From an optimization exercise on the open Yosys and OpenROAD flow, aimed at small area; shortcuts taken in it are not production practice. Function was checked by simulation only, so behaviour that the tests miss may differ from the original. The series may have gaps, and a smaller design here may also do less where the tests do not look.

**Run 1: critical path on the layout**

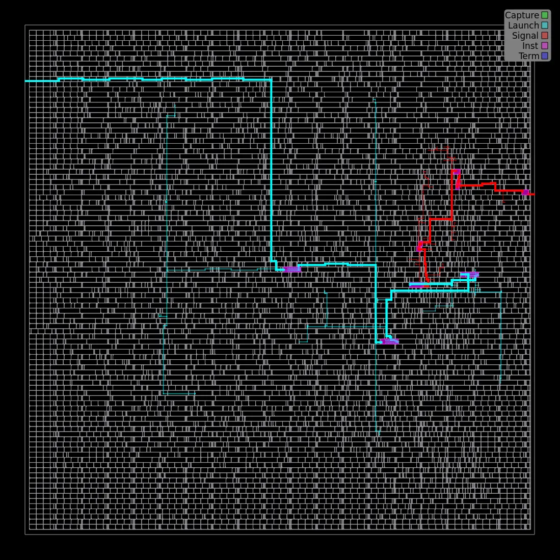
**Run 1: signal wires by layer**

Drawn at 2 px/um. Only two layers are drawn.
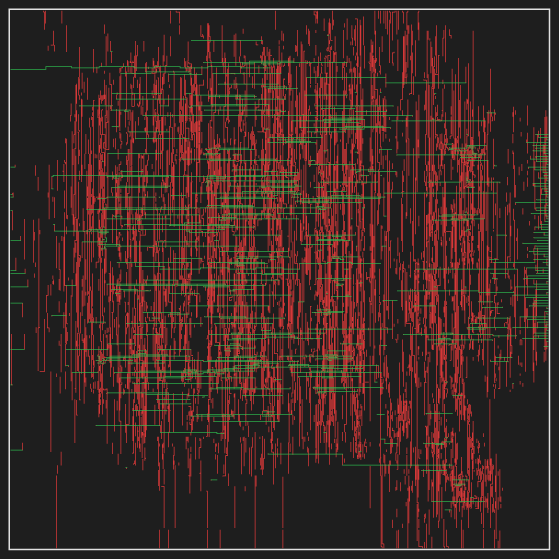
**Run 1: metal 3**

Drawn at 1.5 px/um.
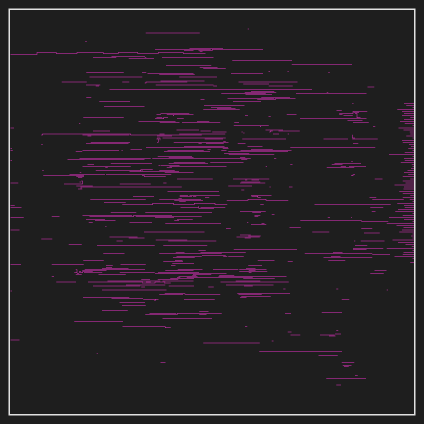
## design.v

```verilog
module data_ingress (
    input  logic        clk,
    input  logic        rst,
    input  logic [15:0] adc_ch0,
    input  logic [15:0] adc_ch1,
    input  logic        adc_valid,
    output logic [31:0] m_tdata,
    output logic        m_tvalid,
    input  logic        m_tready
);
    always_ff @(posedge clk) begin
        if (!m_tvalid) m_tdata <= {adc_ch1, adc_ch0};
        if (rst)
            m_tvalid <= 1'b0;
        else if (!m_tvalid)
            m_tvalid <= adc_valid;
        else if (m_tready)
            m_tvalid <= 1'b0;
    end
endmodule
module axi_capture_controller (
    input  logic        clk,
    input  logic        rst,
    input  logic        s_tvalid,
    output logic        s_tready,
    input  logic        m_tready,
    output logic        m_tvalid,
    input  logic        trigger_in,
    input  logic [7:0]  capture_len_cfg,
    input  logic [31:0] timestamp_counter,
    output logic [31:0] latched_timestamp,
    output logic        capture_active
);
    logic trigger_sync, trigger_prev;
    logic rise_d1, trigger_valid;
    logic trigger_latched;
    logic [15:0] sample_count;
    logic [16:0] sample_count_inc;
    logic sample_fire, last_sample;
    always_ff @(posedge clk) begin
        if (rst) begin
            trigger_sync  <= 1'b0;
            trigger_prev  <= 1'b0;
            rise_d1       <= 1'b0;
            trigger_valid <= 1'b0;
        end else begin
            trigger_sync  <= trigger_in;
            trigger_prev  <= trigger_sync;
            rise_d1       <= trigger_sync & ~trigger_prev;
            trigger_valid <= rise_d1;
        end
    end
    assign s_tready    = capture_active & m_tready;
    assign m_tvalid    = capture_active & s_tvalid;
    assign sample_fire = s_tvalid & s_tready;
    assign sample_count_inc = {1'b0, sample_count} + 17'd1;
    assign last_sample = sample_fire && (sample_count_inc == {9'd0, capture_len_cfg});
    always_ff @(posedge clk) begin
        if (rst)
            capture_active <= 1'b0;
        else if (capture_active)
            capture_active <= !last_sample;
        else
            capture_active <= trigger_valid && !trigger_latched;
        if (rst || !capture_active)
            sample_count <= '0;
        else if (sample_fire)
            sample_count <= sample_count_inc[15:0];
        if (!capture_active && trigger_valid)
            latched_timestamp <= timestamp_counter;
        if (rst)
            trigger_latched <= 1'b0;
        else if (capture_active)
            trigger_latched <= 1'b1;
        else if (!trigger_sync)
            trigger_latched <= 1'b0;
    end
endmodule
module axi_fifo (
    input  logic        clk,
    input  logic        rst,
    input  logic [31:0] s_tdata,
    input  logic        s_tvalid,
    output logic        s_tready,
    output logic [31:0] m_tdata,
    output logic        m_tvalid,
    input  logic        m_tready
);
    logic [31:0] mem [0:15];
    logic [3:0] wr_ptr, rd_ptr;
    logic [4:0] count;
    logic [15:0] rd_sel;
    wire full  = count[4];
    wire empty = (count == 5'd0);
    wire push  = s_tvalid & ~full;
    wire pop   = m_tvalid & m_tready;
    assign s_tready = ~full;
    always_ff @(posedge clk) begin
        for (int i = 0; i < 16; i++)
            if (!full && wr_ptr == i[3:0]) mem[i] <= s_tdata;
    end
    always_comb begin
        m_tdata = '0;
        for (int i = 0; i < 16; i++) begin
            rd_sel[i] = (rd_ptr == i[3:0]);
            m_tdata = m_tdata | ({32{rd_sel[i]}} & mem[i]);
        end
    end
    always_ff @(posedge clk) begin
        if (rst) begin
            wr_ptr   <= '0;
            rd_ptr   <= '0;
            count    <= '0;
            m_tvalid <= 1'b0;
        end else begin
            if (push) wr_ptr <= wr_ptr + 4'd1;
            if (pop)  rd_ptr <= rd_ptr + 4'd1;
            if (push && !pop) count <= count + 5'd1;
            else if (pop && !push) count <= count - 5'd1;
            m_tvalid <= !empty && !(count == 5'd1 && pop && !push);
        end
    end
endmodule
module axi_packetizer (
    input  logic        clk,
    input  logic        rst,
    input  logic [31:0] s_tdata,
    input  logic        s_tvalid,
    output logic        s_tready,
    output logic [31:0] m_tdata,
    output logic        m_tvalid,
    input  logic        m_tready,
    output logic        m_tlast,
    input  logic [31:0] timestamp_latched,
    input  logic [7:0]  capture_len_cfg,
    input  logic [15:0] error_flags
);
    localparam logic [2:0] ST_IDLE        = 3'd0,
                           ST_HEADER      = 3'd1,
                           ST_TIMESTAMP   = 3'd2,
                           ST_CHNID       = 3'd3,
                           ST_SAMPLECOUNT = 3'd4,
                           ST_PAYLOAD     = 3'd5,
                           ST_INFO        = 3'd6,
                           ST_DONE        = 3'd7;
    localparam logic [31:0] HEADER = 32'h30415144;
    logic [2:0]  state;
    logic [1:0]  byte_idx;
    logic [1:0]  out_idx;
    logic        word_active, word_active_d;
    logic [7:0]  remaining;
    logic [31:0] timestamp_reg;
    logic [15:0] error_flags_reg;
    logic [31:0] payload_reg;
    wire st_idle    = (state == ST_IDLE);
    wire st_header  = (state == ST_HEADER);
    wire st_ts      = (state == ST_TIMESTAMP);
    wire st_count   = (state == ST_SAMPLECOUNT);
    wire st_payload = (state == ST_PAYLOAD);
    wire st_info    = (state == ST_INFO);
    assign s_tready = st_idle | (st_payload & ~word_active);
    assign m_tvalid = ~st_idle & (~st_payload | word_active_d);
    assign m_tlast  = (state == ST_DONE);
    wire notify_out = m_tvalid & m_tready;
    wire load_word  = st_payload & ~word_active & s_tvalid;
    logic advance;
    always_comb begin
        case (state)
            ST_IDLE:      advance = s_tvalid;
            ST_HEADER,
            ST_TIMESTAMP: advance = notify_out & (byte_idx == 2'd3);
            ST_PAYLOAD:   advance = notify_out & (byte_idx == 2'd3) & (remaining == 8'd0);
            ST_INFO:      advance = notify_out & byte_idx[0];
            default:      advance = notify_out;
        endcase
    end
    wire idx_inc = notify_out & (st_header | st_ts | st_info | (st_payload & word_active));
    always_ff @(posedge clk) begin
        if (rst) state <= ST_IDLE;
        else if (advance) state <= state + 3'd1;
        if (st_idle) byte_idx <= 2'd0;
        else if (idx_inc) byte_idx <= byte_idx + 2'd1;
        word_active   <= st_payload & (word_active ? ~(notify_out & byte_idx == 2'd3) : s_tvalid);
        word_active_d <= word_active;
        out_idx       <= byte_idx;
        if (st_idle) begin
            remaining       <= capture_len_cfg;
            timestamp_reg   <= timestamp_latched;
            error_flags_reg <= error_flags;
        end else if (load_word) begin
            remaining <= remaining - 8'd1;
        end
        if (!word_active) payload_reg <= s_tdata;
    end
    logic [31:0] field;
    logic [1:0]  shift;
    always_comb begin
        field = '0;
        if (st_header)  field = HEADER;
        if (st_ts)      field = timestamp_reg;
        if (st_count)   field = {24'd0, remaining};
        if (st_payload) field = payload_reg;
        if (st_info)    field = {16'd0, error_flags_reg};
        shift = st_payload ? out_idx : byte_idx;
        m_tdata = field >> (8 * shift);
    end
endmodule
module usb_tx_if (
    input  logic        clk,
    input  logic        rst,
    input  logic [31:0] s_tdata,
    input  logic        s_tvalid,
    output logic        s_tready,
    output logic [31:0] usb_data,
    output logic        usb_wr_en,
    input  logic        usb_full
);
    assign s_tready = ~usb_full;
    always_ff @(posedge clk) begin
        usb_data <= s_tdata;
        if (rst) usb_wr_en <= 1'b0;
        else     usb_wr_en <= s_tvalid & ~usb_full;
    end
endmodule
module daq_top (
    input logic clk,
    input logic rst,
    input logic [15:0] adc_ch0,
    input logic [15:0] adc_ch1,
    input logic adc_valid,
    input logic trigger_in,
    input logic [31:0] timestamp_counter,
    input logic [7:0] capture_len_cfg,
    input logic [15:0] error_flags,
    input logic usb_full,
    output logic [7:0] tx_data,
    output logic tx_valid,
    input  logic tx_ready,
    output logic tx_last,
    output logic capture_active,
    output logic [31:0]usb_data,
    output logic usb_wr_en
);
    logic [31:0] ingress_tdata;
    logic ingress_tvalid, ingress_tready;
    logic capture_tvalid, capture_tready;
    logic [31:0] fifo_tdata;
    logic fifo_tvalid, fifo_tready;
    logic [31:0] packet_tdata;
    logic packet_tvalid, packet_tready, packet_tlast;
    logic [31:0] latched_timestamp;
    logic usb_ready;
    data_ingress u_ingress (
        .clk(clk),
        .rst(rst),
        .adc_ch0(adc_ch0),
        .adc_ch1(adc_ch1),
        .adc_valid(adc_valid),
        .m_tdata(ingress_tdata),
        .m_tvalid(ingress_tvalid),
        .m_tready(ingress_tready)
    );
    axi_capture_controller u_capture (
        .clk(clk),
        .rst(rst),
        .s_tvalid(ingress_tvalid),
        .s_tready(ingress_tready),
        .m_tready(capture_tready),
        .m_tvalid(capture_tvalid),
        .trigger_in(trigger_in),
        .capture_len_cfg(capture_len_cfg),
        .timestamp_counter(timestamp_counter),
        .latched_timestamp(latched_timestamp),
        .capture_active(capture_active)
    );
    axi_fifo u_fifo (
        .clk(clk),
        .rst(rst),
        .s_tdata(ingress_tdata),
        .s_tvalid(capture_tvalid),
        .s_tready(capture_tready),
        .m_tdata(fifo_tdata),
        .m_tvalid(fifo_tvalid),
        .m_tready(fifo_tready)
    );
    axi_packetizer u_packetizer (
        .clk(clk),
        .rst(rst),
        .s_tdata(fifo_tdata),
        .s_tvalid(fifo_tvalid),
        .s_tready(fifo_tready),
        .m_tdata(packet_tdata),
        .m_tvalid(packet_tvalid),
        .m_tready(packet_tready),
        .m_tlast(packet_tlast),
        .timestamp_latched(latched_timestamp),
        .capture_len_cfg(capture_len_cfg),
        .error_flags(error_flags)
    );
    usb_tx_if usb_tx_inst (
        .clk(clk),
        .rst(rst),
        .s_tdata(packet_tdata),
        .s_tvalid(packet_tvalid),
        .s_tready(usb_ready),
        .usb_data(usb_data),
        .usb_wr_en(usb_wr_en),
        .usb_full(usb_full)
    );
    assign tx_data  = packet_tdata[7:0];
    assign tx_valid = packet_tvalid;
    assign packet_tready = usb_ready & tx_ready;
    assign tx_last  = packet_tlast;
endmodule
```

## run.sh

```bash
#!/bin/bash
# synth_recipe.tcl (not shown) runs the flow's synth.tcl, then flattens the netlist and writes it again
# the make line also repeats each setting of config.mk as NAME=value (left out here)
make -C /OpenROAD-flow-scripts/flow DESIGN_CONFIG=/design/flow/config.mk WORK_HOME=/design/flow/orfs CLKGATE_MAP_FILE= SYNTH_SCRIPT=/design/flow/synth_recipe.tcl finish
```

## config.mk

```make
export PLATFORM = sky130hd
export DESIGN_NAME = daq_top
export DESIGN_NICKNAME = daq_top
export VERILOG_FILES = /design/flow/design.v
export SDC_FILE = /design/flow/constraint.sdc
export NUM_CORES = 4
export LEC_CHECK = 0
export CAP_MARGIN = 20
export CORE_MARGIN = 2
export CORE_UTILIZATION = 40
export SLEW_MARGIN = 20
```

## constraint.sdc

```tcl
create_clock -name core_clock -period 5.0 [get_ports {clk}]
set_input_delay 1.0000 -clock core_clock [delete_from_list [all_inputs] [get_ports {clk}]]
set_output_delay 1.0000 -clock core_clock [all_outputs]
set_load 0.01 [all_outputs]
```

==> impl_metrics.toml, run 1 <==
[status]
outcome = "no timing/DRC/antenna violations"

[global_route]
antenna_found_initial = 2
grt_max_degree = 72
use_met2_pct = 33.3
grt_overflow = 0
grt-busiest-layer = "met2"
grt_pass1_wl_um = 111000
grt_pass1_vias = 16300

[critical_path]
reg2reg_to = "u_packetizer.payload_reg[29]"
crit_fanout = 19
regToRegSetupSlack_ns = 1.59
startpoint = "u_packetizer.state[2]"
critical_path_class = "reg -> out"
worstSetupStartpointType = "flip-flop"
worstRegToRegCells = 6
reg2reg_from = "u_fifo.rd_ptr[3]"
critPathCapture = "tx_data[3]"
cp.required_ns = 4.00
critPathCaptureType = "primary output"

[detailed_routing]
met2RoutedLength_um = 36000
m1WireLength_um = 31700
drc = 0
ant_nets = 0
vias = 16700
dr_wl_met3_um = 7060

[cts]
cts_tree = "yes"
clockBufferDepth = 3
cts.sinks = 743
insertion_delay_ns = 0.62
htreeDepth = 3
clk_pin_slew_ns = 0.06
post_cts_buffers = 0
cts_resized = 0
clock-root-buffer = "clkbuf_16"

[timing]
setup_viol_count_final = 0
fin_crit_ns = 4.51
final_hold_viol_count = 0
fin_crit_sh_pct = 90.2
rsz0062_at_grt = "false"
fin_tns_setup_ns = 0
slew_headroom_pct = 24.4
slew_violations = 0
maxClockFrequency_mhz = 222
worst_pin_slew_ns = 1.13

[min_path]
hold_path_class = "reg -> reg"
hold_depth = 1
min_to = "u_capture.rise_d1"

[floorplan]
initial_core_util_pct = 40.3
rows = 97
die_area_um2 = 72500
die_x_um = 269
coreArea_um2 = 69900
die_y_um = 269

[finish]
drive_gt1_share_pct = 10.9
regArea_um2 = 21500
multi_input_area_um2 = 6140
fin_nets = 2035
largest_reg_flops = 512
syn_to_final_growth_pct = 17.6
top_register = "u_fifo.mem"

[logic_synthesis]
synth.avg_cell_area_um2 = 15.9
yosys.area.top_type = "edfxtp_1"
synth_area_leaders = "edfxtp_1 71%, dfxtp_1 5.6%, a22oi_1 2.8%, a22o_1 2.1%, nand2_1 1.6%"
synthXorXnorAreaFrac_pct = 1.24
ys_ff_latch = 743
synth_compound_area_share_pct = 11.0
ys.flop_type = "edfxtp_1"
synth-adder-area-share_pct = 0.933
synthDistinctLibCells = 68
synth_top_area_share_pct = 70.8
synthMuxAreaShare_pct = 1.47
synth_area_um2 = 28200
synth_top_family_by_area = "compound AO/OA/AOI/OAI gates"
yosysSeqAreaShare_pct = 76.4

[placed_design]
gp_congestion = 0.880
io_buffer_count = 137
dpl.hpwl_um = 44500
dpl_cell_area_um2 = 30700

[run]
drv_cap = 0
Notes on 'critical path on the layout' above:
final setup margin: 0.490 ns
Post-Route Utilization: 47.4%

Notes on 'signal wires by layer' above:
layer	color	wire length
met3	green	7060 um
met2	red	36.0 mm

Notes on 'metal 3' above:
main direction	horizontal
share of all routed wire	9.2%

-- run 1: placed cells by master, fill, tap and decap left out, types with 11 or more instances in the layout --
master / n
a21oi_1: 48
a221o_1: 15
a221oi_1: 28
a222oi_1: 27
a22o_1: 69
a22oi_1: 104
buf_4: 48
clkbuf_1: 19
clkbuf_16: 81
clkdlybuf4s50_1: 137
clkinv_1: 15
dfxtp_1: 77
edfxtp_1: 664
ha_1: 20
inv_1: 17
mux2_2: 18
mux2i_1: 13
nand2_1: 118
nand2b_1: 18
nand3_1: 33
nand4_1: 31
nor2_1: 75
nor2_4: 12
nor2b_1: 17
nor3_1: 11
o21ai_0: 66
xnor2_1: 21
xor2_1: 19
-- run 1: cells in the mapped netlist, types with 18 or more instances --
master / instances
a21oi_1: 48
mux2_2: 18
ha_1: 21
o21ai_0: 66
nand2_1: 118
nor2_1: 87
buf_2: 39
clkbuf_1: 57
a221oi_1: 28
a22o_1: 69
inv_1: 18
nor2b_1: 20
a222oi_1: 27
a22oi_1: 104
xor2_1: 19
nand4_1: 31
edfxtp_1: 664
nand3_1: 33
xnor2_1: 21
nand2b_1: 18
dfxtp_1: 79
-- run 1: cell type report --
| class | count | area share [%] |
|---|---|---|
| Clock inverter | 33 | 0.816 |
| Clock buffer | 104 | 6.50 |
| Antenna cell | 1 | 0.00756 |
| Timing Repair Buffer | 187 | 5.36 |
| Sequential cell | 743 | 65.0 |
| Inverter | 19 | 0.215 |
| Multi-Input combinational cell | 891 | 18.6 |
| Tap cell | 940 | 3.55 |
-- run 1: metrics by stage --
step                utilization (%)  hold slack, ns  instances  setup slack (ns)
finish                         47.4           0.388       2918             0.490
floorplan                         -           0.367       1771              1.30
detailed placement             43.9           0.386       2779              1.16
global route                   47.4           0.410       2917             0.239
global placement               43.8           0.377       2778              1.20
CTS                            47.3           0.393       2916             0.482
-- run 1: critical path: stages (launching register included) --
cell and delay (ns):
dfxtp_1 0.69, nand2_2 0.24, nor2_2 0.62, a22o_1 0.26, o21ai_0 0.10, o21ai_0 0.37
clkdlybuf4s50_1 0.62
**Run 1: cell classes on the final placement**

Drawn at 2 px/um.
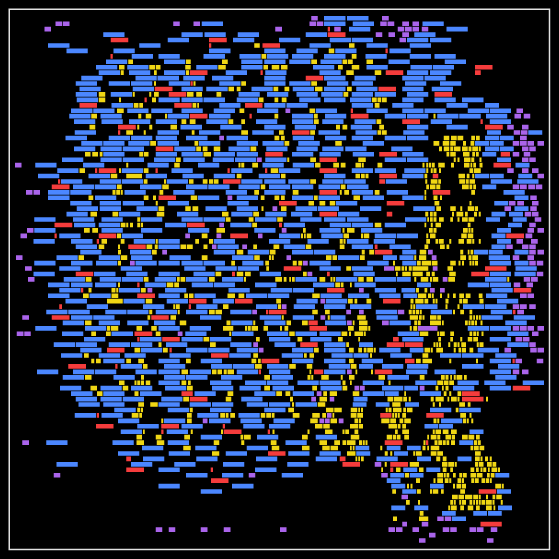

==> run 2, diff against run 1 <==
--- a/config.mk
+++ b/config.mk
@@ -8,4 +8,7 @@
 export CAP_MARGIN = 20
 export CORE_MARGIN = 2
 export CORE_UTILIZATION = 40
+export CTS_BUF_LIST = sky130_fd_sc_hd__clkbuf_16
+export CTS_CLUSTER_DIAMETER = 100
+export CTS_CLUSTER_SIZE = 24
 export SLEW_MARGIN = 20
**Run 2: cell classes on the final placement**

Drawn at 2 px/um.
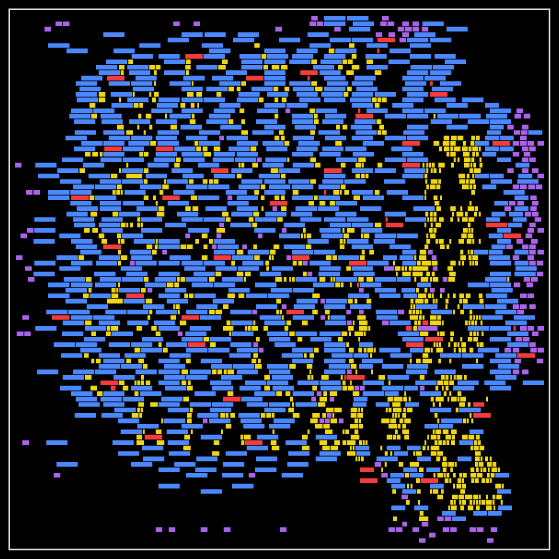
class	color	cells
flip-flops	blue	743
clock drivers and dummy loads	red	54
all other logic	yellow	910
other buffers and delay cells	purple	187

**Run 2: metal 3**

Drawn at 1.5 px/um.
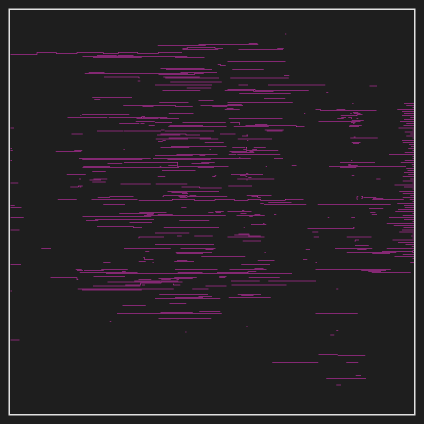
nets with wire on the layer	248
share of all routed wire	8.3%
main direction	horizontal
longest straight run	124 um

==> run 2 against run 1 <==
Maximum frequency grew 0.33%. Clock-buffer cell count is 65 lower. Wire length fell by 1.1%. Still clean. Critical path depth unchanged. Area after synthesis stayed put. First-iteration DRC count shrank 1.1%. Highest routed layer unchanged. Critical endpoint unchanged.
==> impl_metrics.toml, run 2 <==
[finish]
fin_nets = 1995
antennaDiodeCount = 0
layout_common_cells = "664 x edfxtp_1, 137 x clkdlybuf4s50_1, 118 x nand2_1, 104 x a22oi_1, 77 x dfxtp_1"
final_common_cell = "edfxtp_1"
regArea_um2 = 21500
multi_input_area_um2 = 6140
top_register = "u_fifo.mem"
final_util_pct = 45.5
syn_to_final_growth_pct = 12.9
drive_gt1_share_pct = 8.29
largest_reg_flops = 512

[critical_path]
crit_fanout = 19
reg2reg_to = "u_packetizer.payload_reg[28]"
critical_path_class = "reg -> out"
worstSetupStartpointType = "flip-flop"
cp.required_ns = 4.00
critPathCaptureType = "primary output"
regToRegSetupSlack_ns = 1.58
reg2reg_from = "u_fifo.rd_ptr[3]"
worstRegToRegCells = 7

[detailed_routing]
drc = 0
routed_wirelength_um = 75800
vias = 16400
ant_nets = 0

[cts]
insertion_delay_ns = 0.61
clockBufferDepth = 3
postCtsHoldBufs = 0
clk_pin_slew_ns = 0.10
clock-root-buffer = "clkbuf_16"
cts_tree = "yes"
post_cts_buffers = 0
cts.sinks = 743
htreeDepth = 2

[floorplan]
die_y_um = 269
initial_core_util_pct = 40.3
die_area_um2 = 72500
die_x_um = 269
coreArea_um2 = 69900
rows = 97

[min_path]
hold_path_class = "reg -> reg"
min_to = "u_capture.rise_d1"
hold_depth = 1

[timing]
worst_pin_slew_ns = 1.10
slew_headroom_pct = 26.8
layout_setup_ws_ns = 0.505
fin_tns_setup_ns = 0
fin_crit_ns = 4.49
slew_violations = 0
rsz0062_at_grt = "false"
setup_viol_count_final = 0
final_hold_viol_count = 0
fin_crit_sh_pct = 89.9
maxClockFrequency_mhz = 222

[global_route]
grt_pass1_vias = 15900
grt_max_degree = 72
grt_pass1_wl_um = 110000
grt_overflow = 0
antenna_found_initial = 2

[logic_synthesis]
ys_ff_latch = 743
synth_common_cells = "664 x edfxtp_1, 118 x nand2_1, 104 x a22oi_1, 87 x nor2_1, 79 x dfxtp_1"
synth_area_leaders = "edfxtp_1 71%, dfxtp_1 5.6%, a22oi_1 2.8%, a22o_1 2.1%, nand2_1 1.6%"
ys.flop_type = "edfxtp_1"
synth_top_area_share_pct = 70.8
synthDistinctLibCells = 68
syn-num-nets = 1886
yosys.area.top_type = "edfxtp_1"
yosysMostFrequentCell = "edfxtp_1"
synth_area_um2 = 28200
yosysSeqAreaShare_pct = 76.4
synth.avg_cell_area_um2 = 15.9

[placed_design]
gp_congestion = 0.880
dpl_cell_area_um2 = 30700
pre_cts_ws_ns = 1.16
dpl.hpwl_um = 44500

[run]
drv_cap = 0

[status]
outcome = "no timing/DRC/antenna violations"
[run 2: layout make-up]
cell class / instances / share of cell area (%)
clock buffer: 39 / 3.07
clock inverter: 15 / 0.398
inverter: 19 / 0.224
multi-input combinational: 891 / 19.3
sequential: 743 / 67.7
tap: 940 / 3.70
timing repair buffer: 187 / 5.58
[run 2: how the worst max path moves through the flow]
stage | to
after global routing | tx_data[6]
final | tx_data[3]
after detailed placement | tx_data[6]
after global placement | tx_data[6]
after floorplan | tx_valid
after CTS | tx_data[6]
[run 2: worst max-delay path, stage by stage (launching register included)]
cell and delay, ns:
dfxtp_1 0.71, nand2_2 0.23, nor2_2 0.62, a22o_1 0.27
o21ai_0 0.10, o21ai_0 0.36, clkdlybuf4s50_1 0.61
[run 2: cell families (layout without fill, tap and decap cells)]
family | count (synthesis) | count (layout) | synth area share, %
AOI/OAI and AO/OA | 412 | 412 | 11.0
xor gates and xnor gates | 40 | 40 | 1.24
adders and majority gates | 21 | 21 | 0.933
buffers and inverters | 137 | 260 | 2.24
DFF | 743 | 743 | 76.4
muxes | 35 | 35 | 1.47
and+or+nand+nor | 383 | 383 | 6.72
[run 2: layer usage]
metal	vias up	GRT usage, %	share of wire, %
li1	7160	-	-
met1	8379	28.7	42
met2	777	33.2	48
met3	98	3.32	8.3
met4	0	5.16	2.1
met5	-	0	0
[run 2: per-stage QoR]
step	std cells	hold slack [ns]
2_1_floorplan	1771	0.367
3_3_place_gp	2778	0.377
3_5_place_dp	2779	0.386
4_1_cts	2833	0.399
5_1_grt	2834	0.417
6_report	2834	0.394
**Run 2: critical path on the layout**

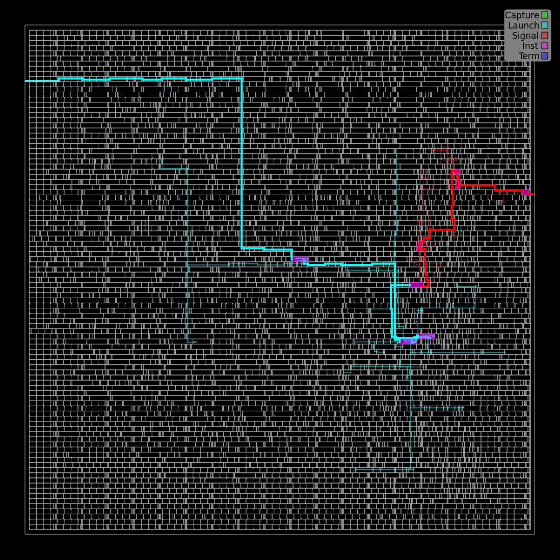

==> run 3, diff against run 2 <==
--- a/config.mk
+++ b/config.mk
@@ -8,7 +8,7 @@
 export CAP_MARGIN = 20
 export CORE_MARGIN = 2
 export CORE_UTILIZATION = 40
-export CTS_BUF_LIST = sky130_fd_sc_hd__clkbuf_16
-export CTS_CLUSTER_DIAMETER = 100
-export CTS_CLUSTER_SIZE = 24
+export CTS_BUF_LIST = sky130_fd_sc_hd__clkbuf_8
+export CTS_CLUSTER_DIAMETER = 60
+export CTS_CLUSTER_SIZE = 16
 export SLEW_MARGIN = 20
**Run 3: critical path on the layout**

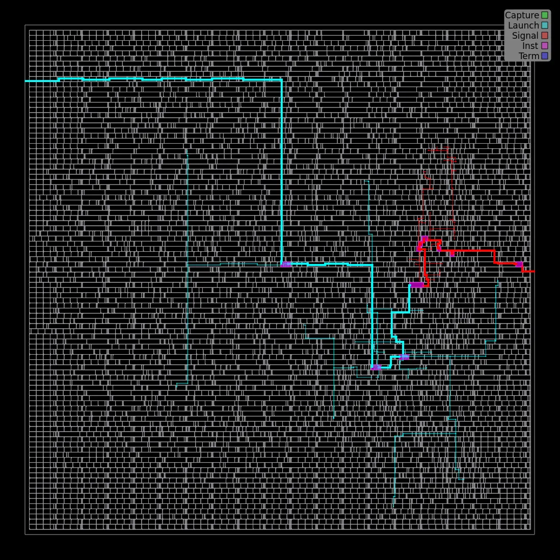
setup_tns: 0 ns
Tmin final: 4.59 ns
final setup margin: 0.408 ns
Cell Count, Final, Fillers Out: 2869

==> run 3 against run 2 <==
Maximum frequency shrank 2.1%. Flip-flop and latch count is the same. Utilization is 0.11 points lower. Area after synthesis stayed put. Register-to-register slack improved by 0.05 ns. Synthesized cell count stayed put. Critical endpoint is now tx_data[4]. Sequential share of layout area up 0.17 points.
==> impl_metrics.toml, run 3 <==
[status]
outcome = "no timing/DRC/antenna violations"

[logic_synthesis]
synth_area_leaders = "edfxtp_1 71%, dfxtp_1 5.6%, a22oi_1 2.8%, a22o_1 2.1%, nand2_1 1.6%"
synth-simple-area-share_pct = 6.72
synth_top_area_share_pct = 70.8
synth_area_um2 = 28200
ys.flop_type = "edfxtp_1"
ys_ff_latch = 743
synth.avg_cell_area_um2 = 15.9
yosysSeqAreaShare_pct = 76.4
synth_compound_area_share_pct = 11.0
syn-num-nets = 1886

[critical_path]
regToRegSetupSlack_ns = 1.63
worstSetupStartpointType = "flip-flop"
slowest_stage = "dfxtp_1"
critPathCaptureType = "primary output"
cp.buffers_inverters = 1
crit_chain = "nand2_2 > nor2_2 > a22o_1 > o21ai_0 > o21ai_0 > clkdlybuf4s50_1"
cp_common_cell = "o21ai_0"
reg2reg_to = "u_packetizer.payload_reg[29]"

[finish]
antennaDiodeCount = 0
syn_to_final_growth_pct = 12.6
layout_common_cells = "664 x edfxtp_1, 137 x clkdlybuf4s50_1, 118 x nand2_1, 104 x a22oi_1, 77 x dfxtp_1"
drive_gt1_share_pct = 9.54
fin_nets = 2014
largest_reg_flops = 512
top_register = "u_fifo.mem"

[placed_design]
dpl.hpwl_um = 44500
pre_cts_ws_ns = 1.16
gp_congestion = 0.880
placedCellCount = 2779

[min_path]
min_to = "u_packetizer.out_idx[1]"

[cts]
cts_tree = "yes"
clk_pin_slew_ns = 0.10
postCtsHoldBufs = 0
insertion_delay_ns = 0.72
post_cts_buffers = 0
clock-root-buffer = "clkbuf_8"
htreeDepth = 2

[timing]
slew_headroom_pct = 27.3
maxClockFrequency_mhz = 218
setup_viol_count_final = 0
rsz0062_at_grt = "false"
slew_violations = 0

[floorplan]
die_y_um = 269
die_area_um2 = 72500
rows = 97
initial_core_util_pct = 40.3
die_x_um = 269

[global_route]
grt_pass1_vias = 16000
antenna_found_initial = 1

[detailed_routing]
routed_wirelength_um = 76000
ant_nets = 0
vias = 16500

[run]
drv_cap = 0
**Run 3: signal wires by layer**

Drawn at 2 px/um. Only two layers are drawn.
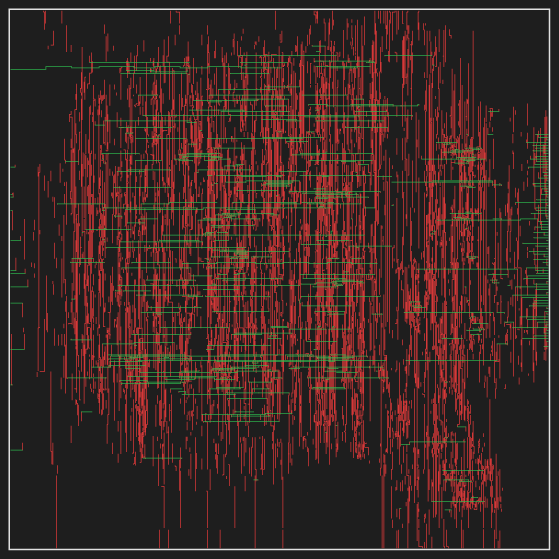
layer	color	wire length
met3	green	6250 um
met2	red	35.8 mm

==> run 3: cell counts after synthesis <==
Identical to the previous run, type by type.
==> run 3: metal layers <==
layer  share of wire (%)  up-vias  GRT usage [%]
met1                  42     8329           28.5
met2                  47      803           33.3
met4                 2.5        0           5.99
met3                 8.2      115           3.41
met5                   0        -              0
li1                    -     7207              -
==> run 3: final cells by class <==
cell class / count / area, um^2 / area share (%)
Sequential cell: 743 / 21500 / 67.9
Tap cell: 940 / 1180 / 3.71
Timing Repair Buffer: 187 / 1770 / 5.59
Clock buffer: 59 / 812 / 2.56
Multi-Input combinational cell: 891 / 6140 / 19.4
Clock inverter: 30 / 211 / 0.667
Inverter: 19 / 71.3 / 0.225
==> run 3: worst reg2reg max path, cell delays in order, from the launching register on <==
cell,delay [ns]
dfxtp_2,0.52
nor2_1,0.89
buf_4,0.32
and2_2,0.75
a221oi_1,0.24
and4_1,0.24
o21ai_0,0.19
==> run 3: how the worst max path moves through the flow <==
stage / to / cells past startpoint
2_1_floorplan: tx_valid / 7
3_5_place_dp: tx_data[6] / 8
3_3_place_gp: tx_data[6] / 8
4_1_cts: tx_data[6] / 6
5_1_grt: tx_data[6] / 6
6_report: tx_data[4] / 6
==> run 3: logic make-up (layout without fill, tap and decap cells) <==
| kind of cell | count (synthesis) | after routing |
|---|---|---|
| multiplexers | 35 | 35 |
| AO/OA/AOI/OAI | 412 | 412 |
| XOR/XNOR | 40 | 40 |
| AND/OR/NAND/NOR | 383 | 383 |
| adder cells (fa/ha/maj) | 21 | 21 |
| flip-flops | 743 | 743 |
| buffers and inverters | 137 | 295 |
==> run 3: through the flow <==
| step | util [%] | hold slack (ns) | cell area (um^2) |
|---|---|---|---|
| after floorplan | - | 0.367 | 28200 |
| after global placement | 43.8 | 0.377 | 30600 |
| final | 45.4 | 0.397 | 31700 |
| after detailed placement | 43.9 | 0.386 | 30700 |
| after global routing | 45.4 | 0.418 | 31700 |
| after CTS | 45.3 | 0.406 | 31700 |
**Run 3: met2 routing**

Drawn at 2 px/um.
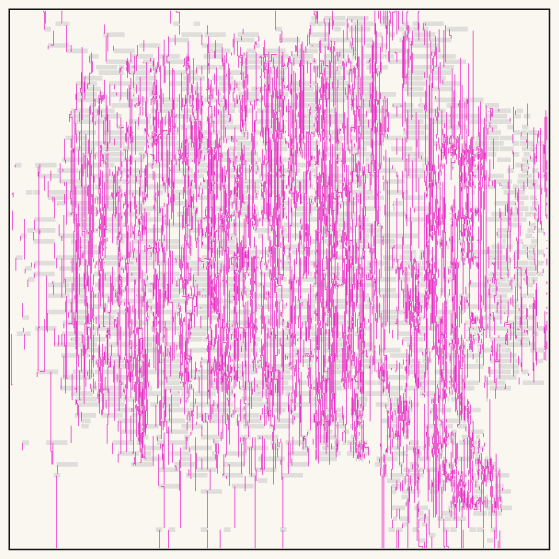

==> run 4, diff against run 3 <==
--- a/design.v
+++ b/design.v
@@ -87,9 +87,9 @@
     input  logic        m_tready
 );
     logic [31:0] mem [0:15];
-    logic [3:0] wr_ptr, rd_ptr;
+    logic [3:0] wr_ptr;
+    logic [15:0] rd_oh;
     logic [4:0] count;
-    logic [15:0] rd_sel;
     wire full  = count[4];
     wire empty = (count == 5'd0);
     wire push  = s_tvalid & ~full;
@@ -101,20 +101,18 @@
     end
     always_comb begin
         m_tdata = '0;
-        for (int i = 0; i < 16; i++) begin
-            rd_sel[i] = (rd_ptr == i[3:0]);
-            m_tdata = m_tdata | ({32{rd_sel[i]}} & mem[i]);
-        end
+        for (int i = 0; i < 16; i++)
+            m_tdata = m_tdata | ({32{rd_oh[i]}} & mem[i]);
     end
     always_ff @(posedge clk) begin
         if (rst) begin
             wr_ptr   <= '0;
-            rd_ptr   <= '0;
+            rd_oh    <= 16'd1;
             count    <= '0;
             m_tvalid <= 1'b0;
         end else begin
             if (push) wr_ptr <= wr_ptr + 4'd1;
-            if (pop)  rd_ptr <= rd_ptr + 4'd1;
+            if (pop)  rd_oh <= {rd_oh[14:0], rd_oh[15]};
             if (push && !pop) count <= count + 5'd1;
             else if (pop && !push) count <= count - 5'd1;
             m_tvalid <= !empty && !(count == 5'd1 && pop && !push);
@@ -149,7 +147,6 @@
     logic [1:0]  out_idx;
     logic        word_active, word_active_d;
     logic [7:0]  remaining;
-    logic [31:0] timestamp_reg;
     logic [15:0] error_flags_reg;
     logic [31:0] payload_reg;
     wire st_idle    = (state == ST_IDLE);
@@ -185,19 +182,19 @@
         out_idx       <= byte_idx;
         if (st_idle) begin
             remaining       <= capture_len_cfg;
-            timestamp_reg   <= timestamp_latched;
             error_flags_reg <= error_flags;
         end else if (load_word) begin
             remaining <= remaining - 8'd1;
         end
-        if (!word_active) payload_reg <= s_tdata;
+        if (st_idle) payload_reg <= timestamp_latched;
+        else if (st_payload && !word_active) payload_reg <= s_tdata;
     end
     logic [31:0] field;
     logic [1:0]  shift;
     always_comb begin
         field = '0;
         if (st_header)  field = HEADER;
-        if (st_ts)      field = timestamp_reg;
+        if (st_ts)      field = payload_reg;
         if (st_count)   field = {24'd0, remaining};
         if (st_payload) field = payload_reg;
         if (st_info)    field = {16'd0, error_flags_reg};
**Run 4: met2 routing**

Drawn at 2 px/um.
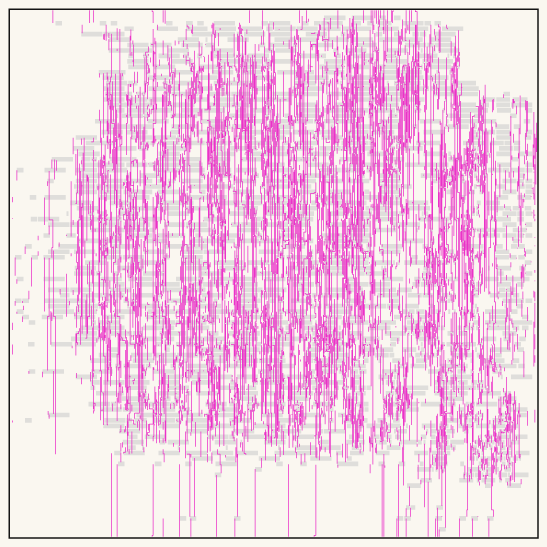
wire length on this layer	35.2 mm
longest straight run	107 um
nets with wire on the layer	1577
share of all routed wire	48%

==> run 4 against run 3 <==
Critical path type unchanged. Clock skew rose by 0.00099 ns. Flip-flop and latch count decreased by 20. Synthesized cell count down 2.9%. Still clean. Worst hold slack got worse by 0.00058 ns.
==> impl_metrics.toml, run 4 <==
[global_route]
grt_pass1_vias = 15500
antenna_found_initial = 1

[detailed_routing]
dr.pass1.iters = 7
m1WireLength_um = 30500
highest-signal-layer = "met4"
routed_wirelength_um = 73600
met2RoutedLength_um = 35200
vias = 15900
ant_nets = 0

[finish]
final_cells = 2740
layout_common_cells = "632 x edfxtp_1, 142 x a22oi_1, 137 x clkdlybuf4s50_1, 119 x nor2_1"
post-route-cell-area_um2 = 30300
fin_nets = 1951
top_register = "u_fifo.mem"
syn_to_final_growth_pct = 12.4
drive_gt1_share_pct = 7.98
final_util_pct = 45.3
largest_reg_flops = 512
antennaDiodeCount = 0

[floorplan]
ios = 138
die_y_um = 264
rows = 95
initial_core_util_pct = 40.3
die_area_um2 = 69500
die_x_um = 264

[critical_path]
reg2reg_to = "u_fifo.count[4]"
worstSetupStartpointType = "flip-flop"
arrival_ns = 3.78
regToRegSetupSlack_ns = 1.20
critPathCaptureType = "primary output"

[min_path]
min_to = "u_capture.rise_d1"

[logic_synthesis]
synth_top_area_share_pct = 70.4
ys_ff_latch = 723
syn-num-nets = 1831
yosysSeqAreaShare_pct = 77.1
synth_common_cells = "632 x edfxtp_1, 142 x a22oi_1, 129 x nor2_1, 91 x dfxtp_1, 91 x nand2_1"
yosys.area.top_type = "edfxtp_1"
synth_area_leaders = "edfxtp_1 70%, dfxtp_1 6.8%, a22oi_1 4.0%, a22o_1 2.2%, a221oi_1 2.0%"
synth_area_um2 = 27000
ys.flop_type = "edfxtp_1"

[placed_design]
dpl_cell_area_um2 = 29400
gp_congestion = 0.867
dpl.hpwl_um = 41600
pre_cts_ws_ns = 0.897
placedCellCount = 2657

[timing]
slew_violations = 0
hold_slack_ns = 0.396
fin_crit_ns = 4.78
layout_setup_ws_ns = 0.219
rsz0062_at_grt = "false"
maxClockFrequency_mhz = 209
slew_headroom_pct = 24.7
setup_viol_count_final = 0
fin_tns_setup_ns = 0

[cts]
post_cts_buffers = 0
postCtsHoldBufs = 0
cts_tree = "yes"
clock-root-buffer = "clkbuf_8"
insertion_delay_ns = 0.70
htreeDepth = 2
cts_resized = 0
clk_pin_slew_ns = 0.10

[status]
outcome = "no timing/DRC/antenna violations"

[run]
drv_cap = 0
**Run 4: metal 3**

Drawn at 1.5 px/um.
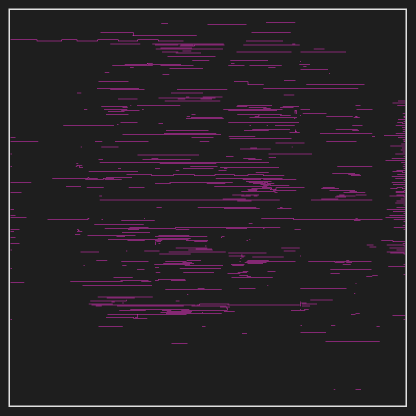
share of all routed wire	8.5%
main direction	horizontal
wire length on this layer	6250 um

[run 4: cell types whose count changed after synthesis, moves of 15 or more]
cell      delta
a22oi_1     +38
nor3_1      +17
a221oi_1    +35
clkbuf_1    +16
edfxtp_1    -32
nand2_1     -27
a41oi_1     +15
mux2_2      -16
a222oi_1    -27
nor2_1      +42
o21ai_0     -32
buf_2       -16
[run 4: layer usage]
layer | global-route usage [%] | up-vias
met1 | 28.8 | 7998
li1 | - | 6949
met4 | 5.70 | 0
met5 | 0 | -
met2 | 34.2 | 826
met3 | 3.49 | 101
[run 4: worst max path at each step]
| stage | start | endpoint | slack [ns] | cells past startpoint |
|---|---|---|---|---|
| 3_5_place_dp | u_packetizer.state[0] | tx_data[6] | 0.90 | 8 |
| 5_1_grt | u_packetizer.state[0] | tx_data[6] | 0.04 | 8 |
| 3_3_place_gp | u_packetizer.state[0] | tx_data[5] | 0.95 | 9 |
| 4_1_cts | u_packetizer.state[0] | tx_data[7] | 0.1 | 8 |
| 2_1_floorplan | u_packetizer.state[1] | u_fifo.count[4] | 0.71 | 14 |
| 6_report | u_packetizer.state[0] | tx_data[6] | 0.22 | 8 |
[run 4: logic make-up (layout without fill, tap and decap cells)]
family | Yosys count | in the layout | share of synthesized area [%]
adder cells (fa/ha/maj) | 17 | 17 | 0.789
AO/OA/AOI/OAI | 408 | 408 | 11.3
buffers and inverters | 136 | 283 | 2.25
flip-flops | 723 | 723 | 77.1
AND/OR/NAND/NOR | 381 | 381 | 6.68
multiplexers | 17 | 17 | 0.659
XOR/XNOR | 38 | 38 | 1.23
[run 4: final cells by class]
cell class	instances	area [um^2]	share of cell area (%)
timing repair buffer	184	1760	5.81
multi-input combinational	861	5690	18.8
sequential	723	20800	68.6
clock inverter	28	154	0.508
inverter	16	61.3	0.202
clock buffer	55	757	2.50
tap	873	1090	3.60
[run 4: critical path: stages, from the launching register on]
cell and delay, ns:
dfxtp_1 0.38, inv_1 0.10, ha_1 0.45, nor2b_4 0.45, a21bo_2 0.44, nand3_1 0.12, o21a_1 0.13, o21ai_0 0.36
clkdlybuf4s50_1 0.63
**Run 4: signal wires by layer**

Drawn at 2 px/um. Only two layers are drawn.
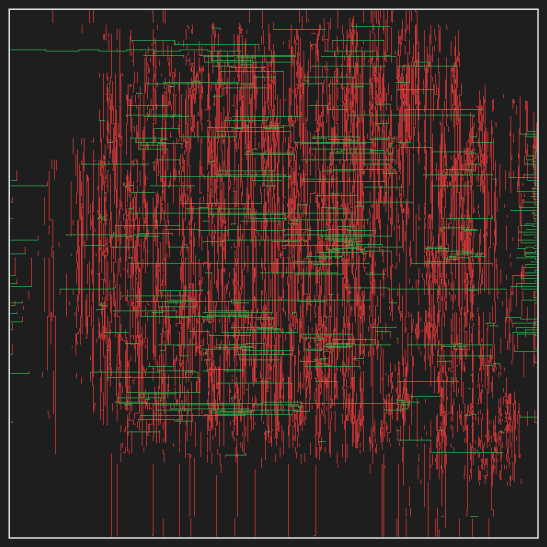

==> run 5, diff against run 4 <==
--- a/config.mk
+++ b/config.mk
@@ -7,7 +7,7 @@
 export LEC_CHECK = 0
 export CAP_MARGIN = 20
 export CORE_MARGIN = 2
-export CORE_UTILIZATION = 40
+export CORE_UTILIZATION = 65
 export CTS_BUF_LIST = sky130_fd_sc_hd__clkbuf_8
 export CTS_CLUSTER_DIAMETER = 60
 export CTS_CLUSTER_SIZE = 16
**Run 5: signal wires by layer**

Drawn at 2 px/um. Only two layers are drawn.
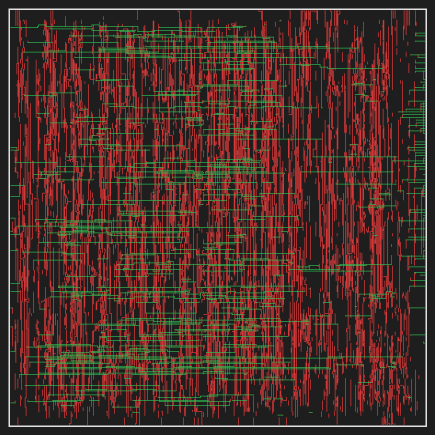
layer	color	wire length
met2	red	31.9 mm
met3	green	7970 um

**Run 5: metal 3**

Drawn at 2 px/um.
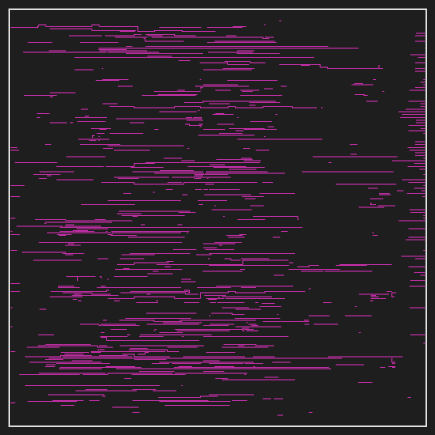
longest straight run	146 um
nets with wire on the layer	251
main direction	horizontal
share of all routed wire	12%
wire length on this layer	7970 um

==> run 5 against run 4 <==
Sequential share of layout area up 0.64 points. Register-to-register slack gained 0.02 ns. Wire length decreased by 6.9%. Still clean on timing, DRC and antenna. Worst hold slack worse by 0.0053 ns. Maximum frequency up 0.88%. Critical path type unchanged. Global-route usage rose by 11 points. Utilization grew 28 points. Clock skew increased by 0.016 ns. Cell count is 12% lower.
==> impl_metrics.toml, run 5 <==
[floorplan]
rows = 74
die_area_um2 = 43100
initial_core_util_pct = 65.9
die_x_um = 208
die_y_um = 208
coreArea_um2 = 40900
ios = 138

[finish]
fin_nets = 1956
post-route-cell-area_um2 = 30000
layout_common_cells = "632 x edfxtp_1, 142 x a22oi_1, 137 x clkdlybuf4s50_1, 119 x nor2_1"
drive_gt1_share_pct = 8.10
syn_to_final_growth_pct = 11.4
fillerInstances = 2582
antennaDiodeCount = 0
top_register = "u_fifo.mem"
largest_reg_flops = 512
final_util_pct = 73.4
final_cells = 2409

[cts]
cts_tree = "yes"
insertion_delay_ns = 0.70
cts.sinks = 723
clock-root-buffer = "clkbuf_8"
htreeDepth = 2
clk_pin_slew_ns = 0.10

[critical_path]
arrival_ns = 3.74
crit_chain = "inv_1 > ha_1 > buf_4 > nor2b_4 > a21bo_2 > a221oi_1 > a21oi_1 > nor2_1 > a21oi_1 > clkdlybuf4s50_1"
worstSetupStartpointType = "flip-flop"
slowest_stage = "clkdlybuf4s50_1"
critical_path_class = "reg -> out"
worstRegToRegCells = 9
crit_cells = 10
critPathCapture = "tx_data[5]"
cp_common_cell = "a21oi_1"
cp.buffers_inverters = 3
critical_path.max_stage_delay_ns = 0.58
crit_family = "compound AO/OA/AOI/OAI gates"
critPathCaptureType = "primary output"
reg2reg_to = "u_fifo.count[4]"
startpoint = "u_packetizer.state[0]"
regToRegSetupSlack_ns = 1.22

[timing]
slew_headroom_pct = 28.4
hold_slack_ns = 0.391
setup_viol_count_final = 0
maxClockFrequency_mhz = 211
slew_violations = 0
final_hold_viol_count = 0
fin_crit_sh_pct = 94.8
fin_tns_setup_ns = 0
layout_setup_ws_ns = 0.261
rsz0062_at_grt = "false"
fin_crit_ns = 4.74

[placed_design]
placedCellCount = 2321
pre_cts_ws_ns = 0.894
dpl.hpwl_um = 39000
io_buffer_count = 137
dpl_cell_area_um2 = 29000
gp_congestion = 0.879

[logic_synthesis]
synth_common_cells = "632 x edfxtp_1, 142 x a22oi_1, 129 x nor2_1, 91 x dfxtp_1, 91 x nand2_1"
synth_top_area_share_pct = 70.4
synthDistinctLibCells = 59
syn-num-nets = 1831
synth_area_um2 = 27000
yosys.area.top_type = "edfxtp_1"
ys.flop_type = "edfxtp_1"
yosysSeqAreaShare_pct = 77.1
synth_area_leaders = "edfxtp_1 70%, dfxtp_1 6.8%, a22oi_1 4.0%, a22o_1 2.2%, a221oi_1 2.0%"
yosysMostFrequentCell = "edfxtp_1"
ys_ff_latch = 723

[global_route]
grt_pass1_wl_um = 100000
grt_pass1_vias = 15400
antenna_found_initial = 1

[detailed_routing]
met2RoutedLength_um = 31900
viasPerCell = 6.69
routed_wirelength_um = 68500
highest-signal-layer = "met4"
vias = 16100
drtIter0Drc = 1924
ant_nets = 0
wl_per_cell_um = 28.4
m1WireLength_um = 26600
dr.pass1.iters = 5
drc = 0

[min_path]
hold_depth = 1

[status]
outcome = "no timing/DRC/antenna violations"

[run]
drv_cap = 0
==> run 5: worst min path at each step <==
stage | to | startpoint
after CTS | u_capture.rise_d1 | u_capture.trigger_prev
after detailed placement | u_capture.rise_d1 | u_capture.trigger_prev
after global routing | u_capture.rise_d1 | u_capture.trigger_prev
final | u_capture.rise_d1 | u_capture.trigger_prev
after global placement | u_capture.rise_d1 | u_capture.trigger_prev
after floorplan | u_capture.rise_d1 | u_capture.trigger_prev
==> run 5: logic make-up after synthesis <==
logic type	after synthesis	share of synthesized area, %
multiplexers	17	0.659
AND/OR/NAND/NOR	381	6.68
AO/OA/AOI/OAI	408	11.3
flip-flops	723	77.1
adder cells (fa/ha/maj)	17	0.789
XOR/XNOR	38	1.23
buffers and inverters	136	2.25
==> run 5: cell type report <==
| cell class | instances | area, um^2 | share of cell area (%) |
|---|---|---|---|
| Sequential cell | 723 | 20800 | 69.2 |
| Clock inverter | 32 | 260 | 0.866 |
| Inverter | 16 | 61.3 | 0.204 |
| Tap cell | 532 | 666 | 2.22 |
| Multi-Input combinational cell | 861 | 5700 | 19.0 |
| Timing Repair Buffer | 190 | 1790 | 5.97 |
| Clock buffer | 55 | 757 | 2.52 |
==> run 5: repair_timing <==
| action | in CTS | in global routing |
|---|---|---|
| hold buffers | 0 | 0 |
| setup buffers | 0 | 0 |
| gates resized for setup | 0 | 1 |
| endpoints found under the setup margin | 0 | 2 |
==> run 5: routing by layer <==
| metal | track usage (%) | up-vias |
|---|---|---|
| met3 | 8.08 | 148 |
| met1 | 44.4 | 8009 |
| met4 | 9.61 | 0 |
| met2 | 50.0 | 997 |
| met5 | 0 | - |
| li1 | - | 6958 |
**Run 5: critical path on the layout**

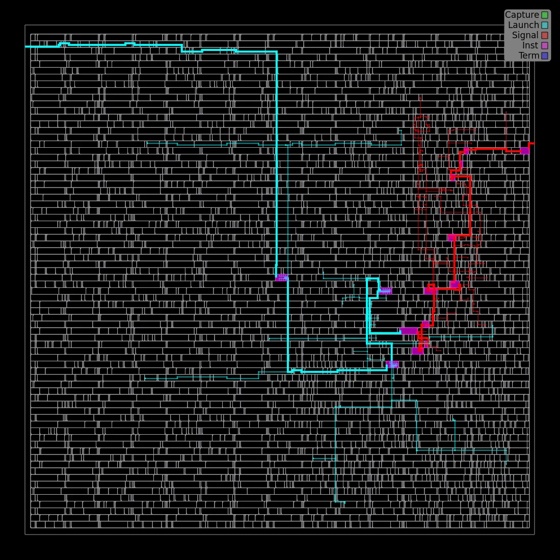

==> run 6, diff against run 5 <==
--- a/config.mk
+++ b/config.mk
@@ -7,8 +7,8 @@
 export LEC_CHECK = 0
 export CAP_MARGIN = 20
 export CORE_MARGIN = 2
-export CORE_UTILIZATION = 65
+export CORE_UTILIZATION = 40
 export CTS_BUF_LIST = sky130_fd_sc_hd__clkbuf_8
-export CTS_CLUSTER_DIAMETER = 60
-export CTS_CLUSTER_SIZE = 16
+export CTS_CLUSTER_DIAMETER = 50
+export CTS_CLUSTER_SIZE = 20
 export SLEW_MARGIN = 20
**Run 6: critical path on the layout**

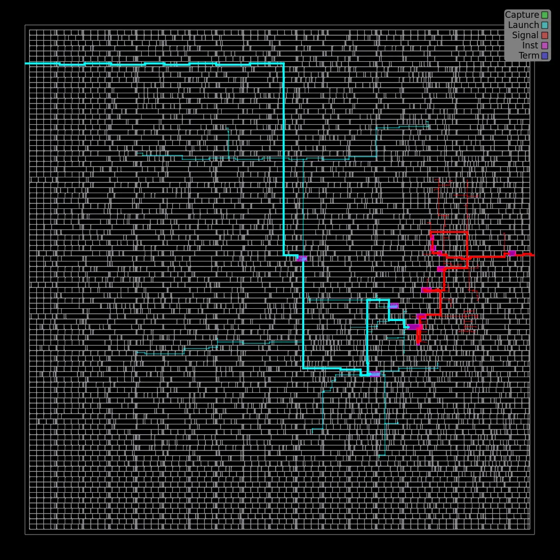
Cell Count, Final, Fillers Out: 2791
Tmin final: 4.74 ns
Post-Route Utilization: 46.5%

==> run 6 against run 5 <==
Still clean on timing, DRC and antenna. Flip-flop and latch count unchanged. First-iteration DRC count increased by 0.47%. Register-to-register slack got worse by 0.04 ns. Synthesized cell count is the same. Worst hold slack gained 0.0015 ns. Largest cell class unchanged.
==> impl_metrics.toml, run 6 <==
[timing]
slew_headroom_pct = 26.4
maxClockFrequency_mhz = 211
hold_slack_ns = 0.392
fin_tns_setup_ns = 0
slew_violations = 0
setup_viol_count_final = 0

[finish]
syn_to_final_growth_pct = 15.3
drive_gt1_share_pct = 10.7
regArea_um2 = 20800
multi_input_area_um2 = 5690
fin_nets = 1970
top_register = "u_fifo.mem"
largest_reg_flops = 512

[placed_design]
io_buffer_count = 137
placedCellCount = 2657
dpl.hpwl_um = 41600
dpl_cell_area_um2 = 29400
pre_cts_ws_ns = 0.897

[logic_synthesis]
synth_compound_area_share_pct = 11.3
ys_ff_latch = 723
synth_area_um2 = 27000
synth_common_cells = "632 x edfxtp_1, 142 x a22oi_1, 129 x nor2_1, 91 x dfxtp_1, 91 x nand2_1"
synth_top_family_by_area = "compound AO/OA/AOI/OAI gates"
synthXorXnorAreaFrac_pct = 1.23
syn-num-nets = 1831
yosysSeqAreaShare_pct = 77.1
ys.flop_type = "edfxtp_1"
synth-adder-area-share_pct = 0.789
synthMuxAreaShare_pct = 0.659

[run]
drv_cap = 0

[global_route]
grt_pass1_vias = 15700

[critical_path]
critical_path_class = "reg -> out"
worstSetupStartpointType = "flip-flop"
arrival_ns = 3.74
critPathCaptureType = "primary output"

[detailed_routing]
wl_per_cell_um = 26.6
routed_wirelength_um = 74100
drc = 0

[floorplan]
die_y_um = 264
ios = 138
rows = 95
die_x_um = 264
coreArea_um2 = 66900

[cts]
cts_tree = "yes"
htreeDepth = 3

[status]
outcome = "no timing/DRC/antenna violations"
**Run 6: metal 3**

Drawn at 1.5 px/um.
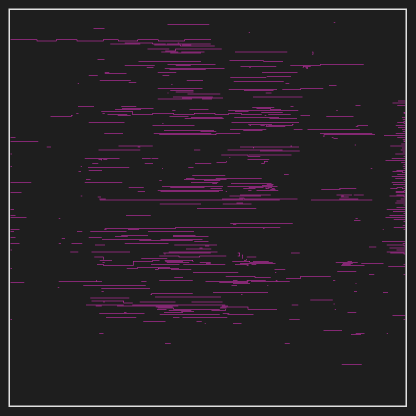
wire length on this layer	5910 um
nets with wire on the layer	213

-- run 6: cell count changes in the layout (fill, tap and decap cells not counted), moves of 3 or more --
cell        before  now
buf_4           51   44
inv_12           0    4
inv_6            2   14
clkinv_1         1    4
clkbuf_8        55   79
inv_1           35   19
clkinv_8         1    7
clkinvlp_4       0    6
inv_8            1    5
clkinv_2         1    4
-- run 6: what timing repair did --
item | 4_1_cts | 5_1_grt
hold buffers | 0 | 0
endpoints found under the setup margin | 0 | 5
gates resized for setup | 0 | 1
hold endpoints to repair | 0 | 0
-- run 6: path summary, 6_finish.rpt --
check,from,to,slack (ns),cells after the start
max,u_packetizer.state[0],tx_data[6],0.26,8
min,u_capture.trigger_prev,u_capture.rise_d1,0.39,1
max reg2reg,u_packetizer.state[1],u_fifo.count[4],1.18,11
min reg2reg,u_capture.trigger_prev,u_capture.rise_d1,0.39,1
-- run 6: logic make-up after synthesis --
family                     Yosys count
DFF                                723
buffers and inverters              136
and+or+nand+nor                    381
AOI/OAI and AO/OA                  408
adders and majority gates           17
xor gates and xnor gates            38
muxes                               17
-- run 6: critical path: stages (launching register included) --
cell             delay, ns
dfxtp_1               0.37
inv_1                 0.10
ha_1                  0.45
nor2b_4               0.46
a21bo_2               0.43
nand3_1               0.12
o21a_1                0.13
o21ai_0               0.36
clkdlybuf4s50_1       0.63
-- run 6: area by class of cell --
cell class	instances	share of cell area, %
multi-input cells	861	18.3
repair buffers	184	5.66
well taps	873	3.51
flip-flops and latches	723	66.9
inverters	16	0.197
clock inverters	55	1.94
clock buffers	79	3.50
-- run 6: per-layer routing --
metal  share of wire, %  global-route usage (%)
met1                 42                    29.0
met2                 48                    34.5
met3                8.0                    3.90
met4                2.3                    5.71
met5                  0                       0
**Run 6: met2 routing**

Drawn at 2 px/um.
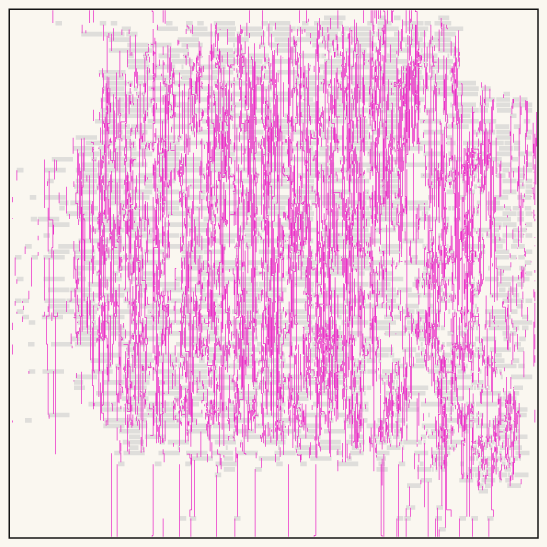

==> run 7, diff against run 6 <==
==> flow/run.sh (new file) <==
#!/bin/bash
# Standard layout (standard.sh: standard synthesis and ORFS flow) with two
# changes passed as make variables:
#  - port buffers are sky130_fd_sc_hd__buf_1 instead of the default choice;
#  - CTS without dummy loads, with clkbuf_4, at most 10 sinks per cluster.
# Each tool's full output goes to the ORFS logs under orfs/logs; make's own
# output goes to flow_make.log here.
set -euo pipefail
bash standard.sh \
  "BUFFER_PORTS_ARGS=-buffer_cell sky130_fd_sc_hd__buf_1" \
  "CTS_ARGS=-sink_clustering_enable -repair_clock_nets -dont_use_dummy_load -buf_list sky130_fd_sc_hd__clkbuf_4 -sink_clustering_size 10 -sink_clustering_max_diameter 40" \
  finish > flow_make.log 2>&1
==> standard.sh (new file) <==
#!/bin/bash
# synth_recipe.tcl (not shown) runs the flow's synth.tcl, then flattens the netlist and writes it again
# the make line also repeats each setting of config.mk as NAME=value (left out here)
make -C /OpenROAD-flow-scripts/flow DESIGN_CONFIG=/design/flow/config.mk WORK_HOME=/design/flow/orfs CLKGATE_MAP_FILE= SYNTH_SCRIPT=/design/flow/synth_recipe.tcl "${@:-finish}"
--- a/config.mk
+++ b/config.mk
@@ -9,6 +9,6 @@
 export CORE_MARGIN = 2
 export CORE_UTILIZATION = 40
 export CTS_BUF_LIST = sky130_fd_sc_hd__clkbuf_8
-export CTS_CLUSTER_DIAMETER = 50
-export CTS_CLUSTER_SIZE = 20
+export CTS_CLUSTER_DIAMETER = 60
+export CTS_CLUSTER_SIZE = 16
 export SLEW_MARGIN = 20
removed: run.sh
**Run 7: met2 routing**

Drawn at 2 px/um.
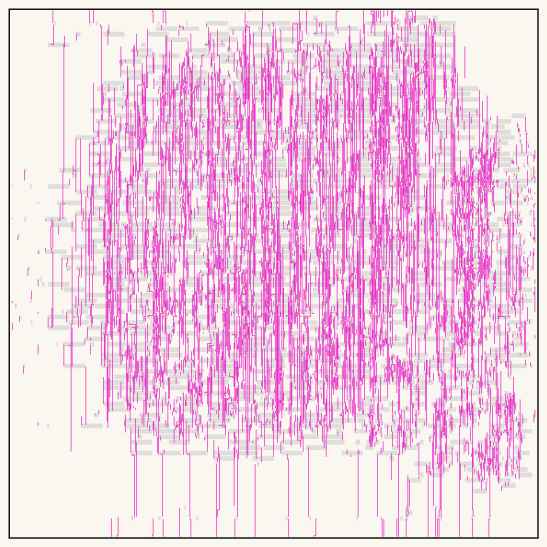
share of all routed wire	48%
main direction	vertical
nets with wire on the layer	1644
longest straight run	145 um

==> run 7 against run 6 <==
Still clean on timing, DRC and antenna. First-iteration DRC count is 24% lower. Maximum frequency is 5.8% higher. Setup slack better by 0.26 ns. Via count hardly changed. Utilization is 2.6 points lower. Synthesized cell count stayed put. Wire length is 1.9% lower. Flip-flop and latch count stayed put. Critical endpoint is now tx_data[0]. Largest cell class unchanged.
==> impl_metrics.toml, run 7 <==
[status]
outcome = "no timing/DRC/antenna violations"

[timing]
slew_headroom_pct = 25.2
slew_violations = 0
layout_setup_ws_ns = 0.523
hold_slack_ns = 0.245
maxClockFrequency_mhz = 223
fin_crit_ns = 4.48
setup_viol_count_final = 0
worst_pin_slew_ns = 1.09
final_hold_viol_count = 0
fin_tns_setup_ns = 0

[critical_path]
regToRegSetupSlack_ns = 1.33
worstRegToRegCells = 11
reg2reg_from = "u_packetizer.state[1]"
slowest_stage = "a21bo_1"
reg2reg_to = "u_fifo.count[4]"
crit_chain = "inv_1 > ha_1 > nor2b_4 > a21bo_1 > a221oi_1 > a211o_1 > o21ai_0 > buf_1"
worstSetupStartpointType = "flip-flop"
critPathCaptureType = "primary output"
arrival_ns = 3.48
critical_path_class = "reg -> out"
critical_path.max_stage_delay_ns = 0.49

[logic_synthesis]
synth_common_cells = "632 x edfxtp_1, 142 x a22oi_1, 129 x nor2_1, 91 x dfxtp_1, 91 x nand2_1"
syn-num-nets = 1831
synth_area_um2 = 27000
yosys.area.top_type = "edfxtp_1"
ys_ff_latch = 723
yosysSeqAreaShare_pct = 77.1
synthDistinctLibCells = 59
ys.flop_type = "edfxtp_1"
yosysMostFrequentCell = "edfxtp_1"

[cts]
cts-buffers-inserted = 104
clock-root-buffer = "clkbuf_4"
htreeDepth = 3
cts_resized = 0
postCtsHoldBufs = 0
cts_tree = "yes"
insertion_delay_ns = 0.91

[finish]
largest_reg_flops = 512
drive_gt1_share_pct = 10.0
final_common_cell = "edfxtp_1"
fin_nets = 2006
syn_to_final_growth_pct = 8.87
top_register = "u_fifo.mem"

[detailed_routing]
viasPerCell = 5.79
drc = 0
wl_per_cell_um = 26.3
routed_wirelength_um = 72700

[floorplan]
initial_core_util_pct = 40.3
die_y_um = 264
die_x_um = 264
die_area_um2 = 69500
rows = 95
coreArea_um2 = 66900
ios = 138

[placed_design]
io_buffer_count = 137
dpl_cell_area_um2 = 28600
dpl.hpwl_um = 41500
pre_cts_ws_ns = 1.40

[min_path]
min_to = "u_packetizer.error_flags_reg[10]"
hold_depth = 1
holdCritStartpoint = "error_flags[10]"

[global_route]
grt_max_degree = 59
grt_pass1_vias = 15900
antenna_found_initial = 3

[run]
drv_cap = 0
**Run 7: signal wires by layer**

Drawn at 2 px/um. Only two layers are drawn.
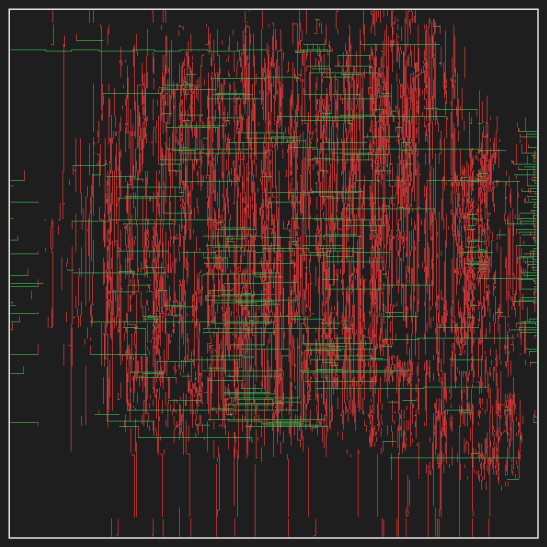
layer	color	wire length
met2	red	34.9 mm
met3	green	5440 um

-- run 7: per-layer routing --
metal / global-route usage (%) / vias up / wire length (um)
met1: 28.2 / 8106 / 30500
met2: 34.2 / 708 / 34900
li1: - / 7071 / -
met5: 0 / - / 0
met3: 3.74 / 124 / 5440
met4: 6.98 / 0 / 1890
-- run 7: worst max path at each step --
stage | from | end | slack [ns] | cells after the start
CTS | u_packetizer.state[0] | tx_data[0] | 0.47 | 8
floorplan | u_packetizer.state[1] | u_fifo.count[4] | 0.71 | 14
global placement | u_packetizer.state[1] | u_fifo.count[4] | 1.51 | 11
global route | u_packetizer.state[0] | tx_data[5] | 0.17 | 9
detailed placement | u_packetizer.state[1] | u_fifo.count[4] | 1.40 | 11
finish | u_packetizer.state[0] | tx_data[0] | 0.52 | 8
-- run 7: cells by family (layout without fill, tap and decap cells) --
logic type,count (synthesis),count (layout),share of synthesized area (%)
AO/OA/AOI/OAI,408,408,11.3
adder cells (fa/ha/maj),17,17,0.789
buffers and inverters,136,309,2.25
other,0,1,0
AND/OR/NAND/NOR,381,381,6.68
multiplexers,17,17,0.659
flip-flops,723,723,77.1
XOR/XNOR,38,38,1.23
-- run 7: metrics by stage --
step / utilization (%) / cells
floorplan: - / 1720
global placement: 42.7 / 2661
detailed placement: 42.7 / 2661
CTS: 43.8 / 2765
global route: 43.9 / 2767
finish: 43.9 / 2767
-- run 7: cell type report --
cell class	count	area, um^2
antenna	1	2.50
sequential	723	20800
tap	873	1090
timing repair buffer	189	937
multi-input combinational	861	5690
clock buffer	104	781
fill	5944	37600
inverter	16	61.3
-- run 7: worst max-delay path: cells and delay by family (launching register included) --
kind	cells	cell delay, ns
AND/OR/NAND/NOR	1	0.44
flip-flops	1	0.37
adder cells (fa/ha/maj)	1	0.43
AO/OA/AOI/OAI	4	1.08
buffers and inverters	2	0.29
**Run 7: cell classes on the final placement**

Drawn at 2 px/um.
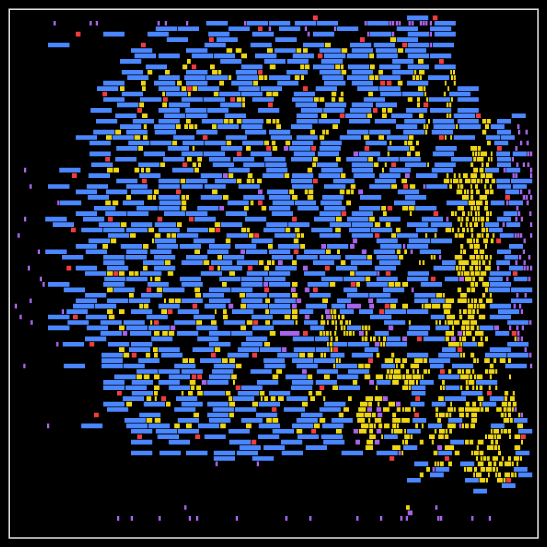

==> run 8, diff against run 7 <==
==> flow/run.sh (replaced) <==
#!/bin/bash
# Standard layout (standard.sh: standard synthesis and ORFS flow) with two
# changes passed as make variables:
#  - port buffers are sky130_fd_sc_hd__buf_1 instead of the default choice;
#  - CTS without dummy loads, with clkbuf_8 and the clustering of config.mk.
# Each tool's full output goes to the ORFS logs under orfs/logs; make's own
# output goes to flow_make.log here.
set -euo pipefail
bash standard.sh \
  "BUFFER_PORTS_ARGS=-buffer_cell sky130_fd_sc_hd__buf_1" \
  "CTS_ARGS=-sink_clustering_enable -repair_clock_nets -dont_use_dummy_load -buf_list sky130_fd_sc_hd__clkbuf_8 -sink_clustering_size 16 -sink_clustering_max_diameter 60" \
  finish > flow_make.log 2>&1
**Run 8: cell classes on the final placement**

Drawn at 2 px/um.
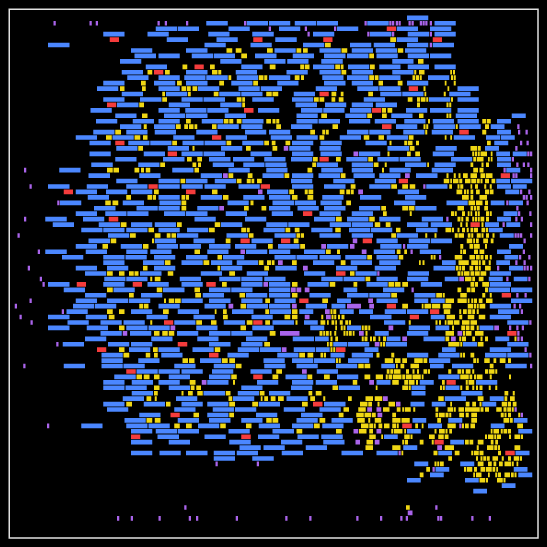
class	color	cells
other buffers and delay cells	purple	189
flip-flops	blue	723
all other logic	yellow	877
cells driving clock nets	red	56

**Run 8: met2 routing**

Drawn at 2 px/um.
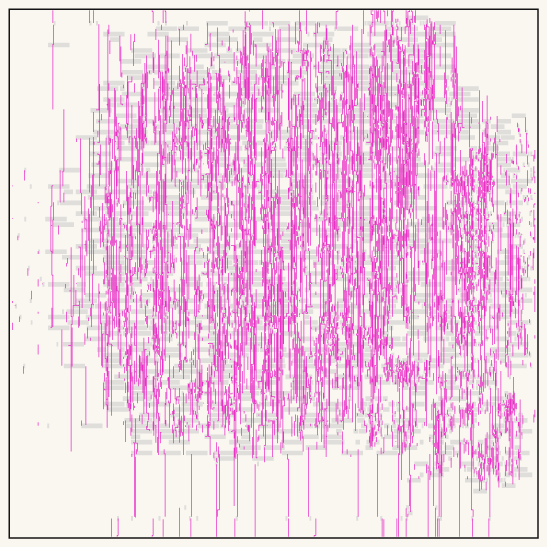
wire length on this layer	34.5 mm
nets with wire on the layer	1597

==> run 8 against run 7 <==
Still clean. Flip-flop and latch count unchanged. Sequential share of layout area about the same. Die area unchanged. Worst hold slack improved by 0.14 ns. Utilization about the same. Register-to-register slack about the same. Via count decreased by 1.1%. Cell count decreased by 1.7%. Critical endpoint unchanged.
==> impl_metrics.toml, run 8 <==
[critical_path]
crit_cells = 8
arrival_ns = 3.30
regToRegSetupSlack_ns = 1.33
critPathCaptureType = "primary output"
critical_path.max_stage_delay_ns = 0.50
cp.required_ns = 4.00
worstSetupStartpointType = "flip-flop"
crit_fanout = 18
reg2reg_to = "u_fifo.count[4]"
slowest_stage = "a21bo_1"
critPathCapture = "tx_data[0]"
crit_family = "compound AO/OA/AOI/OAI gates"
crit_chain = "inv_1 > ha_1 > nor2b_4 > a21bo_1 > nand3_1 > o21a_1 > o21ai_0 > buf_1"
worstRegToRegCells = 11
startpoint = "u_packetizer.state[0]"
cp.buffers_inverters = 2
reg2reg_from = "u_packetizer.state[1]"
critical_path_class = "reg -> out"

[placed_design]
dpl.hpwl_um = 41500
gp_congestion = 0.931
io_buffer_count = 137

[logic_synthesis]
synth_area_leaders = "edfxtp_1 70%, dfxtp_1 6.8%, a22oi_1 4.0%, a22o_1 2.2%, a221oi_1 2.0%"
ys.flop_type = "edfxtp_1"
postSynth.asyncResetShare_pct = 0
syn-num-nets = 1831
synthCells = 1720
yosysSeqAreaShare_pct = 77.1
synthDistinctLibCells = 59
synth_top_area_share_pct = 70.4
synth.avg_cell_area_um2 = 15.7
ys_ff_latch = 723
synth_area_um2 = 27000
yosysWarnings = 6
yosysMostFrequentCell = "edfxtp_1"
synth_common_cells = "632 x edfxtp_1, 142 x a22oi_1, 129 x nor2_1, 91 x dfxtp_1, 91 x nand2_1"
synth_edf_count = 632
yosys.area.top_type = "edfxtp_1"

[global_route]
grt_overflow = 0
antenna_found_initial = 2
grt_max_degree = 59
grt_pass1_wl_um = 106000
grt_pass1_vias = 15500
grtUsageTotal_pct = 20.6

[timing]
slew_violations = 0
fin_crit_ns = 4.30
setup_viol_count_final = 0
fin_tns_setup_ns = 0
slew_headroom_pct = 27.7
rsz0062_at_grt = "false"
final_hold_viol_count = 0
maxClockFrequency_mhz = 232
fin_skew_ns = 0.0474
fin_crit_sh_pct = 86.1
worst_pin_slew_ns = 1.05

[cts]
post_cts_buffers = 0
clockBufferDepth = 3
clk_pin_slew_ns = 0.08
cts-buffers-inserted = 56
postCtsHoldBufs = 0
cts_tree = "yes"
insertion_delay_ns = 0.68
htreeDepth = 2
clock-root-buffer = "clkbuf_8"
cts_resized = 0
cts.sinks = 723

[status]
outcome = "no timing/DRC/antenna violations"

[finish]
multi_input_area_um2 = 5690
regArea_um2 = 20800
final_common_cell = "edfxtp_1"
syn_to_final_growth_pct = 8.83
fillerInstances = 5912
top_register = "u_fifo.mem"
largest_reg_flops = 512
drive_gt1_share_pct = 7.70
fin_nets = 1958
layout_common_cells = "632 x edfxtp_1, 142 x a22oi_1, 137 x buf_1, 119 x nor2_1"
final_util_pct = 43.9

[floorplan]
initial_core_util_pct = 40.3
coreArea_um2 = 66900
die_area_um2 = 69500
rows = 95
die_x_um = 264
die_y_um = 264
ios = 138

[min_path]
holdCritStartpoint = "u_capture.trigger_prev"
hold_path_class = "reg -> reg"

[detailed_routing]
vias = 15800
ant_nets = 0
wl_per_cell_um = 26.7
routed_wirelength_um = 72500
viasPerCell = 5.83
dr.pass1.iters = 5
drc = 0
drtIter0Drc = 1594

[run]
drv_cap = 0
run 8: cell counts after synthesis:
No cell type changed its count.
run 8: metal layers:
metal | GRT usage, % | vias to the layer above | wire length (um)
li1 | - | 6923 | -
met4 | 6.21 | 0 | 1990
met3 | 2.85 | 122 | 5560
met2 | 34.0 | 725 | 34500
met1 | 28.6 | 8070 | 30400
met5 | 0 | - | 0
run 8: worst reg2reg max path: stages, from the launching register on:
cell and delay (ns):
dfxtp_1 0.34, inv_1 0.09, ha_1 0.31, nand2_2 0.23
o21ai_4 0.18, and2_1 0.58, clkinv_2 0.40, ha_1 0.39
or4b_2 0.64, a21oi_1 0.19, xnor2_1 0.13, nor2_1 0.05
run 8: cell families (layout without fill, tap and decap cells):
group / count (synthesis) / in the layout / synth area share, %
AOI/OAI and AO/OA: 408 / 408 / 11.3
adders and majority gates: 17 / 17 / 0.789
other: 0 / 1 / 0
xor gates and xnor gates: 38 / 38 / 1.23
muxes: 17 / 17 / 0.659
buffers and inverters: 136 / 261 / 2.25
DFF: 723 / 723 / 77.1
and+or+nand+nor: 381 / 381 / 6.68
run 8: worst min path at each step:
stage,cells after the start,to
after CTS,1,u_capture.rise_d1
after floorplan,1,u_capture.rise_d1
after global routing,1,u_capture.rise_d1
after global placement,1,u_capture.rise_d1
final,1,u_capture.rise_d1
after detailed placement,1,u_capture.rise_d1
run 8: layout make-up:
class	count	share of cell area (%)
inverters	16	0.209
well taps	873	3.72
flip-flops and latches	723	70.9
diodes	1	0.00852
repair buffers	189	3.19
multi-input cells	861	19.4
clock buffers	56	2.63
run 8: per-stage QoR:
stage	cell area [um^2]	hold slack [ns]	setup slack [ns]	instances
3_3_place_gp	28600	0.374	1.51	2661
6_report	29400	0.384	0.697	2719
4_1_cts	29300	0.387	0.697	2717
2_1_floorplan	27000	0.367	0.709	1720
3_5_place_dp	28600	0.375	1.40	2661
5_1_grt	29400	0.406	0.378	2718
**Run 8: critical path on the layout**

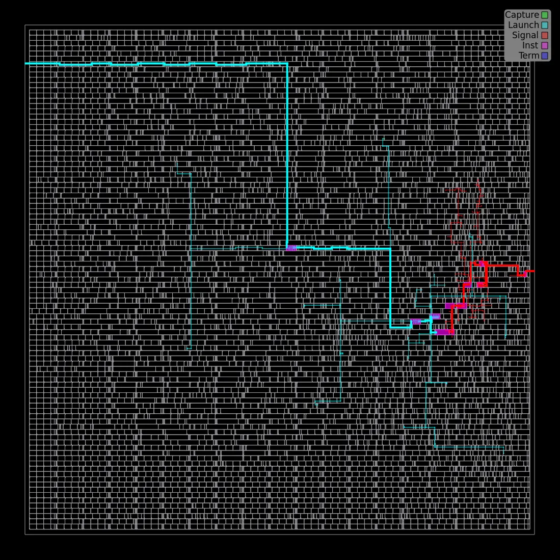

==> run 9, diff against run 8 <==
--- a/design.v
+++ b/design.v
@@ -87,35 +87,30 @@
     input  logic        m_tready
 );
     logic [31:0] mem [0:15];
-    logic [3:0] wr_ptr;
-    logic [15:0] rd_oh;
-    logic [4:0] count;
-    wire full  = count[4];
-    wire empty = (count == 5'd0);
-    wire push  = s_tvalid & ~full;
-    wire pop   = m_tvalid & m_tready;
+    logic [16:0] fill;
+    wire full = fill[16];
+    wire push = s_tvalid & ~full;
+    wire pop  = m_tvalid & m_tready;
     assign s_tready = ~full;
     always_ff @(posedge clk) begin
-        for (int i = 0; i < 16; i++)
-            if (!full && wr_ptr == i[3:0]) mem[i] <= s_tdata;
+        if (push) begin
+            mem[0] <= s_tdata;
+            for (int i = 1; i < 16; i++) mem[i] <= mem[i-1];
+        end
     end
     always_comb begin
         m_tdata = '0;
         for (int i = 0; i < 16; i++)
-            m_tdata = m_tdata | ({32{rd_oh[i]}} & mem[i]);
+            m_tdata = m_tdata | ({32{fill[i+1]}} & mem[i]);
     end
     always_ff @(posedge clk) begin
         if (rst) begin
-            wr_ptr   <= '0;
-            rd_oh    <= 16'd1;
-            count    <= '0;
+            fill     <= 17'd1;
             m_tvalid <= 1'b0;
         end else begin
-            if (push) wr_ptr <= wr_ptr + 4'd1;
-            if (pop)  rd_oh <= {rd_oh[14:0], rd_oh[15]};
-            if (push && !pop) count <= count + 5'd1;
-            else if (pop && !push) count <= count - 5'd1;
-            m_tvalid <= !empty && !(count == 5'd1 && pop && !push);
+            if (push && !pop) fill <= {fill[15:0], 1'b0};
+            else if (pop && !push) fill <= {1'b0, fill[16:1]};
+            m_tvalid <= !fill[0] && !(fill[1] && pop && !push);
         end
     end
 endmodule
**Run 9: critical path on the layout**

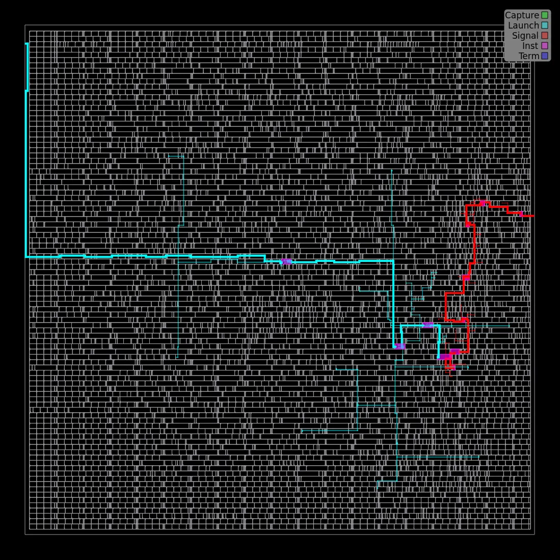
Cell Count, Final, Fillers Out: 2642
Post-Route Utilization: 43.7%
Tmin final: 4.38 ns
final setup margin: 0.621 ns

**Run 9: signal wires by layer**

Drawn at 2 px/um. Only two layers are drawn.
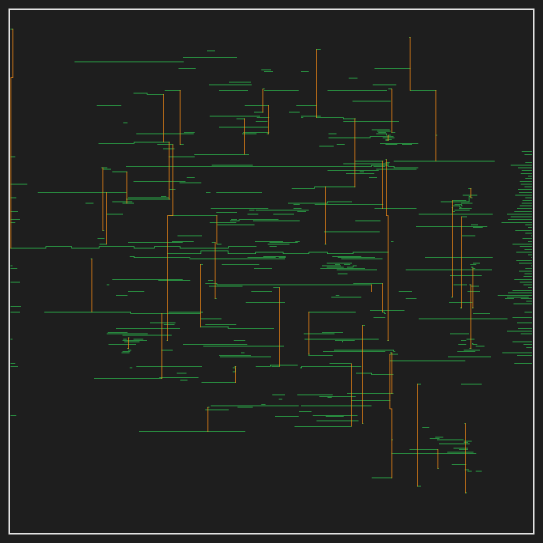
layer	color	wire length
met3	green	4710 um
met4	orange	1350 um

==> run 9 against run 8 <==
Maximum frequency is 1.7% lower. Utilization decreased by 0.19 points. Final area shrank 2.2%. Area after synthesis down 1.7%. Clock skew up 0.039 ns. Cell count fell by 2.8%. Register-to-register slack gained 0.32 ns. Synthesized cell count fell by 3.1%. Wire length shrank 12%. Highest routed layer is now met5. Critical path type unchanged. Setup slack got worse by 0.077 ns.
==> impl_metrics.toml, run 9 <==
[detailed_routing]
wl_per_cell_um = 24.3
drtIter0Drc = 1695
routed_wirelength_um = 64100
vias = 15300

[finish]
fin_nets = 1881
syn_to_final_growth_pct = 8.26
drive_gt1_share_pct = 6.14
top_register = "u_fifo.mem"
post-route-cell-area_um2 = 28700

[global_route]
grt_overflow = 0
grtUsageTotal_pct = 18.5

[floorplan]
die_x_um = 262
ios = 138
initial_core_util_pct = 40.3

[timing]
maxClockFrequency_mhz = 228
rsz0062_at_grt = "false"
fin_skew_ns = 0.0862

[cts]
clockBufferDepth = 3
insertion_delay_ns = 0.70
htreeDepth = 2
postCtsHoldBufs = 0
clk_pin_slew_ns = 0.09
cts-buffers-inserted = 55
cts_tree = "yes"

[logic_synthesis]
ys_ff_latch = 715
synth_top_area_share_pct = 71.6
yosysSeqAreaShare_pct = 77.8
postSynth.asyncResetShare_pct = 0
yosysMostFrequentCell = "edfxtp_1"
synth_common_cells = "632 x edfxtp_1, 155 x a22oi_1, 134 x nor2_1, 83 x clkbuf_1, 83 x dfxtp_1"
ys.flop_type = "edfxtp_1"
yosysWarnings = 6
synthCells = 1666
synth_area_um2 = 26500

[critical_path]
worstSetupStartpointType = "flip-flop"
crit_fanout = 13
critPathCaptureType = "primary output"
worstRegToRegCells = 6
critical_path_class = "reg -> out"

[placed_design]
dpl.hpwl_um = 38300

[status]
outcome = "no timing/DRC/antenna violations"

[min_path]
hold_path_class = "reg -> reg"
[run 9: cell count changes after synthesis, sizes merged, moves of 10 or more]
cell and delta:
buf -14, a22oi +13, clkbuf +10, a22o -10, mux2i +13, nand2 -26
[run 9: layout make-up]
cell class | instances | area share, %
flip-flops and latches | 715 | 71.9
inverters | 10 | 0.222
well taps | 864 | 3.76
clock buffers | 55 | 2.64
repair buffers | 171 | 2.81
diodes | 2 | 0.0174
multi-input cells | 825 | 18.7
[run 9: worst paths after layout]
kind	start	endpoint
min reg2reg	u_ingress.m_tdata[16]	u_fifo.mem[0][16]
min	u_ingress.m_tdata[16]	u_fifo.mem[0][16]
max reg2reg	u_fifo.fill[16]	u_fifo.fill[2]
max	u_packetizer.state[1]	tx_data[2]
[run 9: cell families after synthesis]
family	synth area share, %
AOI/OAI and AO/OA	11.4
xor gates and xnor gates	0.892
adders and majority gates	0.425
buffers and inverters	2.05
DFF	77.8
muxes	1.16
and+or+nand+nor	6.25
[run 9: metal layers]
metal	vias to the layer above	GRT usage (%)	routed length (um)
li1	6753	-	-
met1	7736	27.2	28400
met5	-	0	13
met3	102	2.86	4710
met2	693	28.9	29600
met4	2	4.96	1350
[run 9: stage by stage]
| step | instances |
|---|---|
| 6_report | 2642 |
| 4_1_cts | 2639 |
| 3_5_place_dp | 2584 |
| 3_3_place_gp | 2584 |
| 5_1_grt | 2642 |
| 2_1_floorplan | 1666 |
[run 9: worst max-delay path, stage by stage, from the launching register on]
cell,delay (ns)
dfxtp_1,0.41
inv_1,0.09
ha_1,0.29
nand2_1,0.35
mux2i_1,0.85
o21ai_0,0.27
o22ai_1,0.27
buf_1,0.19
**Run 9: met2 routing**

Drawn at 2 px/um.
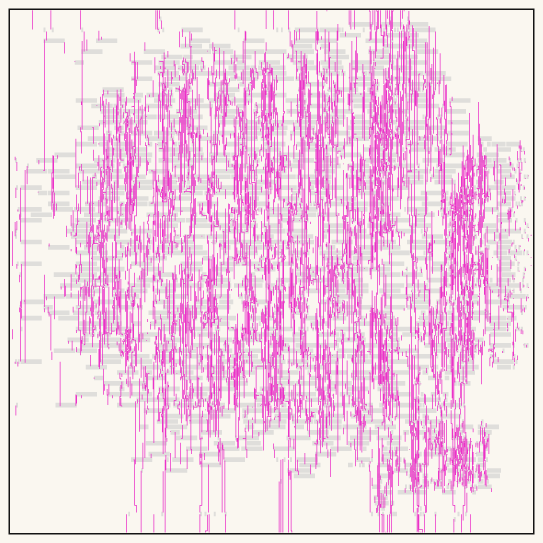

==> run 10, diff against run 9 <==
==> flow/run.sh (replaced) <==
#!/bin/bash
# Standard layout (standard.sh: standard synthesis and ORFS flow) with two
# changes passed as make variables:
#  - port buffers are sky130_fd_sc_hd__buf_1 instead of the default choice;
#  - CTS without dummy loads, with clkbuf_16, at most 40 sinks per cluster.
# Each tool's full output goes to the ORFS logs under orfs/logs; make's own
# output goes to flow_make.log here.
set -euo pipefail
bash standard.sh \
  "BUFFER_PORTS_ARGS=-buffer_cell sky130_fd_sc_hd__buf_1" \
  "CTS_ARGS=-sink_clustering_enable -repair_clock_nets -dont_use_dummy_load -buf_list sky130_fd_sc_hd__clkbuf_16 -sink_clustering_size 40 -sink_clustering_max_diameter 50" \
  finish > flow_make.log 2>&1
**Run 10: met2 routing**

Drawn at 2 px/um.
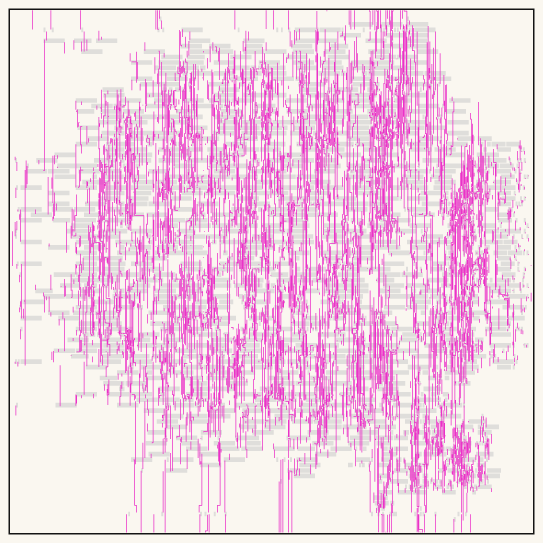
longest straight run	97.6 um
wire length on this layer	29.7 mm

==> run 10 against run 9 <==
Still clean. Die area is the same. Utilization grew 1.5 points. Critical path type unchanged. Largest cell class unchanged.
==> impl_metrics.toml, run 10 <==
[status]
outcome = "no timing/DRC/antenna violations"

[logic_synthesis]
synthDistinctLibCells = 61
synth_top_area_share_pct = 71.6
yosysSeqAreaShare_pct = 77.8
synth_common_cells = "632 x edfxtp_1, 155 x a22oi_1, 134 x nor2_1, 83 x clkbuf_1, 83 x dfxtp_1"
ys.flop_type = "edfxtp_1"
synth_area_um2 = 26500
synth_area_leaders = "edfxtp_1 72%, dfxtp_1 6.3%, a22oi_1 4.4%, a22o_1 1.9%, nor2_1 1.9%"
syn-num-nets = 1769
yosysWarnings = 6
yosysMostFrequentCell = "edfxtp_1"
synth_edf_count = 632
synth.avg_cell_area_um2 = 15.9
postSynth.asyncResetShare_pct = 0
synthCells = 1666
ys_ff_latch = 715

[cts]
postCtsHoldBufs = 0
cts_resized = 0
cts_tree = "yes"
htreeDepth = 3
clockBufferDepth = 3
insertion_delay_ns = 0.62
clk_pin_slew_ns = 0.06
cts.sinks = 715
cts-buffers-inserted = 69

[finish]
top_register = "u_fifo.mem"
drive_gt1_share_pct = 6.87
post-route-cell-area_um2 = 29700
antennaDiodeCount = 0
largest_reg_flops = 512
syn_to_final_growth_pct = 11.9
fillerInstances = 5719
final_util_pct = 45.1
layout_common_cells = "632 x edfxtp_1, 155 x a22oi_1, 137 x buf_1, 134 x nor2_1, 83 x dfxtp_1"
final_common_cell = "edfxtp_1"
fin_nets = 1895

[placed_design]
dpl_cell_area_um2 = 27900
dpl.hpwl_um = 38300
pre_cts_ws_ns = 1.36
io_buffer_count = 137
gp_congestion = 0.908

[detailed_routing]
vias = 15400
routed_wirelength_um = 64100
wl_per_cell_um = 24.2
ant_nets = 0
drtIter0Drc = 1720
viasPerCell = 5.80
drc = 0

[timing]
fin_crit_sh_pct = 86.1
fin_tns_setup_ns = 0
slew_headroom_pct = 23.7
slew_violations = 0
worst_pin_slew_ns = 1.14
maxClockFrequency_mhz = 232
rsz0062_at_grt = "false"
fin_skew_ns = 0.0728

[global_route]
antenna_found_initial = 2
grt_overflow = 0
grtUsageTotal_pct = 18.7
grt_pass1_vias = 15100
grt_max_degree = 181
grt_pass1_wl_um = 95100

[min_path]
hold_path_class = "reg -> reg"
holdCritStartpoint = "u_ingress.m_tdata[16]"

[floorplan]
die_area_um2 = 68400
die_y_um = 262
die_x_um = 262
ios = 138
initial_core_util_pct = 40.3
coreArea_um2 = 65700

[critical_path]
critPathCapture = "tx_data[2]"
regToRegSetupSlack_ns = 1.71
critical_path_class = "reg -> out"
worstSetupStartpointType = "flip-flop"
arrival_ns = 3.31
crit_fanout = 13
reg2reg_to = "u_fifo.fill[8]"
reg2reg_from = "u_capture.capture_active"
worstRegToRegCells = 7
critPathCaptureType = "primary output"
startpoint = "u_packetizer.state[1]"
cp.required_ns = 4.00

[run]
drv_cap = 0
**Run 10: critical path on the layout**

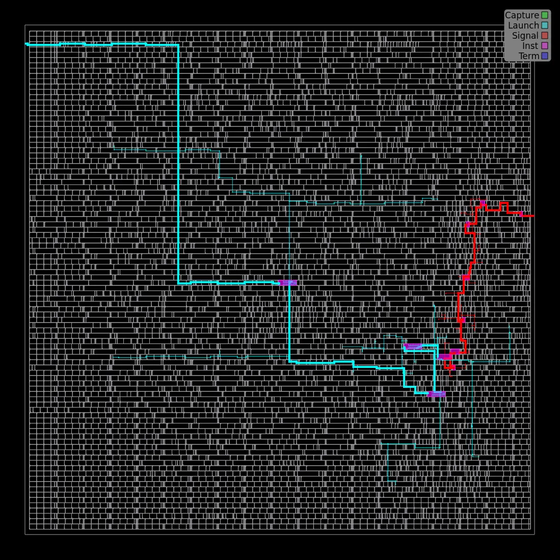
final setup margin: 0.694 ns
Cell Count, Final, Fillers Out: 2654
Tmin final: 4.31 ns

-- run 10: cell counts after synthesis --
No cell type changed its count.
-- run 10: final cells by class --
type                            count  area, um^2  share of cell area, %
Clock buffer                       69        1730                   5.82
Tap cell                          864        1080                   3.64
Inverter                           10        63.8                  0.215
Sequential cell                   715       20600                   69.5
Timing Repair Buffer              171         807                   2.72
Multi-Input combinational cell    825        5360                   18.1
-- run 10: worst min path at each step --
stage	endpoint	slack (ns)	cells after the start
floorplan	u_capture.rise_d1	0.37	1
CTS	u_fifo.mem[0][25]	0.40	0
global route	u_fifo.mem[0][25]	0.40	0
detailed placement	u_capture.rise_d1	0.39	1
finish	u_fifo.mem[0][16]	0.39	0
global placement	u_capture.rise_d1	0.38	1
-- run 10: worst max-delay path, cell delays in order, from the launching register on --
cell and delay (ns):
dfxtp_1 0.39, inv_1 0.09, ha_1 0.29, nand2_1 0.35
mux2i_1 0.85, o21ai_0 0.26, o22ai_1 0.26, buf_1 0.18
-- run 10: kinds of logic (layout without fill, tap and decap cells) --
family,count (synthesis),after routing,share of synthesized area (%)
compound gates,408,408,11.4
fa+ha+maj,9,9,0.425
buf+inv,126,250,2.05
flops,715,715,77.8
xor+xnor,27,27,0.892
mux,30,30,1.16
simple gates,351,351,6.25
-- run 10: metal layers --
| layer | up-vias | global-route usage [%] | wire length (um) |
|---|---|---|---|
| met5 | - | 0 | 0 |
| met4 | 0 | 5.74 | 1640 |
| met3 | 119 | 3.09 | 4330 |
| met2 | 683 | 28.8 | 29700 |
| met1 | 7801 | 27.1 | 28500 |
| li1 | 6796 | - | - |
-- run 10: per-stage QoR --
stage               cells  hold slack, ns
floorplan            1666           0.367
global placement     2584           0.378
detailed placement   2584           0.391
CTS                  2653           0.399
global route         2654           0.400
finish               2654           0.394
**Run 10: cell classes on the final placement**

Drawn at 2 px/um.
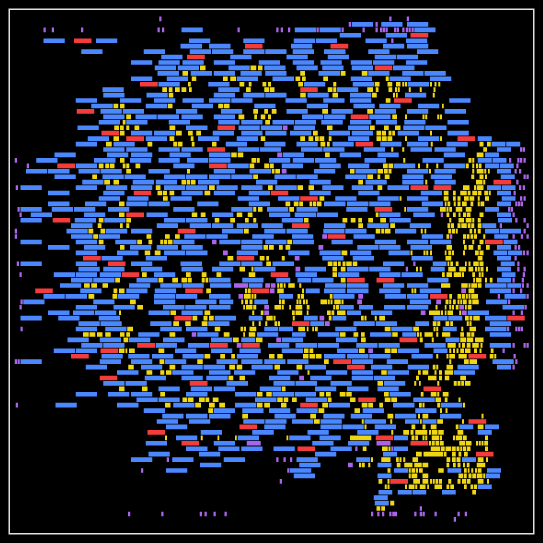

==> run 11, diff against run 10 <==
==> flow/run.sh (replaced) <==
#!/bin/bash
# Standard layout (standard.sh: standard synthesis and ORFS flow) with two
# changes passed as make variables:
#  - port buffers are sky130_fd_sc_hd__buf_1 instead of the default choice;
#  - CTS without dummy loads, with clkbuf_8, at most 22 sinks per cluster.
# Each tool's full output goes to the ORFS logs under orfs/logs; make's own
# output goes to flow_make.log here.
set -euo pipefail
bash standard.sh \
  "BUFFER_PORTS_ARGS=-buffer_cell sky130_fd_sc_hd__buf_1" \
  "CTS_ARGS=-sink_clustering_enable -repair_clock_nets -dont_use_dummy_load -buf_list sky130_fd_sc_hd__clkbuf_8 -sink_clustering_size 22 -sink_clustering_max_diameter 35" \
  finish > flow_make.log 2>&1
**Run 11: cell classes on the final placement**

Drawn at 2 px/um.
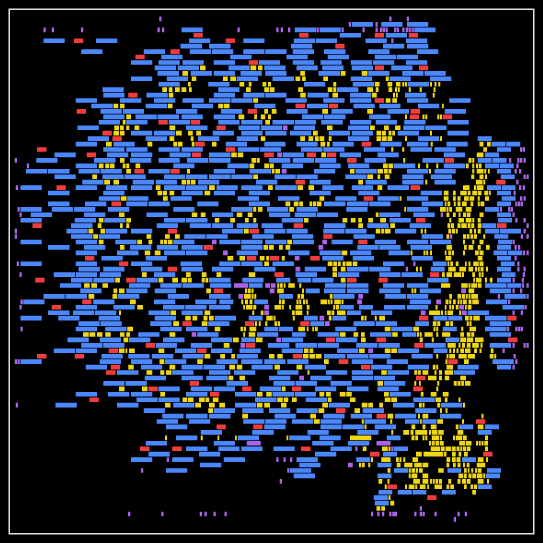
class	color	cells
other buffers and delay cells	purple	171
flip-flops	blue	715
all other logic	yellow	835
cells driving clock nets	red	110

==> run 11 against run 10 <==
Via count grew 0.99%. Non-clock buffer count did not move. Worst hold slack worse by 0.011 ns. Critical endpoint unchanged. Highest routed layer is now met5.
==> impl_metrics.toml, run 11 <==
[logic_synthesis]
synth_edf_count = 632
synthCells = 1666
synth_area_um2 = 26500
yosysWarnings = 6
syn-num-nets = 1769
synthDistinctLibCells = 61
postSynth.asyncResetShare_pct = 0
yosysMostFrequentCell = "edfxtp_1"
synth_common_cells = "632 x edfxtp_1, 155 x a22oi_1, 134 x nor2_1, 83 x clkbuf_1, 83 x dfxtp_1"
ys.flop_type = "edfxtp_1"
ys_ff_latch = 715
synth_area_leaders = "edfxtp_1 72%, dfxtp_1 6.3%, a22oi_1 4.4%, a22o_1 1.9%, nor2_1 1.9%"
yosysSeqAreaShare_pct = 77.8
synth_top_area_share_pct = 71.6
synth.avg_cell_area_um2 = 15.9

[critical_path]
critical_path_class = "reg -> out"
crit_cells = 7
critical_path.max_stage_delay_ns = 0.84
crit_chain = "inv_1 > ha_1 > nand2_1 > mux2i_1 > o21ai_0 > o22ai_1 > buf_1"
regToRegSetupSlack_ns = 1.72
worstSetupStartpointType = "flip-flop"
cp.buffers_inverters = 2
crit_family = "multiplexers"
slowest_stage = "mux2i_1"
reg2reg_to = "u_fifo.fill[8]"
critPathCaptureType = "primary output"
crit_fanout = 13
arrival_ns = 3.37
reg2reg_from = "u_capture.capture_active"
worstRegToRegCells = 7
startpoint = "u_packetizer.state[1]"
critPathCapture = "tx_data[2]"

[status]
outcome = "no timing/DRC/antenna violations"

[finish]
largest_reg_flops = 512
fin_nets = 1936
layout_common_cells = "632 x edfxtp_1, 155 x a22oi_1, 137 x buf_1, 134 x nor2_1, 110 x clkbuf_8"
final_common_cell = "edfxtp_1"
top_register = "u_fifo.mem"
drive_gt1_share_pct = 8.96
syn_to_final_growth_pct = 11.1

[placed_design]
dpl.hpwl_um = 38300
io_buffer_count = 137
gp_congestion = 0.908
pre_cts_ws_ns = 1.36

[global_route]
antenna_found_initial = 3
grt_overflow = 0
grt_pass1_vias = 15400
grt_pass1_wl_um = 95900
grtUsageTotal_pct = 18.8

[cts]
cts.sinks = 715
cts_tree = "yes"
htreeDepth = 3
cts-buffers-inserted = 110
cts_resized = 0
insertion_delay_ns = 0.71
clockBufferDepth = 3
clk_pin_slew_ns = 0.08

[timing]
slew_headroom_pct = 26.3
fin_tns_setup_ns = 0
rsz0062_at_grt = "false"
fin_crit_sh_pct = 87.4
slew_violations = 0
worst_pin_slew_ns = 1.10
maxClockFrequency_mhz = 229

[floorplan]
coreArea_um2 = 65700
die_area_um2 = 68400
die_x_um = 262
die_y_um = 262
ios = 138
initial_core_util_pct = 40.3

[detailed_routing]
routed_wirelength_um = 64600
drc = 0
vias = 15600
viasPerCell = 5.77
drtIter0Drc = 1750

[run]
drv_cap = 0

[min_path]
hold_path_class = "reg -> reg"
**Run 11: critical path on the layout**

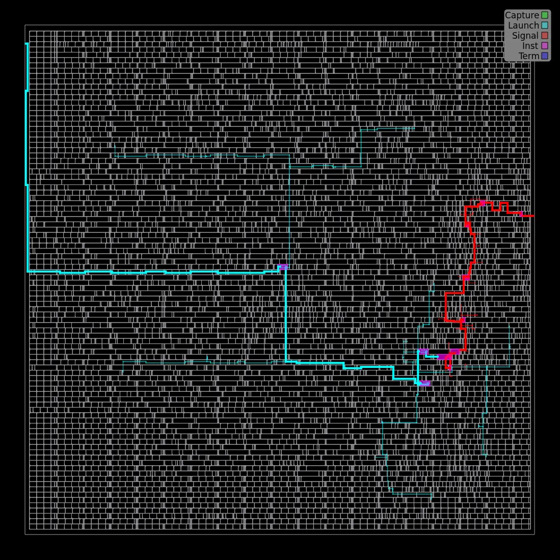
Cell Count, Final, Fillers Out: 2696
Post-Route Utilization: 44.8%
Tmin final: 4.37 ns
final setup margin: 0.630 ns

run 11: cell types whose count changed in the layout (fill, tap and decap cells not counted), sizes merged:
cell    before  now
clkbuf      69  110
diode        0    1
run 11: logic make-up after synthesis:
| kind of cell | after synthesis | share of synthesized area [%] |
|---|---|---|
| buffers and inverters | 126 | 2.05 |
| XOR/XNOR | 27 | 0.892 |
| flip-flops | 715 | 77.8 |
| multiplexers | 30 | 1.16 |
| AND/OR/NAND/NOR | 351 | 6.25 |
| adder cells (fa/ha/maj) | 9 | 0.425 |
| AO/OA/AOI/OAI | 408 | 11.4 |
run 11: area by class of cell:
type | count | area (um^2)
Antenna cell | 1 | 2.50
Clock buffer | 110 | 1510
Fill cell | 5769 | 36300
Inverter | 10 | 63.8
Multi-Input combinational cell | 825 | 5360
Sequential cell | 715 | 20600
Tap cell | 864 | 1080
Timing Repair Buffer | 171 | 807
run 11: layer usage:
| metal | vias up | GRT usage [%] | part of all wire, % |
|---|---|---|---|
| li1 | 6857 | - | - |
| met1 | 7820 | 26.9 | 44 |
| met2 | 738 | 28.7 | 46 |
| met3 | 134 | 3.91 | 7.9 |
| met4 | 2 | 6.16 | 2.6 |
| met5 | - | 0 | 0.020 |
run 11: how the worst min path moves through the flow:
stage,startpoint,end,slack (ns),cells after the start
floorplan,u_capture.trigger_prev,u_capture.rise_d1,0.37,1
global placement,u_capture.trigger_prev,u_capture.rise_d1,0.38,1
detailed placement,u_capture.trigger_prev,u_capture.rise_d1,0.39,1
CTS,u_fifo.mem[1][14],u_fifo.mem[2][14],0.39,0
global route,u_fifo.mem[10][31],u_fifo.mem[11][31],0.41,0
finish,u_fifo.mem[11][13],u_fifo.mem[12][13],0.38,0
run 11: through the flow:
step	instance area [um^2]	instances	hold WS, ns
after global routing	29500	2696	0.407
final	29500	2696	0.383
after floorplan	26500	1666	0.367
after detailed placement	27900	2584	0.391
after global placement	27900	2584	0.378
after CTS	29400	2694	0.391
**Run 11: signal wires by layer**

Drawn at 2 px/um. Only two layers are drawn.
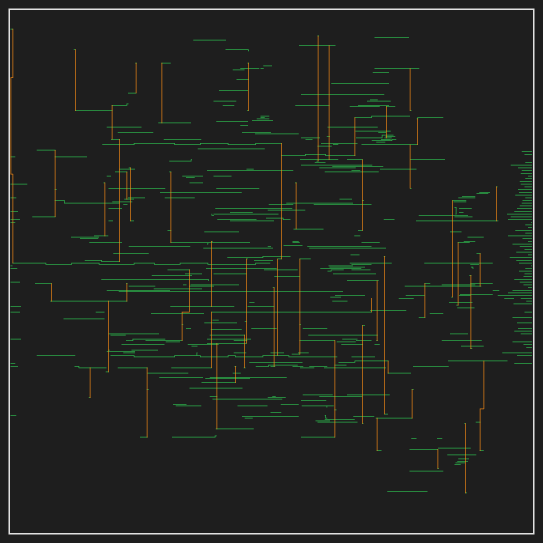

==> run 12, diff against run 11 <==
--- a/design.v
+++ b/design.v
@@ -184,17 +184,28 @@
         if (st_idle) payload_reg <= timestamp_latched;
         else if (st_payload && !word_active) payload_reg <= s_tdata;
     end
-    logic [31:0] field;
-    logic [1:0]  shift;
+    logic [1:0] shift;
+    logic [3:0] sel_hdr, sel_pl;
+    logic [1:0] sel_ef;
     always_comb begin
-        field = '0;
-        if (st_header)  field = HEADER;
-        if (st_ts)      field = payload_reg;
-        if (st_count)   field = {24'd0, remaining};
-        if (st_payload) field = payload_reg;
-        if (st_info)    field = {16'd0, error_flags_reg};
         shift = st_payload ? out_idx : byte_idx;
-        m_tdata = field >> (8 * shift);
+        for (int d = 0; d < 4; d++) begin
+            sel_hdr[d] = st_header & (shift == d[1:0]);
+            sel_pl[d]  = (st_ts | st_payload) & (shift == d[1:0]);
+        end
+        for (int d = 0; d < 2; d++)
+            sel_ef[d] = st_info & (shift == d[1:0]);
+        m_tdata = '0;
+        for (int lane = 0; lane < 4; lane++)
+            for (int d = 0; d < 4 - lane; d++) begin
+                m_tdata[8*lane +: 8] = m_tdata[8*lane +: 8]
+                    | ({8{sel_hdr[d]}} & HEADER[8*(lane+d) +: 8])
+                    | ({8{sel_pl[d]}}  & payload_reg[8*(lane+d) +: 8]);
+                if (lane + d < 2 && d < 2)
+                    m_tdata[8*lane +: 8] = m_tdata[8*lane +: 8]
+                        | ({8{sel_ef[d]}} & error_flags_reg[8*(lane+d) +: 8]);
+            end
+        m_tdata[7:0] = m_tdata[7:0] | ({8{st_count}} & remaining);
     end
 endmodule
 module usb_tx_if (
==> flow/run.sh (replaced) <==
#!/bin/bash
# Standard layout (standard.sh: standard synthesis and ORFS flow) with two
# changes passed as make variables:
#  - port buffers are sky130_fd_sc_hd__buf_1 instead of the default choice;
#  - CTS without dummy loads, with clkbuf_8 and the clustering of config.mk.
# Each tool's full output goes to the ORFS logs under orfs/logs; make's own
# output goes to flow_make.log here.
set -euo pipefail
bash standard.sh \
  "BUFFER_PORTS_ARGS=-buffer_cell sky130_fd_sc_hd__buf_1" \
  "CTS_ARGS=-sink_clustering_enable -repair_clock_nets -dont_use_dummy_load -buf_list sky130_fd_sc_hd__clkbuf_8 -sink_clustering_size 16 -sink_clustering_max_diameter 60" \
  finish > flow_make.log 2>&1
**Run 12: signal wires by layer**

Drawn at 2 px/um. Only two layers are drawn.
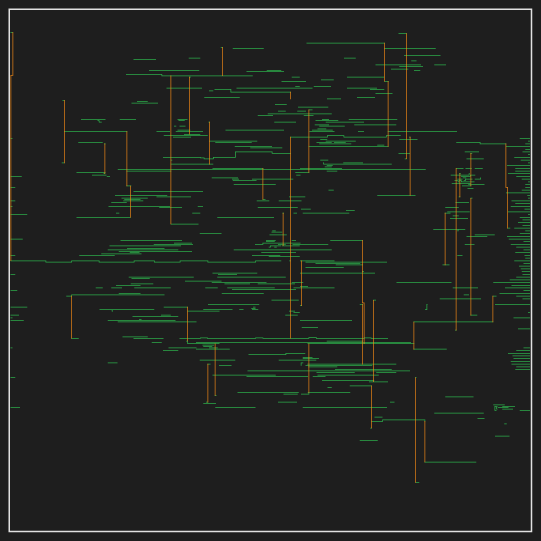
layer	color	wire length
met3	green	5350 um
met4	orange	1260 um

==> run 12 against run 11 <==
Die area shrank 0.87%. Sequential share of layout area grew 2.4 points. Utilization shrank 0.78 points. Highest routed layer unchanged. Still clean on timing, DRC and antenna. Register-to-register slack lost 0.29 ns. Wire length is essentially flat.
==> impl_metrics.toml, run 12 <==
[timing]
slew_headroom_pct = 24.7
fin_crit_sh_pct = 92.9
fin_crit_ns = 4.65
maxClockFrequency_mhz = 215
worst_pin_slew_ns = 1.13
rsz0062_at_grt = "false"

[logic_synthesis]
synth_area_leaders = "edfxtp_1 72%, dfxtp_1 6.3%, a22oi_1 4.2%, a22o_1 2.3%, a221oi_1 2.2%"
yosysSeqAreaShare_pct = 78.5
synth.avg_cell_area_um2 = 16.5
postSynth.asyncResetShare_pct = 0
synth_area_um2 = 26300
ys_ff_latch = 715
synth_common_cells = "632 x edfxtp_1, 147 x a22oi_1, 113 x nor2_1, 83 x dfxtp_1, 81 x clkbuf_1"
yosysWarnings = 6
synth_top_area_share_pct = 72.2
synthCells = 1594

[detailed_routing]
routed_wirelength_um = 64600
drc = 0
drtIter0Drc = 1865
viasPerCell = 5.87
vias = 15000

[critical_path]
critPathCapture = "tx_data[7]"
startpoint = "u_packetizer.state[1]"
critPathCaptureType = "primary output"
reg2reg_to = "u_fifo.fill[11]"
crit_fanout = 20
critical_path_class = "reg -> out"
reg2reg_from = "u_packetizer.state[1]"
arrival_ns = 3.65
regToRegSetupSlack_ns = 1.43

[finish]
fin_nets = 1812
syn_to_final_growth_pct = 8.39
layout_common_cells = "632 x edfxtp_1, 147 x a22oi_1, 137 x buf_1, 112 x nor2_1, 83 x dfxtp_1"
drive_gt1_share_pct = 6.15
final_common_cell = "edfxtp_1"
final_cells = 2564
top_register = "u_fifo.mem"
final_util_pct = 44.0

[floorplan]
initial_core_util_pct = 40.6
die_y_um = 260
coreArea_um2 = 64700
die_area_um2 = 67800

[global_route]
grt_overflow = 0
grtUsageTotal_pct = 18.8

[placed_design]
gp_congestion = 0.901
placedCellCount = 2508
io_buffer_count = 137

[cts]
clk_pin_slew_ns = 0.11
cts_resized = 0
cts_tree = "yes"
insertion_delay_ns = 0.69
cts.sinks = 715
clockBufferDepth = 3
cts-buffers-inserted = 53

[status]
outcome = "no timing/DRC/antenna violations"

[min_path]
hold_depth = 0
hold_path_class = "reg -> reg"

[run]
drv_cap = 0
**Run 12: cell classes on the final placement**

Drawn at 2 px/um.
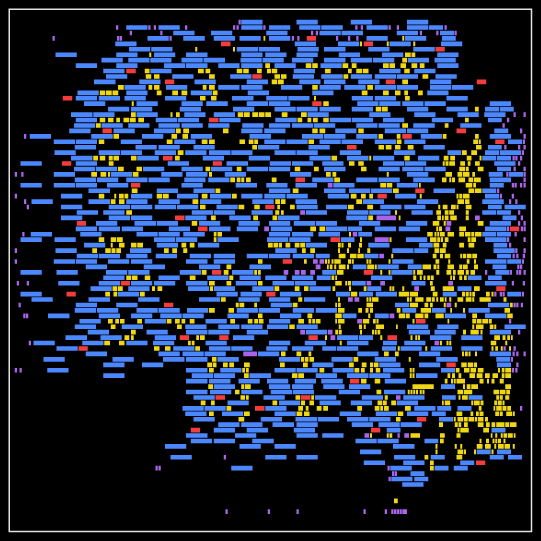
class	color	cells
cells driving clock nets	red	53
other buffers and delay cells	purple	172
flip-flops	blue	715
all other logic	yellow	767

run 12: cell count changes after synthesis, moves of 7 or more:
cell,delta
a21oi_1,-14
a221oi_1,+8
a222oi_1,+9
a22o_1,+10
a22oi_1,-8
mux2i_1,-7
nand2_1,-26
nor2_1,-21
nor3_1,-7
o21ai_0,-26
o22ai_1,-9
run 12: per-stage QoR:
step                      hold slack (ns)  setup slack [ns]  cell area [um^2]
final                               0.386             0.353             28500
after global routing                0.392             0.121             28500
after CTS                           0.387             0.348             28500
after detailed placement            0.391              1.12             27700
after global placement              0.377              1.29             27700
after floorplan                     0.354             0.312             26300
run 12: how the worst min path moves through the flow:
stage                                   from                      end
finish                  u_ingress.m_tdata[2]         u_fifo.mem[0][2]
global route            u_ingress.m_tdata[2]         u_fifo.mem[0][2]
CTS                     u_ingress.m_tdata[2]         u_fifo.mem[0][2]
detailed placement    u_capture.trigger_prev        u_capture.rise_d1
global placement      u_capture.trigger_prev        u_capture.rise_d1
floorplan           u_packetizer.byte_idx[0]  u_packetizer.out_idx[0]
run 12: metal layers:
metal,up-vias,track usage [%],part of all wire [%]
met5,-,0,0.028
met4,2,4.70,2.0
met3,90,3.42,8.3
met2,769,29.1,46
met1,7602,27.6,44
li1,6578,-,-
run 12: cell type report:
class	count	area, um^2
antenna	2	5.00
sequential	715	20600
fill	5709	36200
clock buffer	53	729
timing repair buffer	172	822
tap	855	1070
inverter	11	67.6
multi-input combinational	756	5160
run 12: cell families (layout without fill, tap and decap cells):
logic type                 after synthesis  in the layout  synth area share, %
AOI/OAI and AO/OA                      388            388                 11.5
xor gates and xnor gates                30             30                0.999
adders and majority gates                9              9                0.428
buffers and inverters                  123            236                 1.95
DFF                                    715            715                 78.5
muxes                                   20             20                0.781
other                                    0              2                    0
and+or+nand+nor                        309            309                 5.83
run 12: critical path, cell delays in order, from the launching register on:
cell,delay [ns]
dfxtp_1,0.36
inv_1,0.09
ha_1,0.54
nand2_1,0.41
o31a_1,0.39
nor2_2,0.36
buf_4,0.32
a22oi_1,0.12
nand3_1,0.18
buf_1,0.19
**Run 12: met2 routing**

Drawn at 2 px/um.
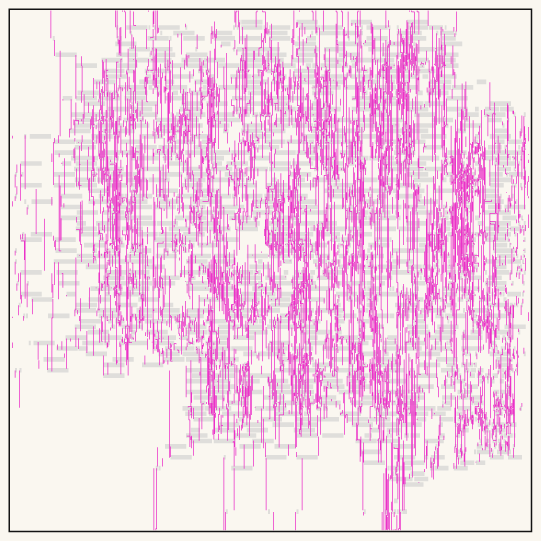

==> run 13, diff against run 12 <==
==> config.mk (replaced) <==
export PLATFORM = sky130hd
export DESIGN_NAME = daq_top
export DESIGN_NICKNAME = daq_top
export VERILOG_FILES = /design/flow/design.v
export SDC_FILE = /design/flow/constraint.sdc
export NUM_CORES = 4
export LEC_CHECK = 0
export CAP_MARGIN = 0
export CORE_MARGIN = 2
export CORE_UTILIZATION = 40
export SLEW_MARGIN = 0
**Run 13: met2 routing**

Drawn at 2 px/um.
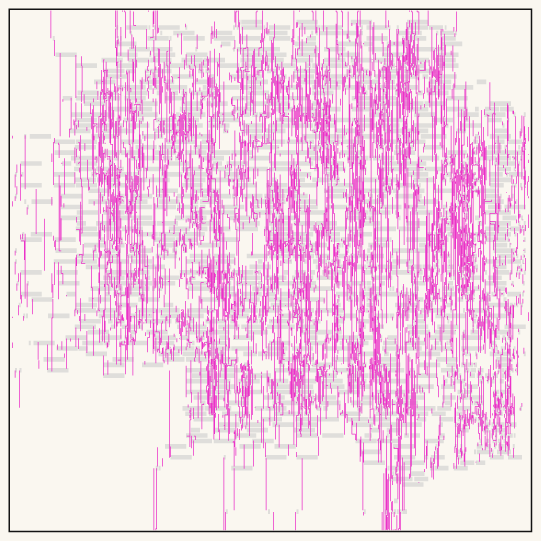
nets with wire on the layer	1548
main direction	vertical

==> run 13 against run 12 <==
Setup slack improved by 0.0029 ns. Clock-buffer cell count did not move. Synthesized cell count did not move. Maximum frequency barely moved. Via count fell by 0.27%. Cell count barely moved. Worst hold slack barely moved.
==> impl_metrics.toml, run 13 <==
[cts]
cts_tree = "yes"
clk_pin_slew_ns = 0.11
cts_resized = 0
insertion_delay_ns = 0.69
cts-buffers-inserted = 53

[finish]
fillerInstances = 5711
syn_to_final_growth_pct = 8.28
final_cells = 2563
layout_common_cells = "632 x edfxtp_1, 147 x a22oi_1, 137 x buf_1, 112 x nor2_1, 83 x dfxtp_1"
top_register = "u_fifo.mem"
final_common_cell = "edfxtp_1"

[floorplan]
die_y_um = 260
die_area_um2 = 67800
coreArea_um2 = 64700
initial_core_util_pct = 40.6

[detailed_routing]
routed_wirelength_um = 64600
drc = 0
drtIter0Drc = 2054

[status]
outcome = "no timing/DRC/antenna violations"

[timing]
worst_pin_slew_ns = 1.19
maxClockFrequency_mhz = 215
layout_setup_ws_ns = 0.356
hold_slack_ns = 0.386
rsz0062_at_grt = "false"

[min_path]
hold_path_class = "reg -> reg"
hold_depth = 0

[critical_path]
arrival_ns = 3.64
critical_path.max_stage_delay_ns = 0.54
crit_chain = "inv_1 > ha_1 > nand2_1 > o31a_1 > nor2_2 > buf_4 > a22oi_1 > nand3_1 > buf_1"
crit_fanout = 20
crit_cells = 9
cp.buffers_inverters = 3
crit_family = "simple AND/OR/NAND/NOR gates"

[logic_synthesis]
synth_top_area_share_pct = 72.2
ys_ff_latch = 715
synth_area_um2 = 26300

[global_route]
grt_overflow = 0
grtUsageTotal_pct = 18.8

[placed_design]
pre_cts_ws_ns = 1.12
gp_congestion = 0.901
io_buffer_count = 137

[run]
drv_cap = 0
**Run 13: signal wires by layer**

Drawn at 2 px/um. Only two layers are drawn.
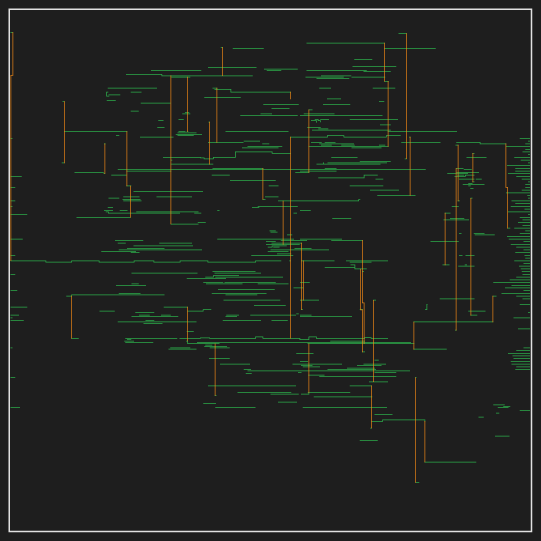
layer	color	wire length
met3	green	5000 um
met4	orange	1330 um

-- run 13: cell counts after synthesis --
Identical to the previous run, type by type.
-- run 13: routing by layer --
metal	GRT usage [%]	wire length, um
met2	29.1	29700
met1	27.6	28600
met3	3.42	5000
met4	4.70	1330
met5	0	18
-- run 13: area by class of cell --
| cell class | count | area, um^2 | share of cell area (%) |
|---|---|---|---|
| inverters | 11 | 67.6 | 0.237 |
| repair buffers | 171 | 795 | 2.79 |
| diodes | 2 | 5.00 | 0.0176 |
| flip-flops and latches | 715 | 20600 | 72.5 |
| well taps | 855 | 1070 | 3.76 |
| multi-input cells | 756 | 5160 | 18.1 |
| clock buffers | 53 | 729 | 2.56 |
-- run 13: through the flow --
stage / instance area (um^2) / util (%)
global placement: 27700 / 42.9
finish: 28500 / 44.0
floorplan: 26300 / -
global route: 28500 / 44.0
detailed placement: 27700 / 42.9
CTS: 28500 / 44.0
-- run 13: cells by family (layout without fill, tap and decap cells) --
family                   after synthesis  count (layout)  synth area share (%)
XOR/XNOR                              30              30                 0.999
AO/OA/AOI/OAI                        388             388                  11.5
adder cells (fa/ha/maj)                9               9                 0.428
AND/OR/NAND/NOR                      309             309                  5.83
flip-flops                           715             715                  78.5
other                                  0               2                     0
multiplexers                          20              20                 0.781
buffers and inverters                123             235                  1.95
-- run 13: path summary, 6_finish.rpt --
kind	slack [ns]	startpoint	endpoint
worst max-delay path	0.36	u_packetizer.state[1]	tx_data[7]
worst min-delay path	0.39	u_ingress.m_tdata[2]	u_fifo.mem[0][2]
worst min register to register	0.39	u_ingress.m_tdata[2]	u_fifo.mem[0][2]
worst max register to register	1.41	u_packetizer.state[1]	u_fifo.fill[11]

## Gallery

Metal 3.
Drawn at 1.5 px/um.
panel A
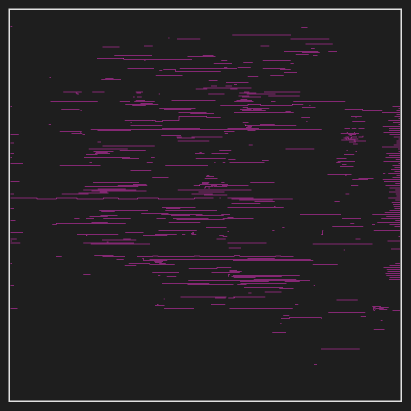
panel B
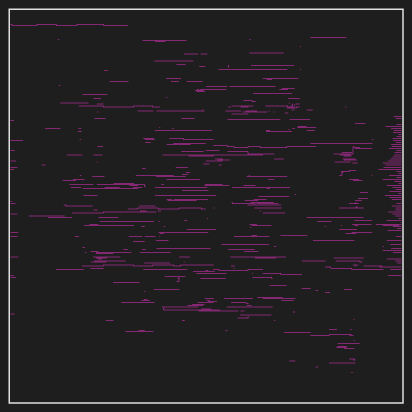
Panel B is run 10.
Panel A is run 12.

Key to panel A:
main direction	horizontal
nets with wire on the layer	276
wire length on this layer	5350 um
longest straight run	154 um
share of all routed wire	8.3%


==> layout pictures side by side <==
Met2 routing.
Drawn at 2 px/um.
Plate I
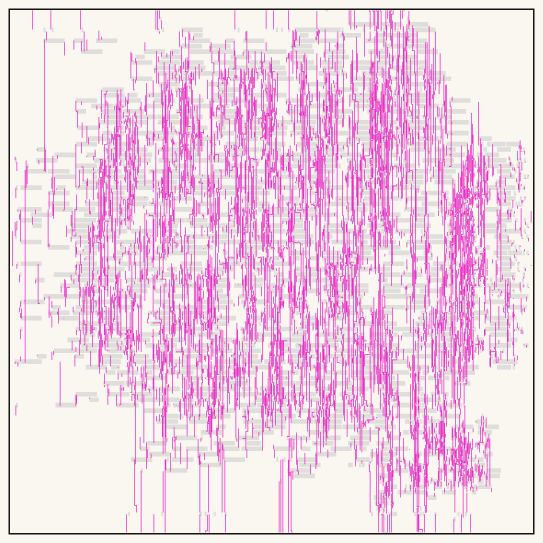
Plate II
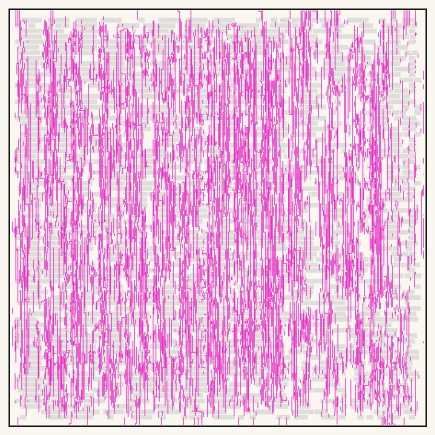
Plate II comes from run 5.
Plate I comes from run 11.
The one with the largest die is Plate I.

-- what the ideal ports hide --
Ports are ideal in the flow. The routed layouts listed here were re-timed in OpenROAD. Step 1 (the two cells are an assumption about what drives the block):
set clk [get_ports {clk}]
set_driving_cell -lib_cell sky130_fd_sc_hd__clkbuf_16 $clk
set_driving_cell -lib_cell sky130_fd_sc_hd__buf_2 [delete_from_list [all_inputs] $clk]
Step 2, shift: input delay + t, output delay - t, t = (earliest + latest rising clock arrival at the registers) / 2. This alone moves slack from input paths to output paths. a / b / c = no drivers / after step 1 / after step 2; a / b = the first two.
run | shift t [ns] | setup slack, ns | hold slack, ns | worst setup path after step 2
run 1 | 0.678 | 0.490 / 0.424 / 1.103 | 0.388 / 0.388 / 0.388 | register to output
run 2 | 0.650 | 0.505 / 0.442 / 1.092 | 0.394 / 0.394 / 0.394 | register to output
run 3 | 0.760 | 0.408 / 0.348 / 1.108 | 0.397 / 0.397 / 0.397 | register to output
run 4 | 0.748 | 0.219 / 0.162 / 0.910 | 0.396 / 0.396 / 0.396 | register to output
run 5 | 0.732 | 0.261 / 0.206 / 0.937 | 0.391 / 0.391 / 0.391 | register to output
run 6 | 0.736 | 0.262 / 0.203 / 0.939 | 0.392 / 0.392 / 0.392 | register to output
run 7 | 0.919 | 0.523 / 0.461 / 1.334 | 0.245 / 0.246 / 0.385 | register to register
run 8 | 0.722 | 0.697 / 0.642 / 1.331 | 0.384 / 0.384 / 0.384 | register to register
run 9 | 0.713 | 0.621 / 0.565 / 1.278 | 0.376 / 0.376 / 0.376 | register to output
run 10 | 0.647 | 0.694 / 0.629 / 1.275 | 0.394 / 0.394 / 0.394 | register to output
run 11 | 0.730 | 0.630 / 0.575 / 1.305 | 0.383 / 0.383 / 0.383 | register to output
run 12 | 0.719 | 0.353 / 0.298 / 1.016 | 0.386 / 0.386 / 0.386 | register to output
run 13 | 0.719 | 0.356 / 0.300 / 1.019 | 0.386 / 0.386 / 0.386 | register to output
After both steps setup and hold are still met in every run listed.
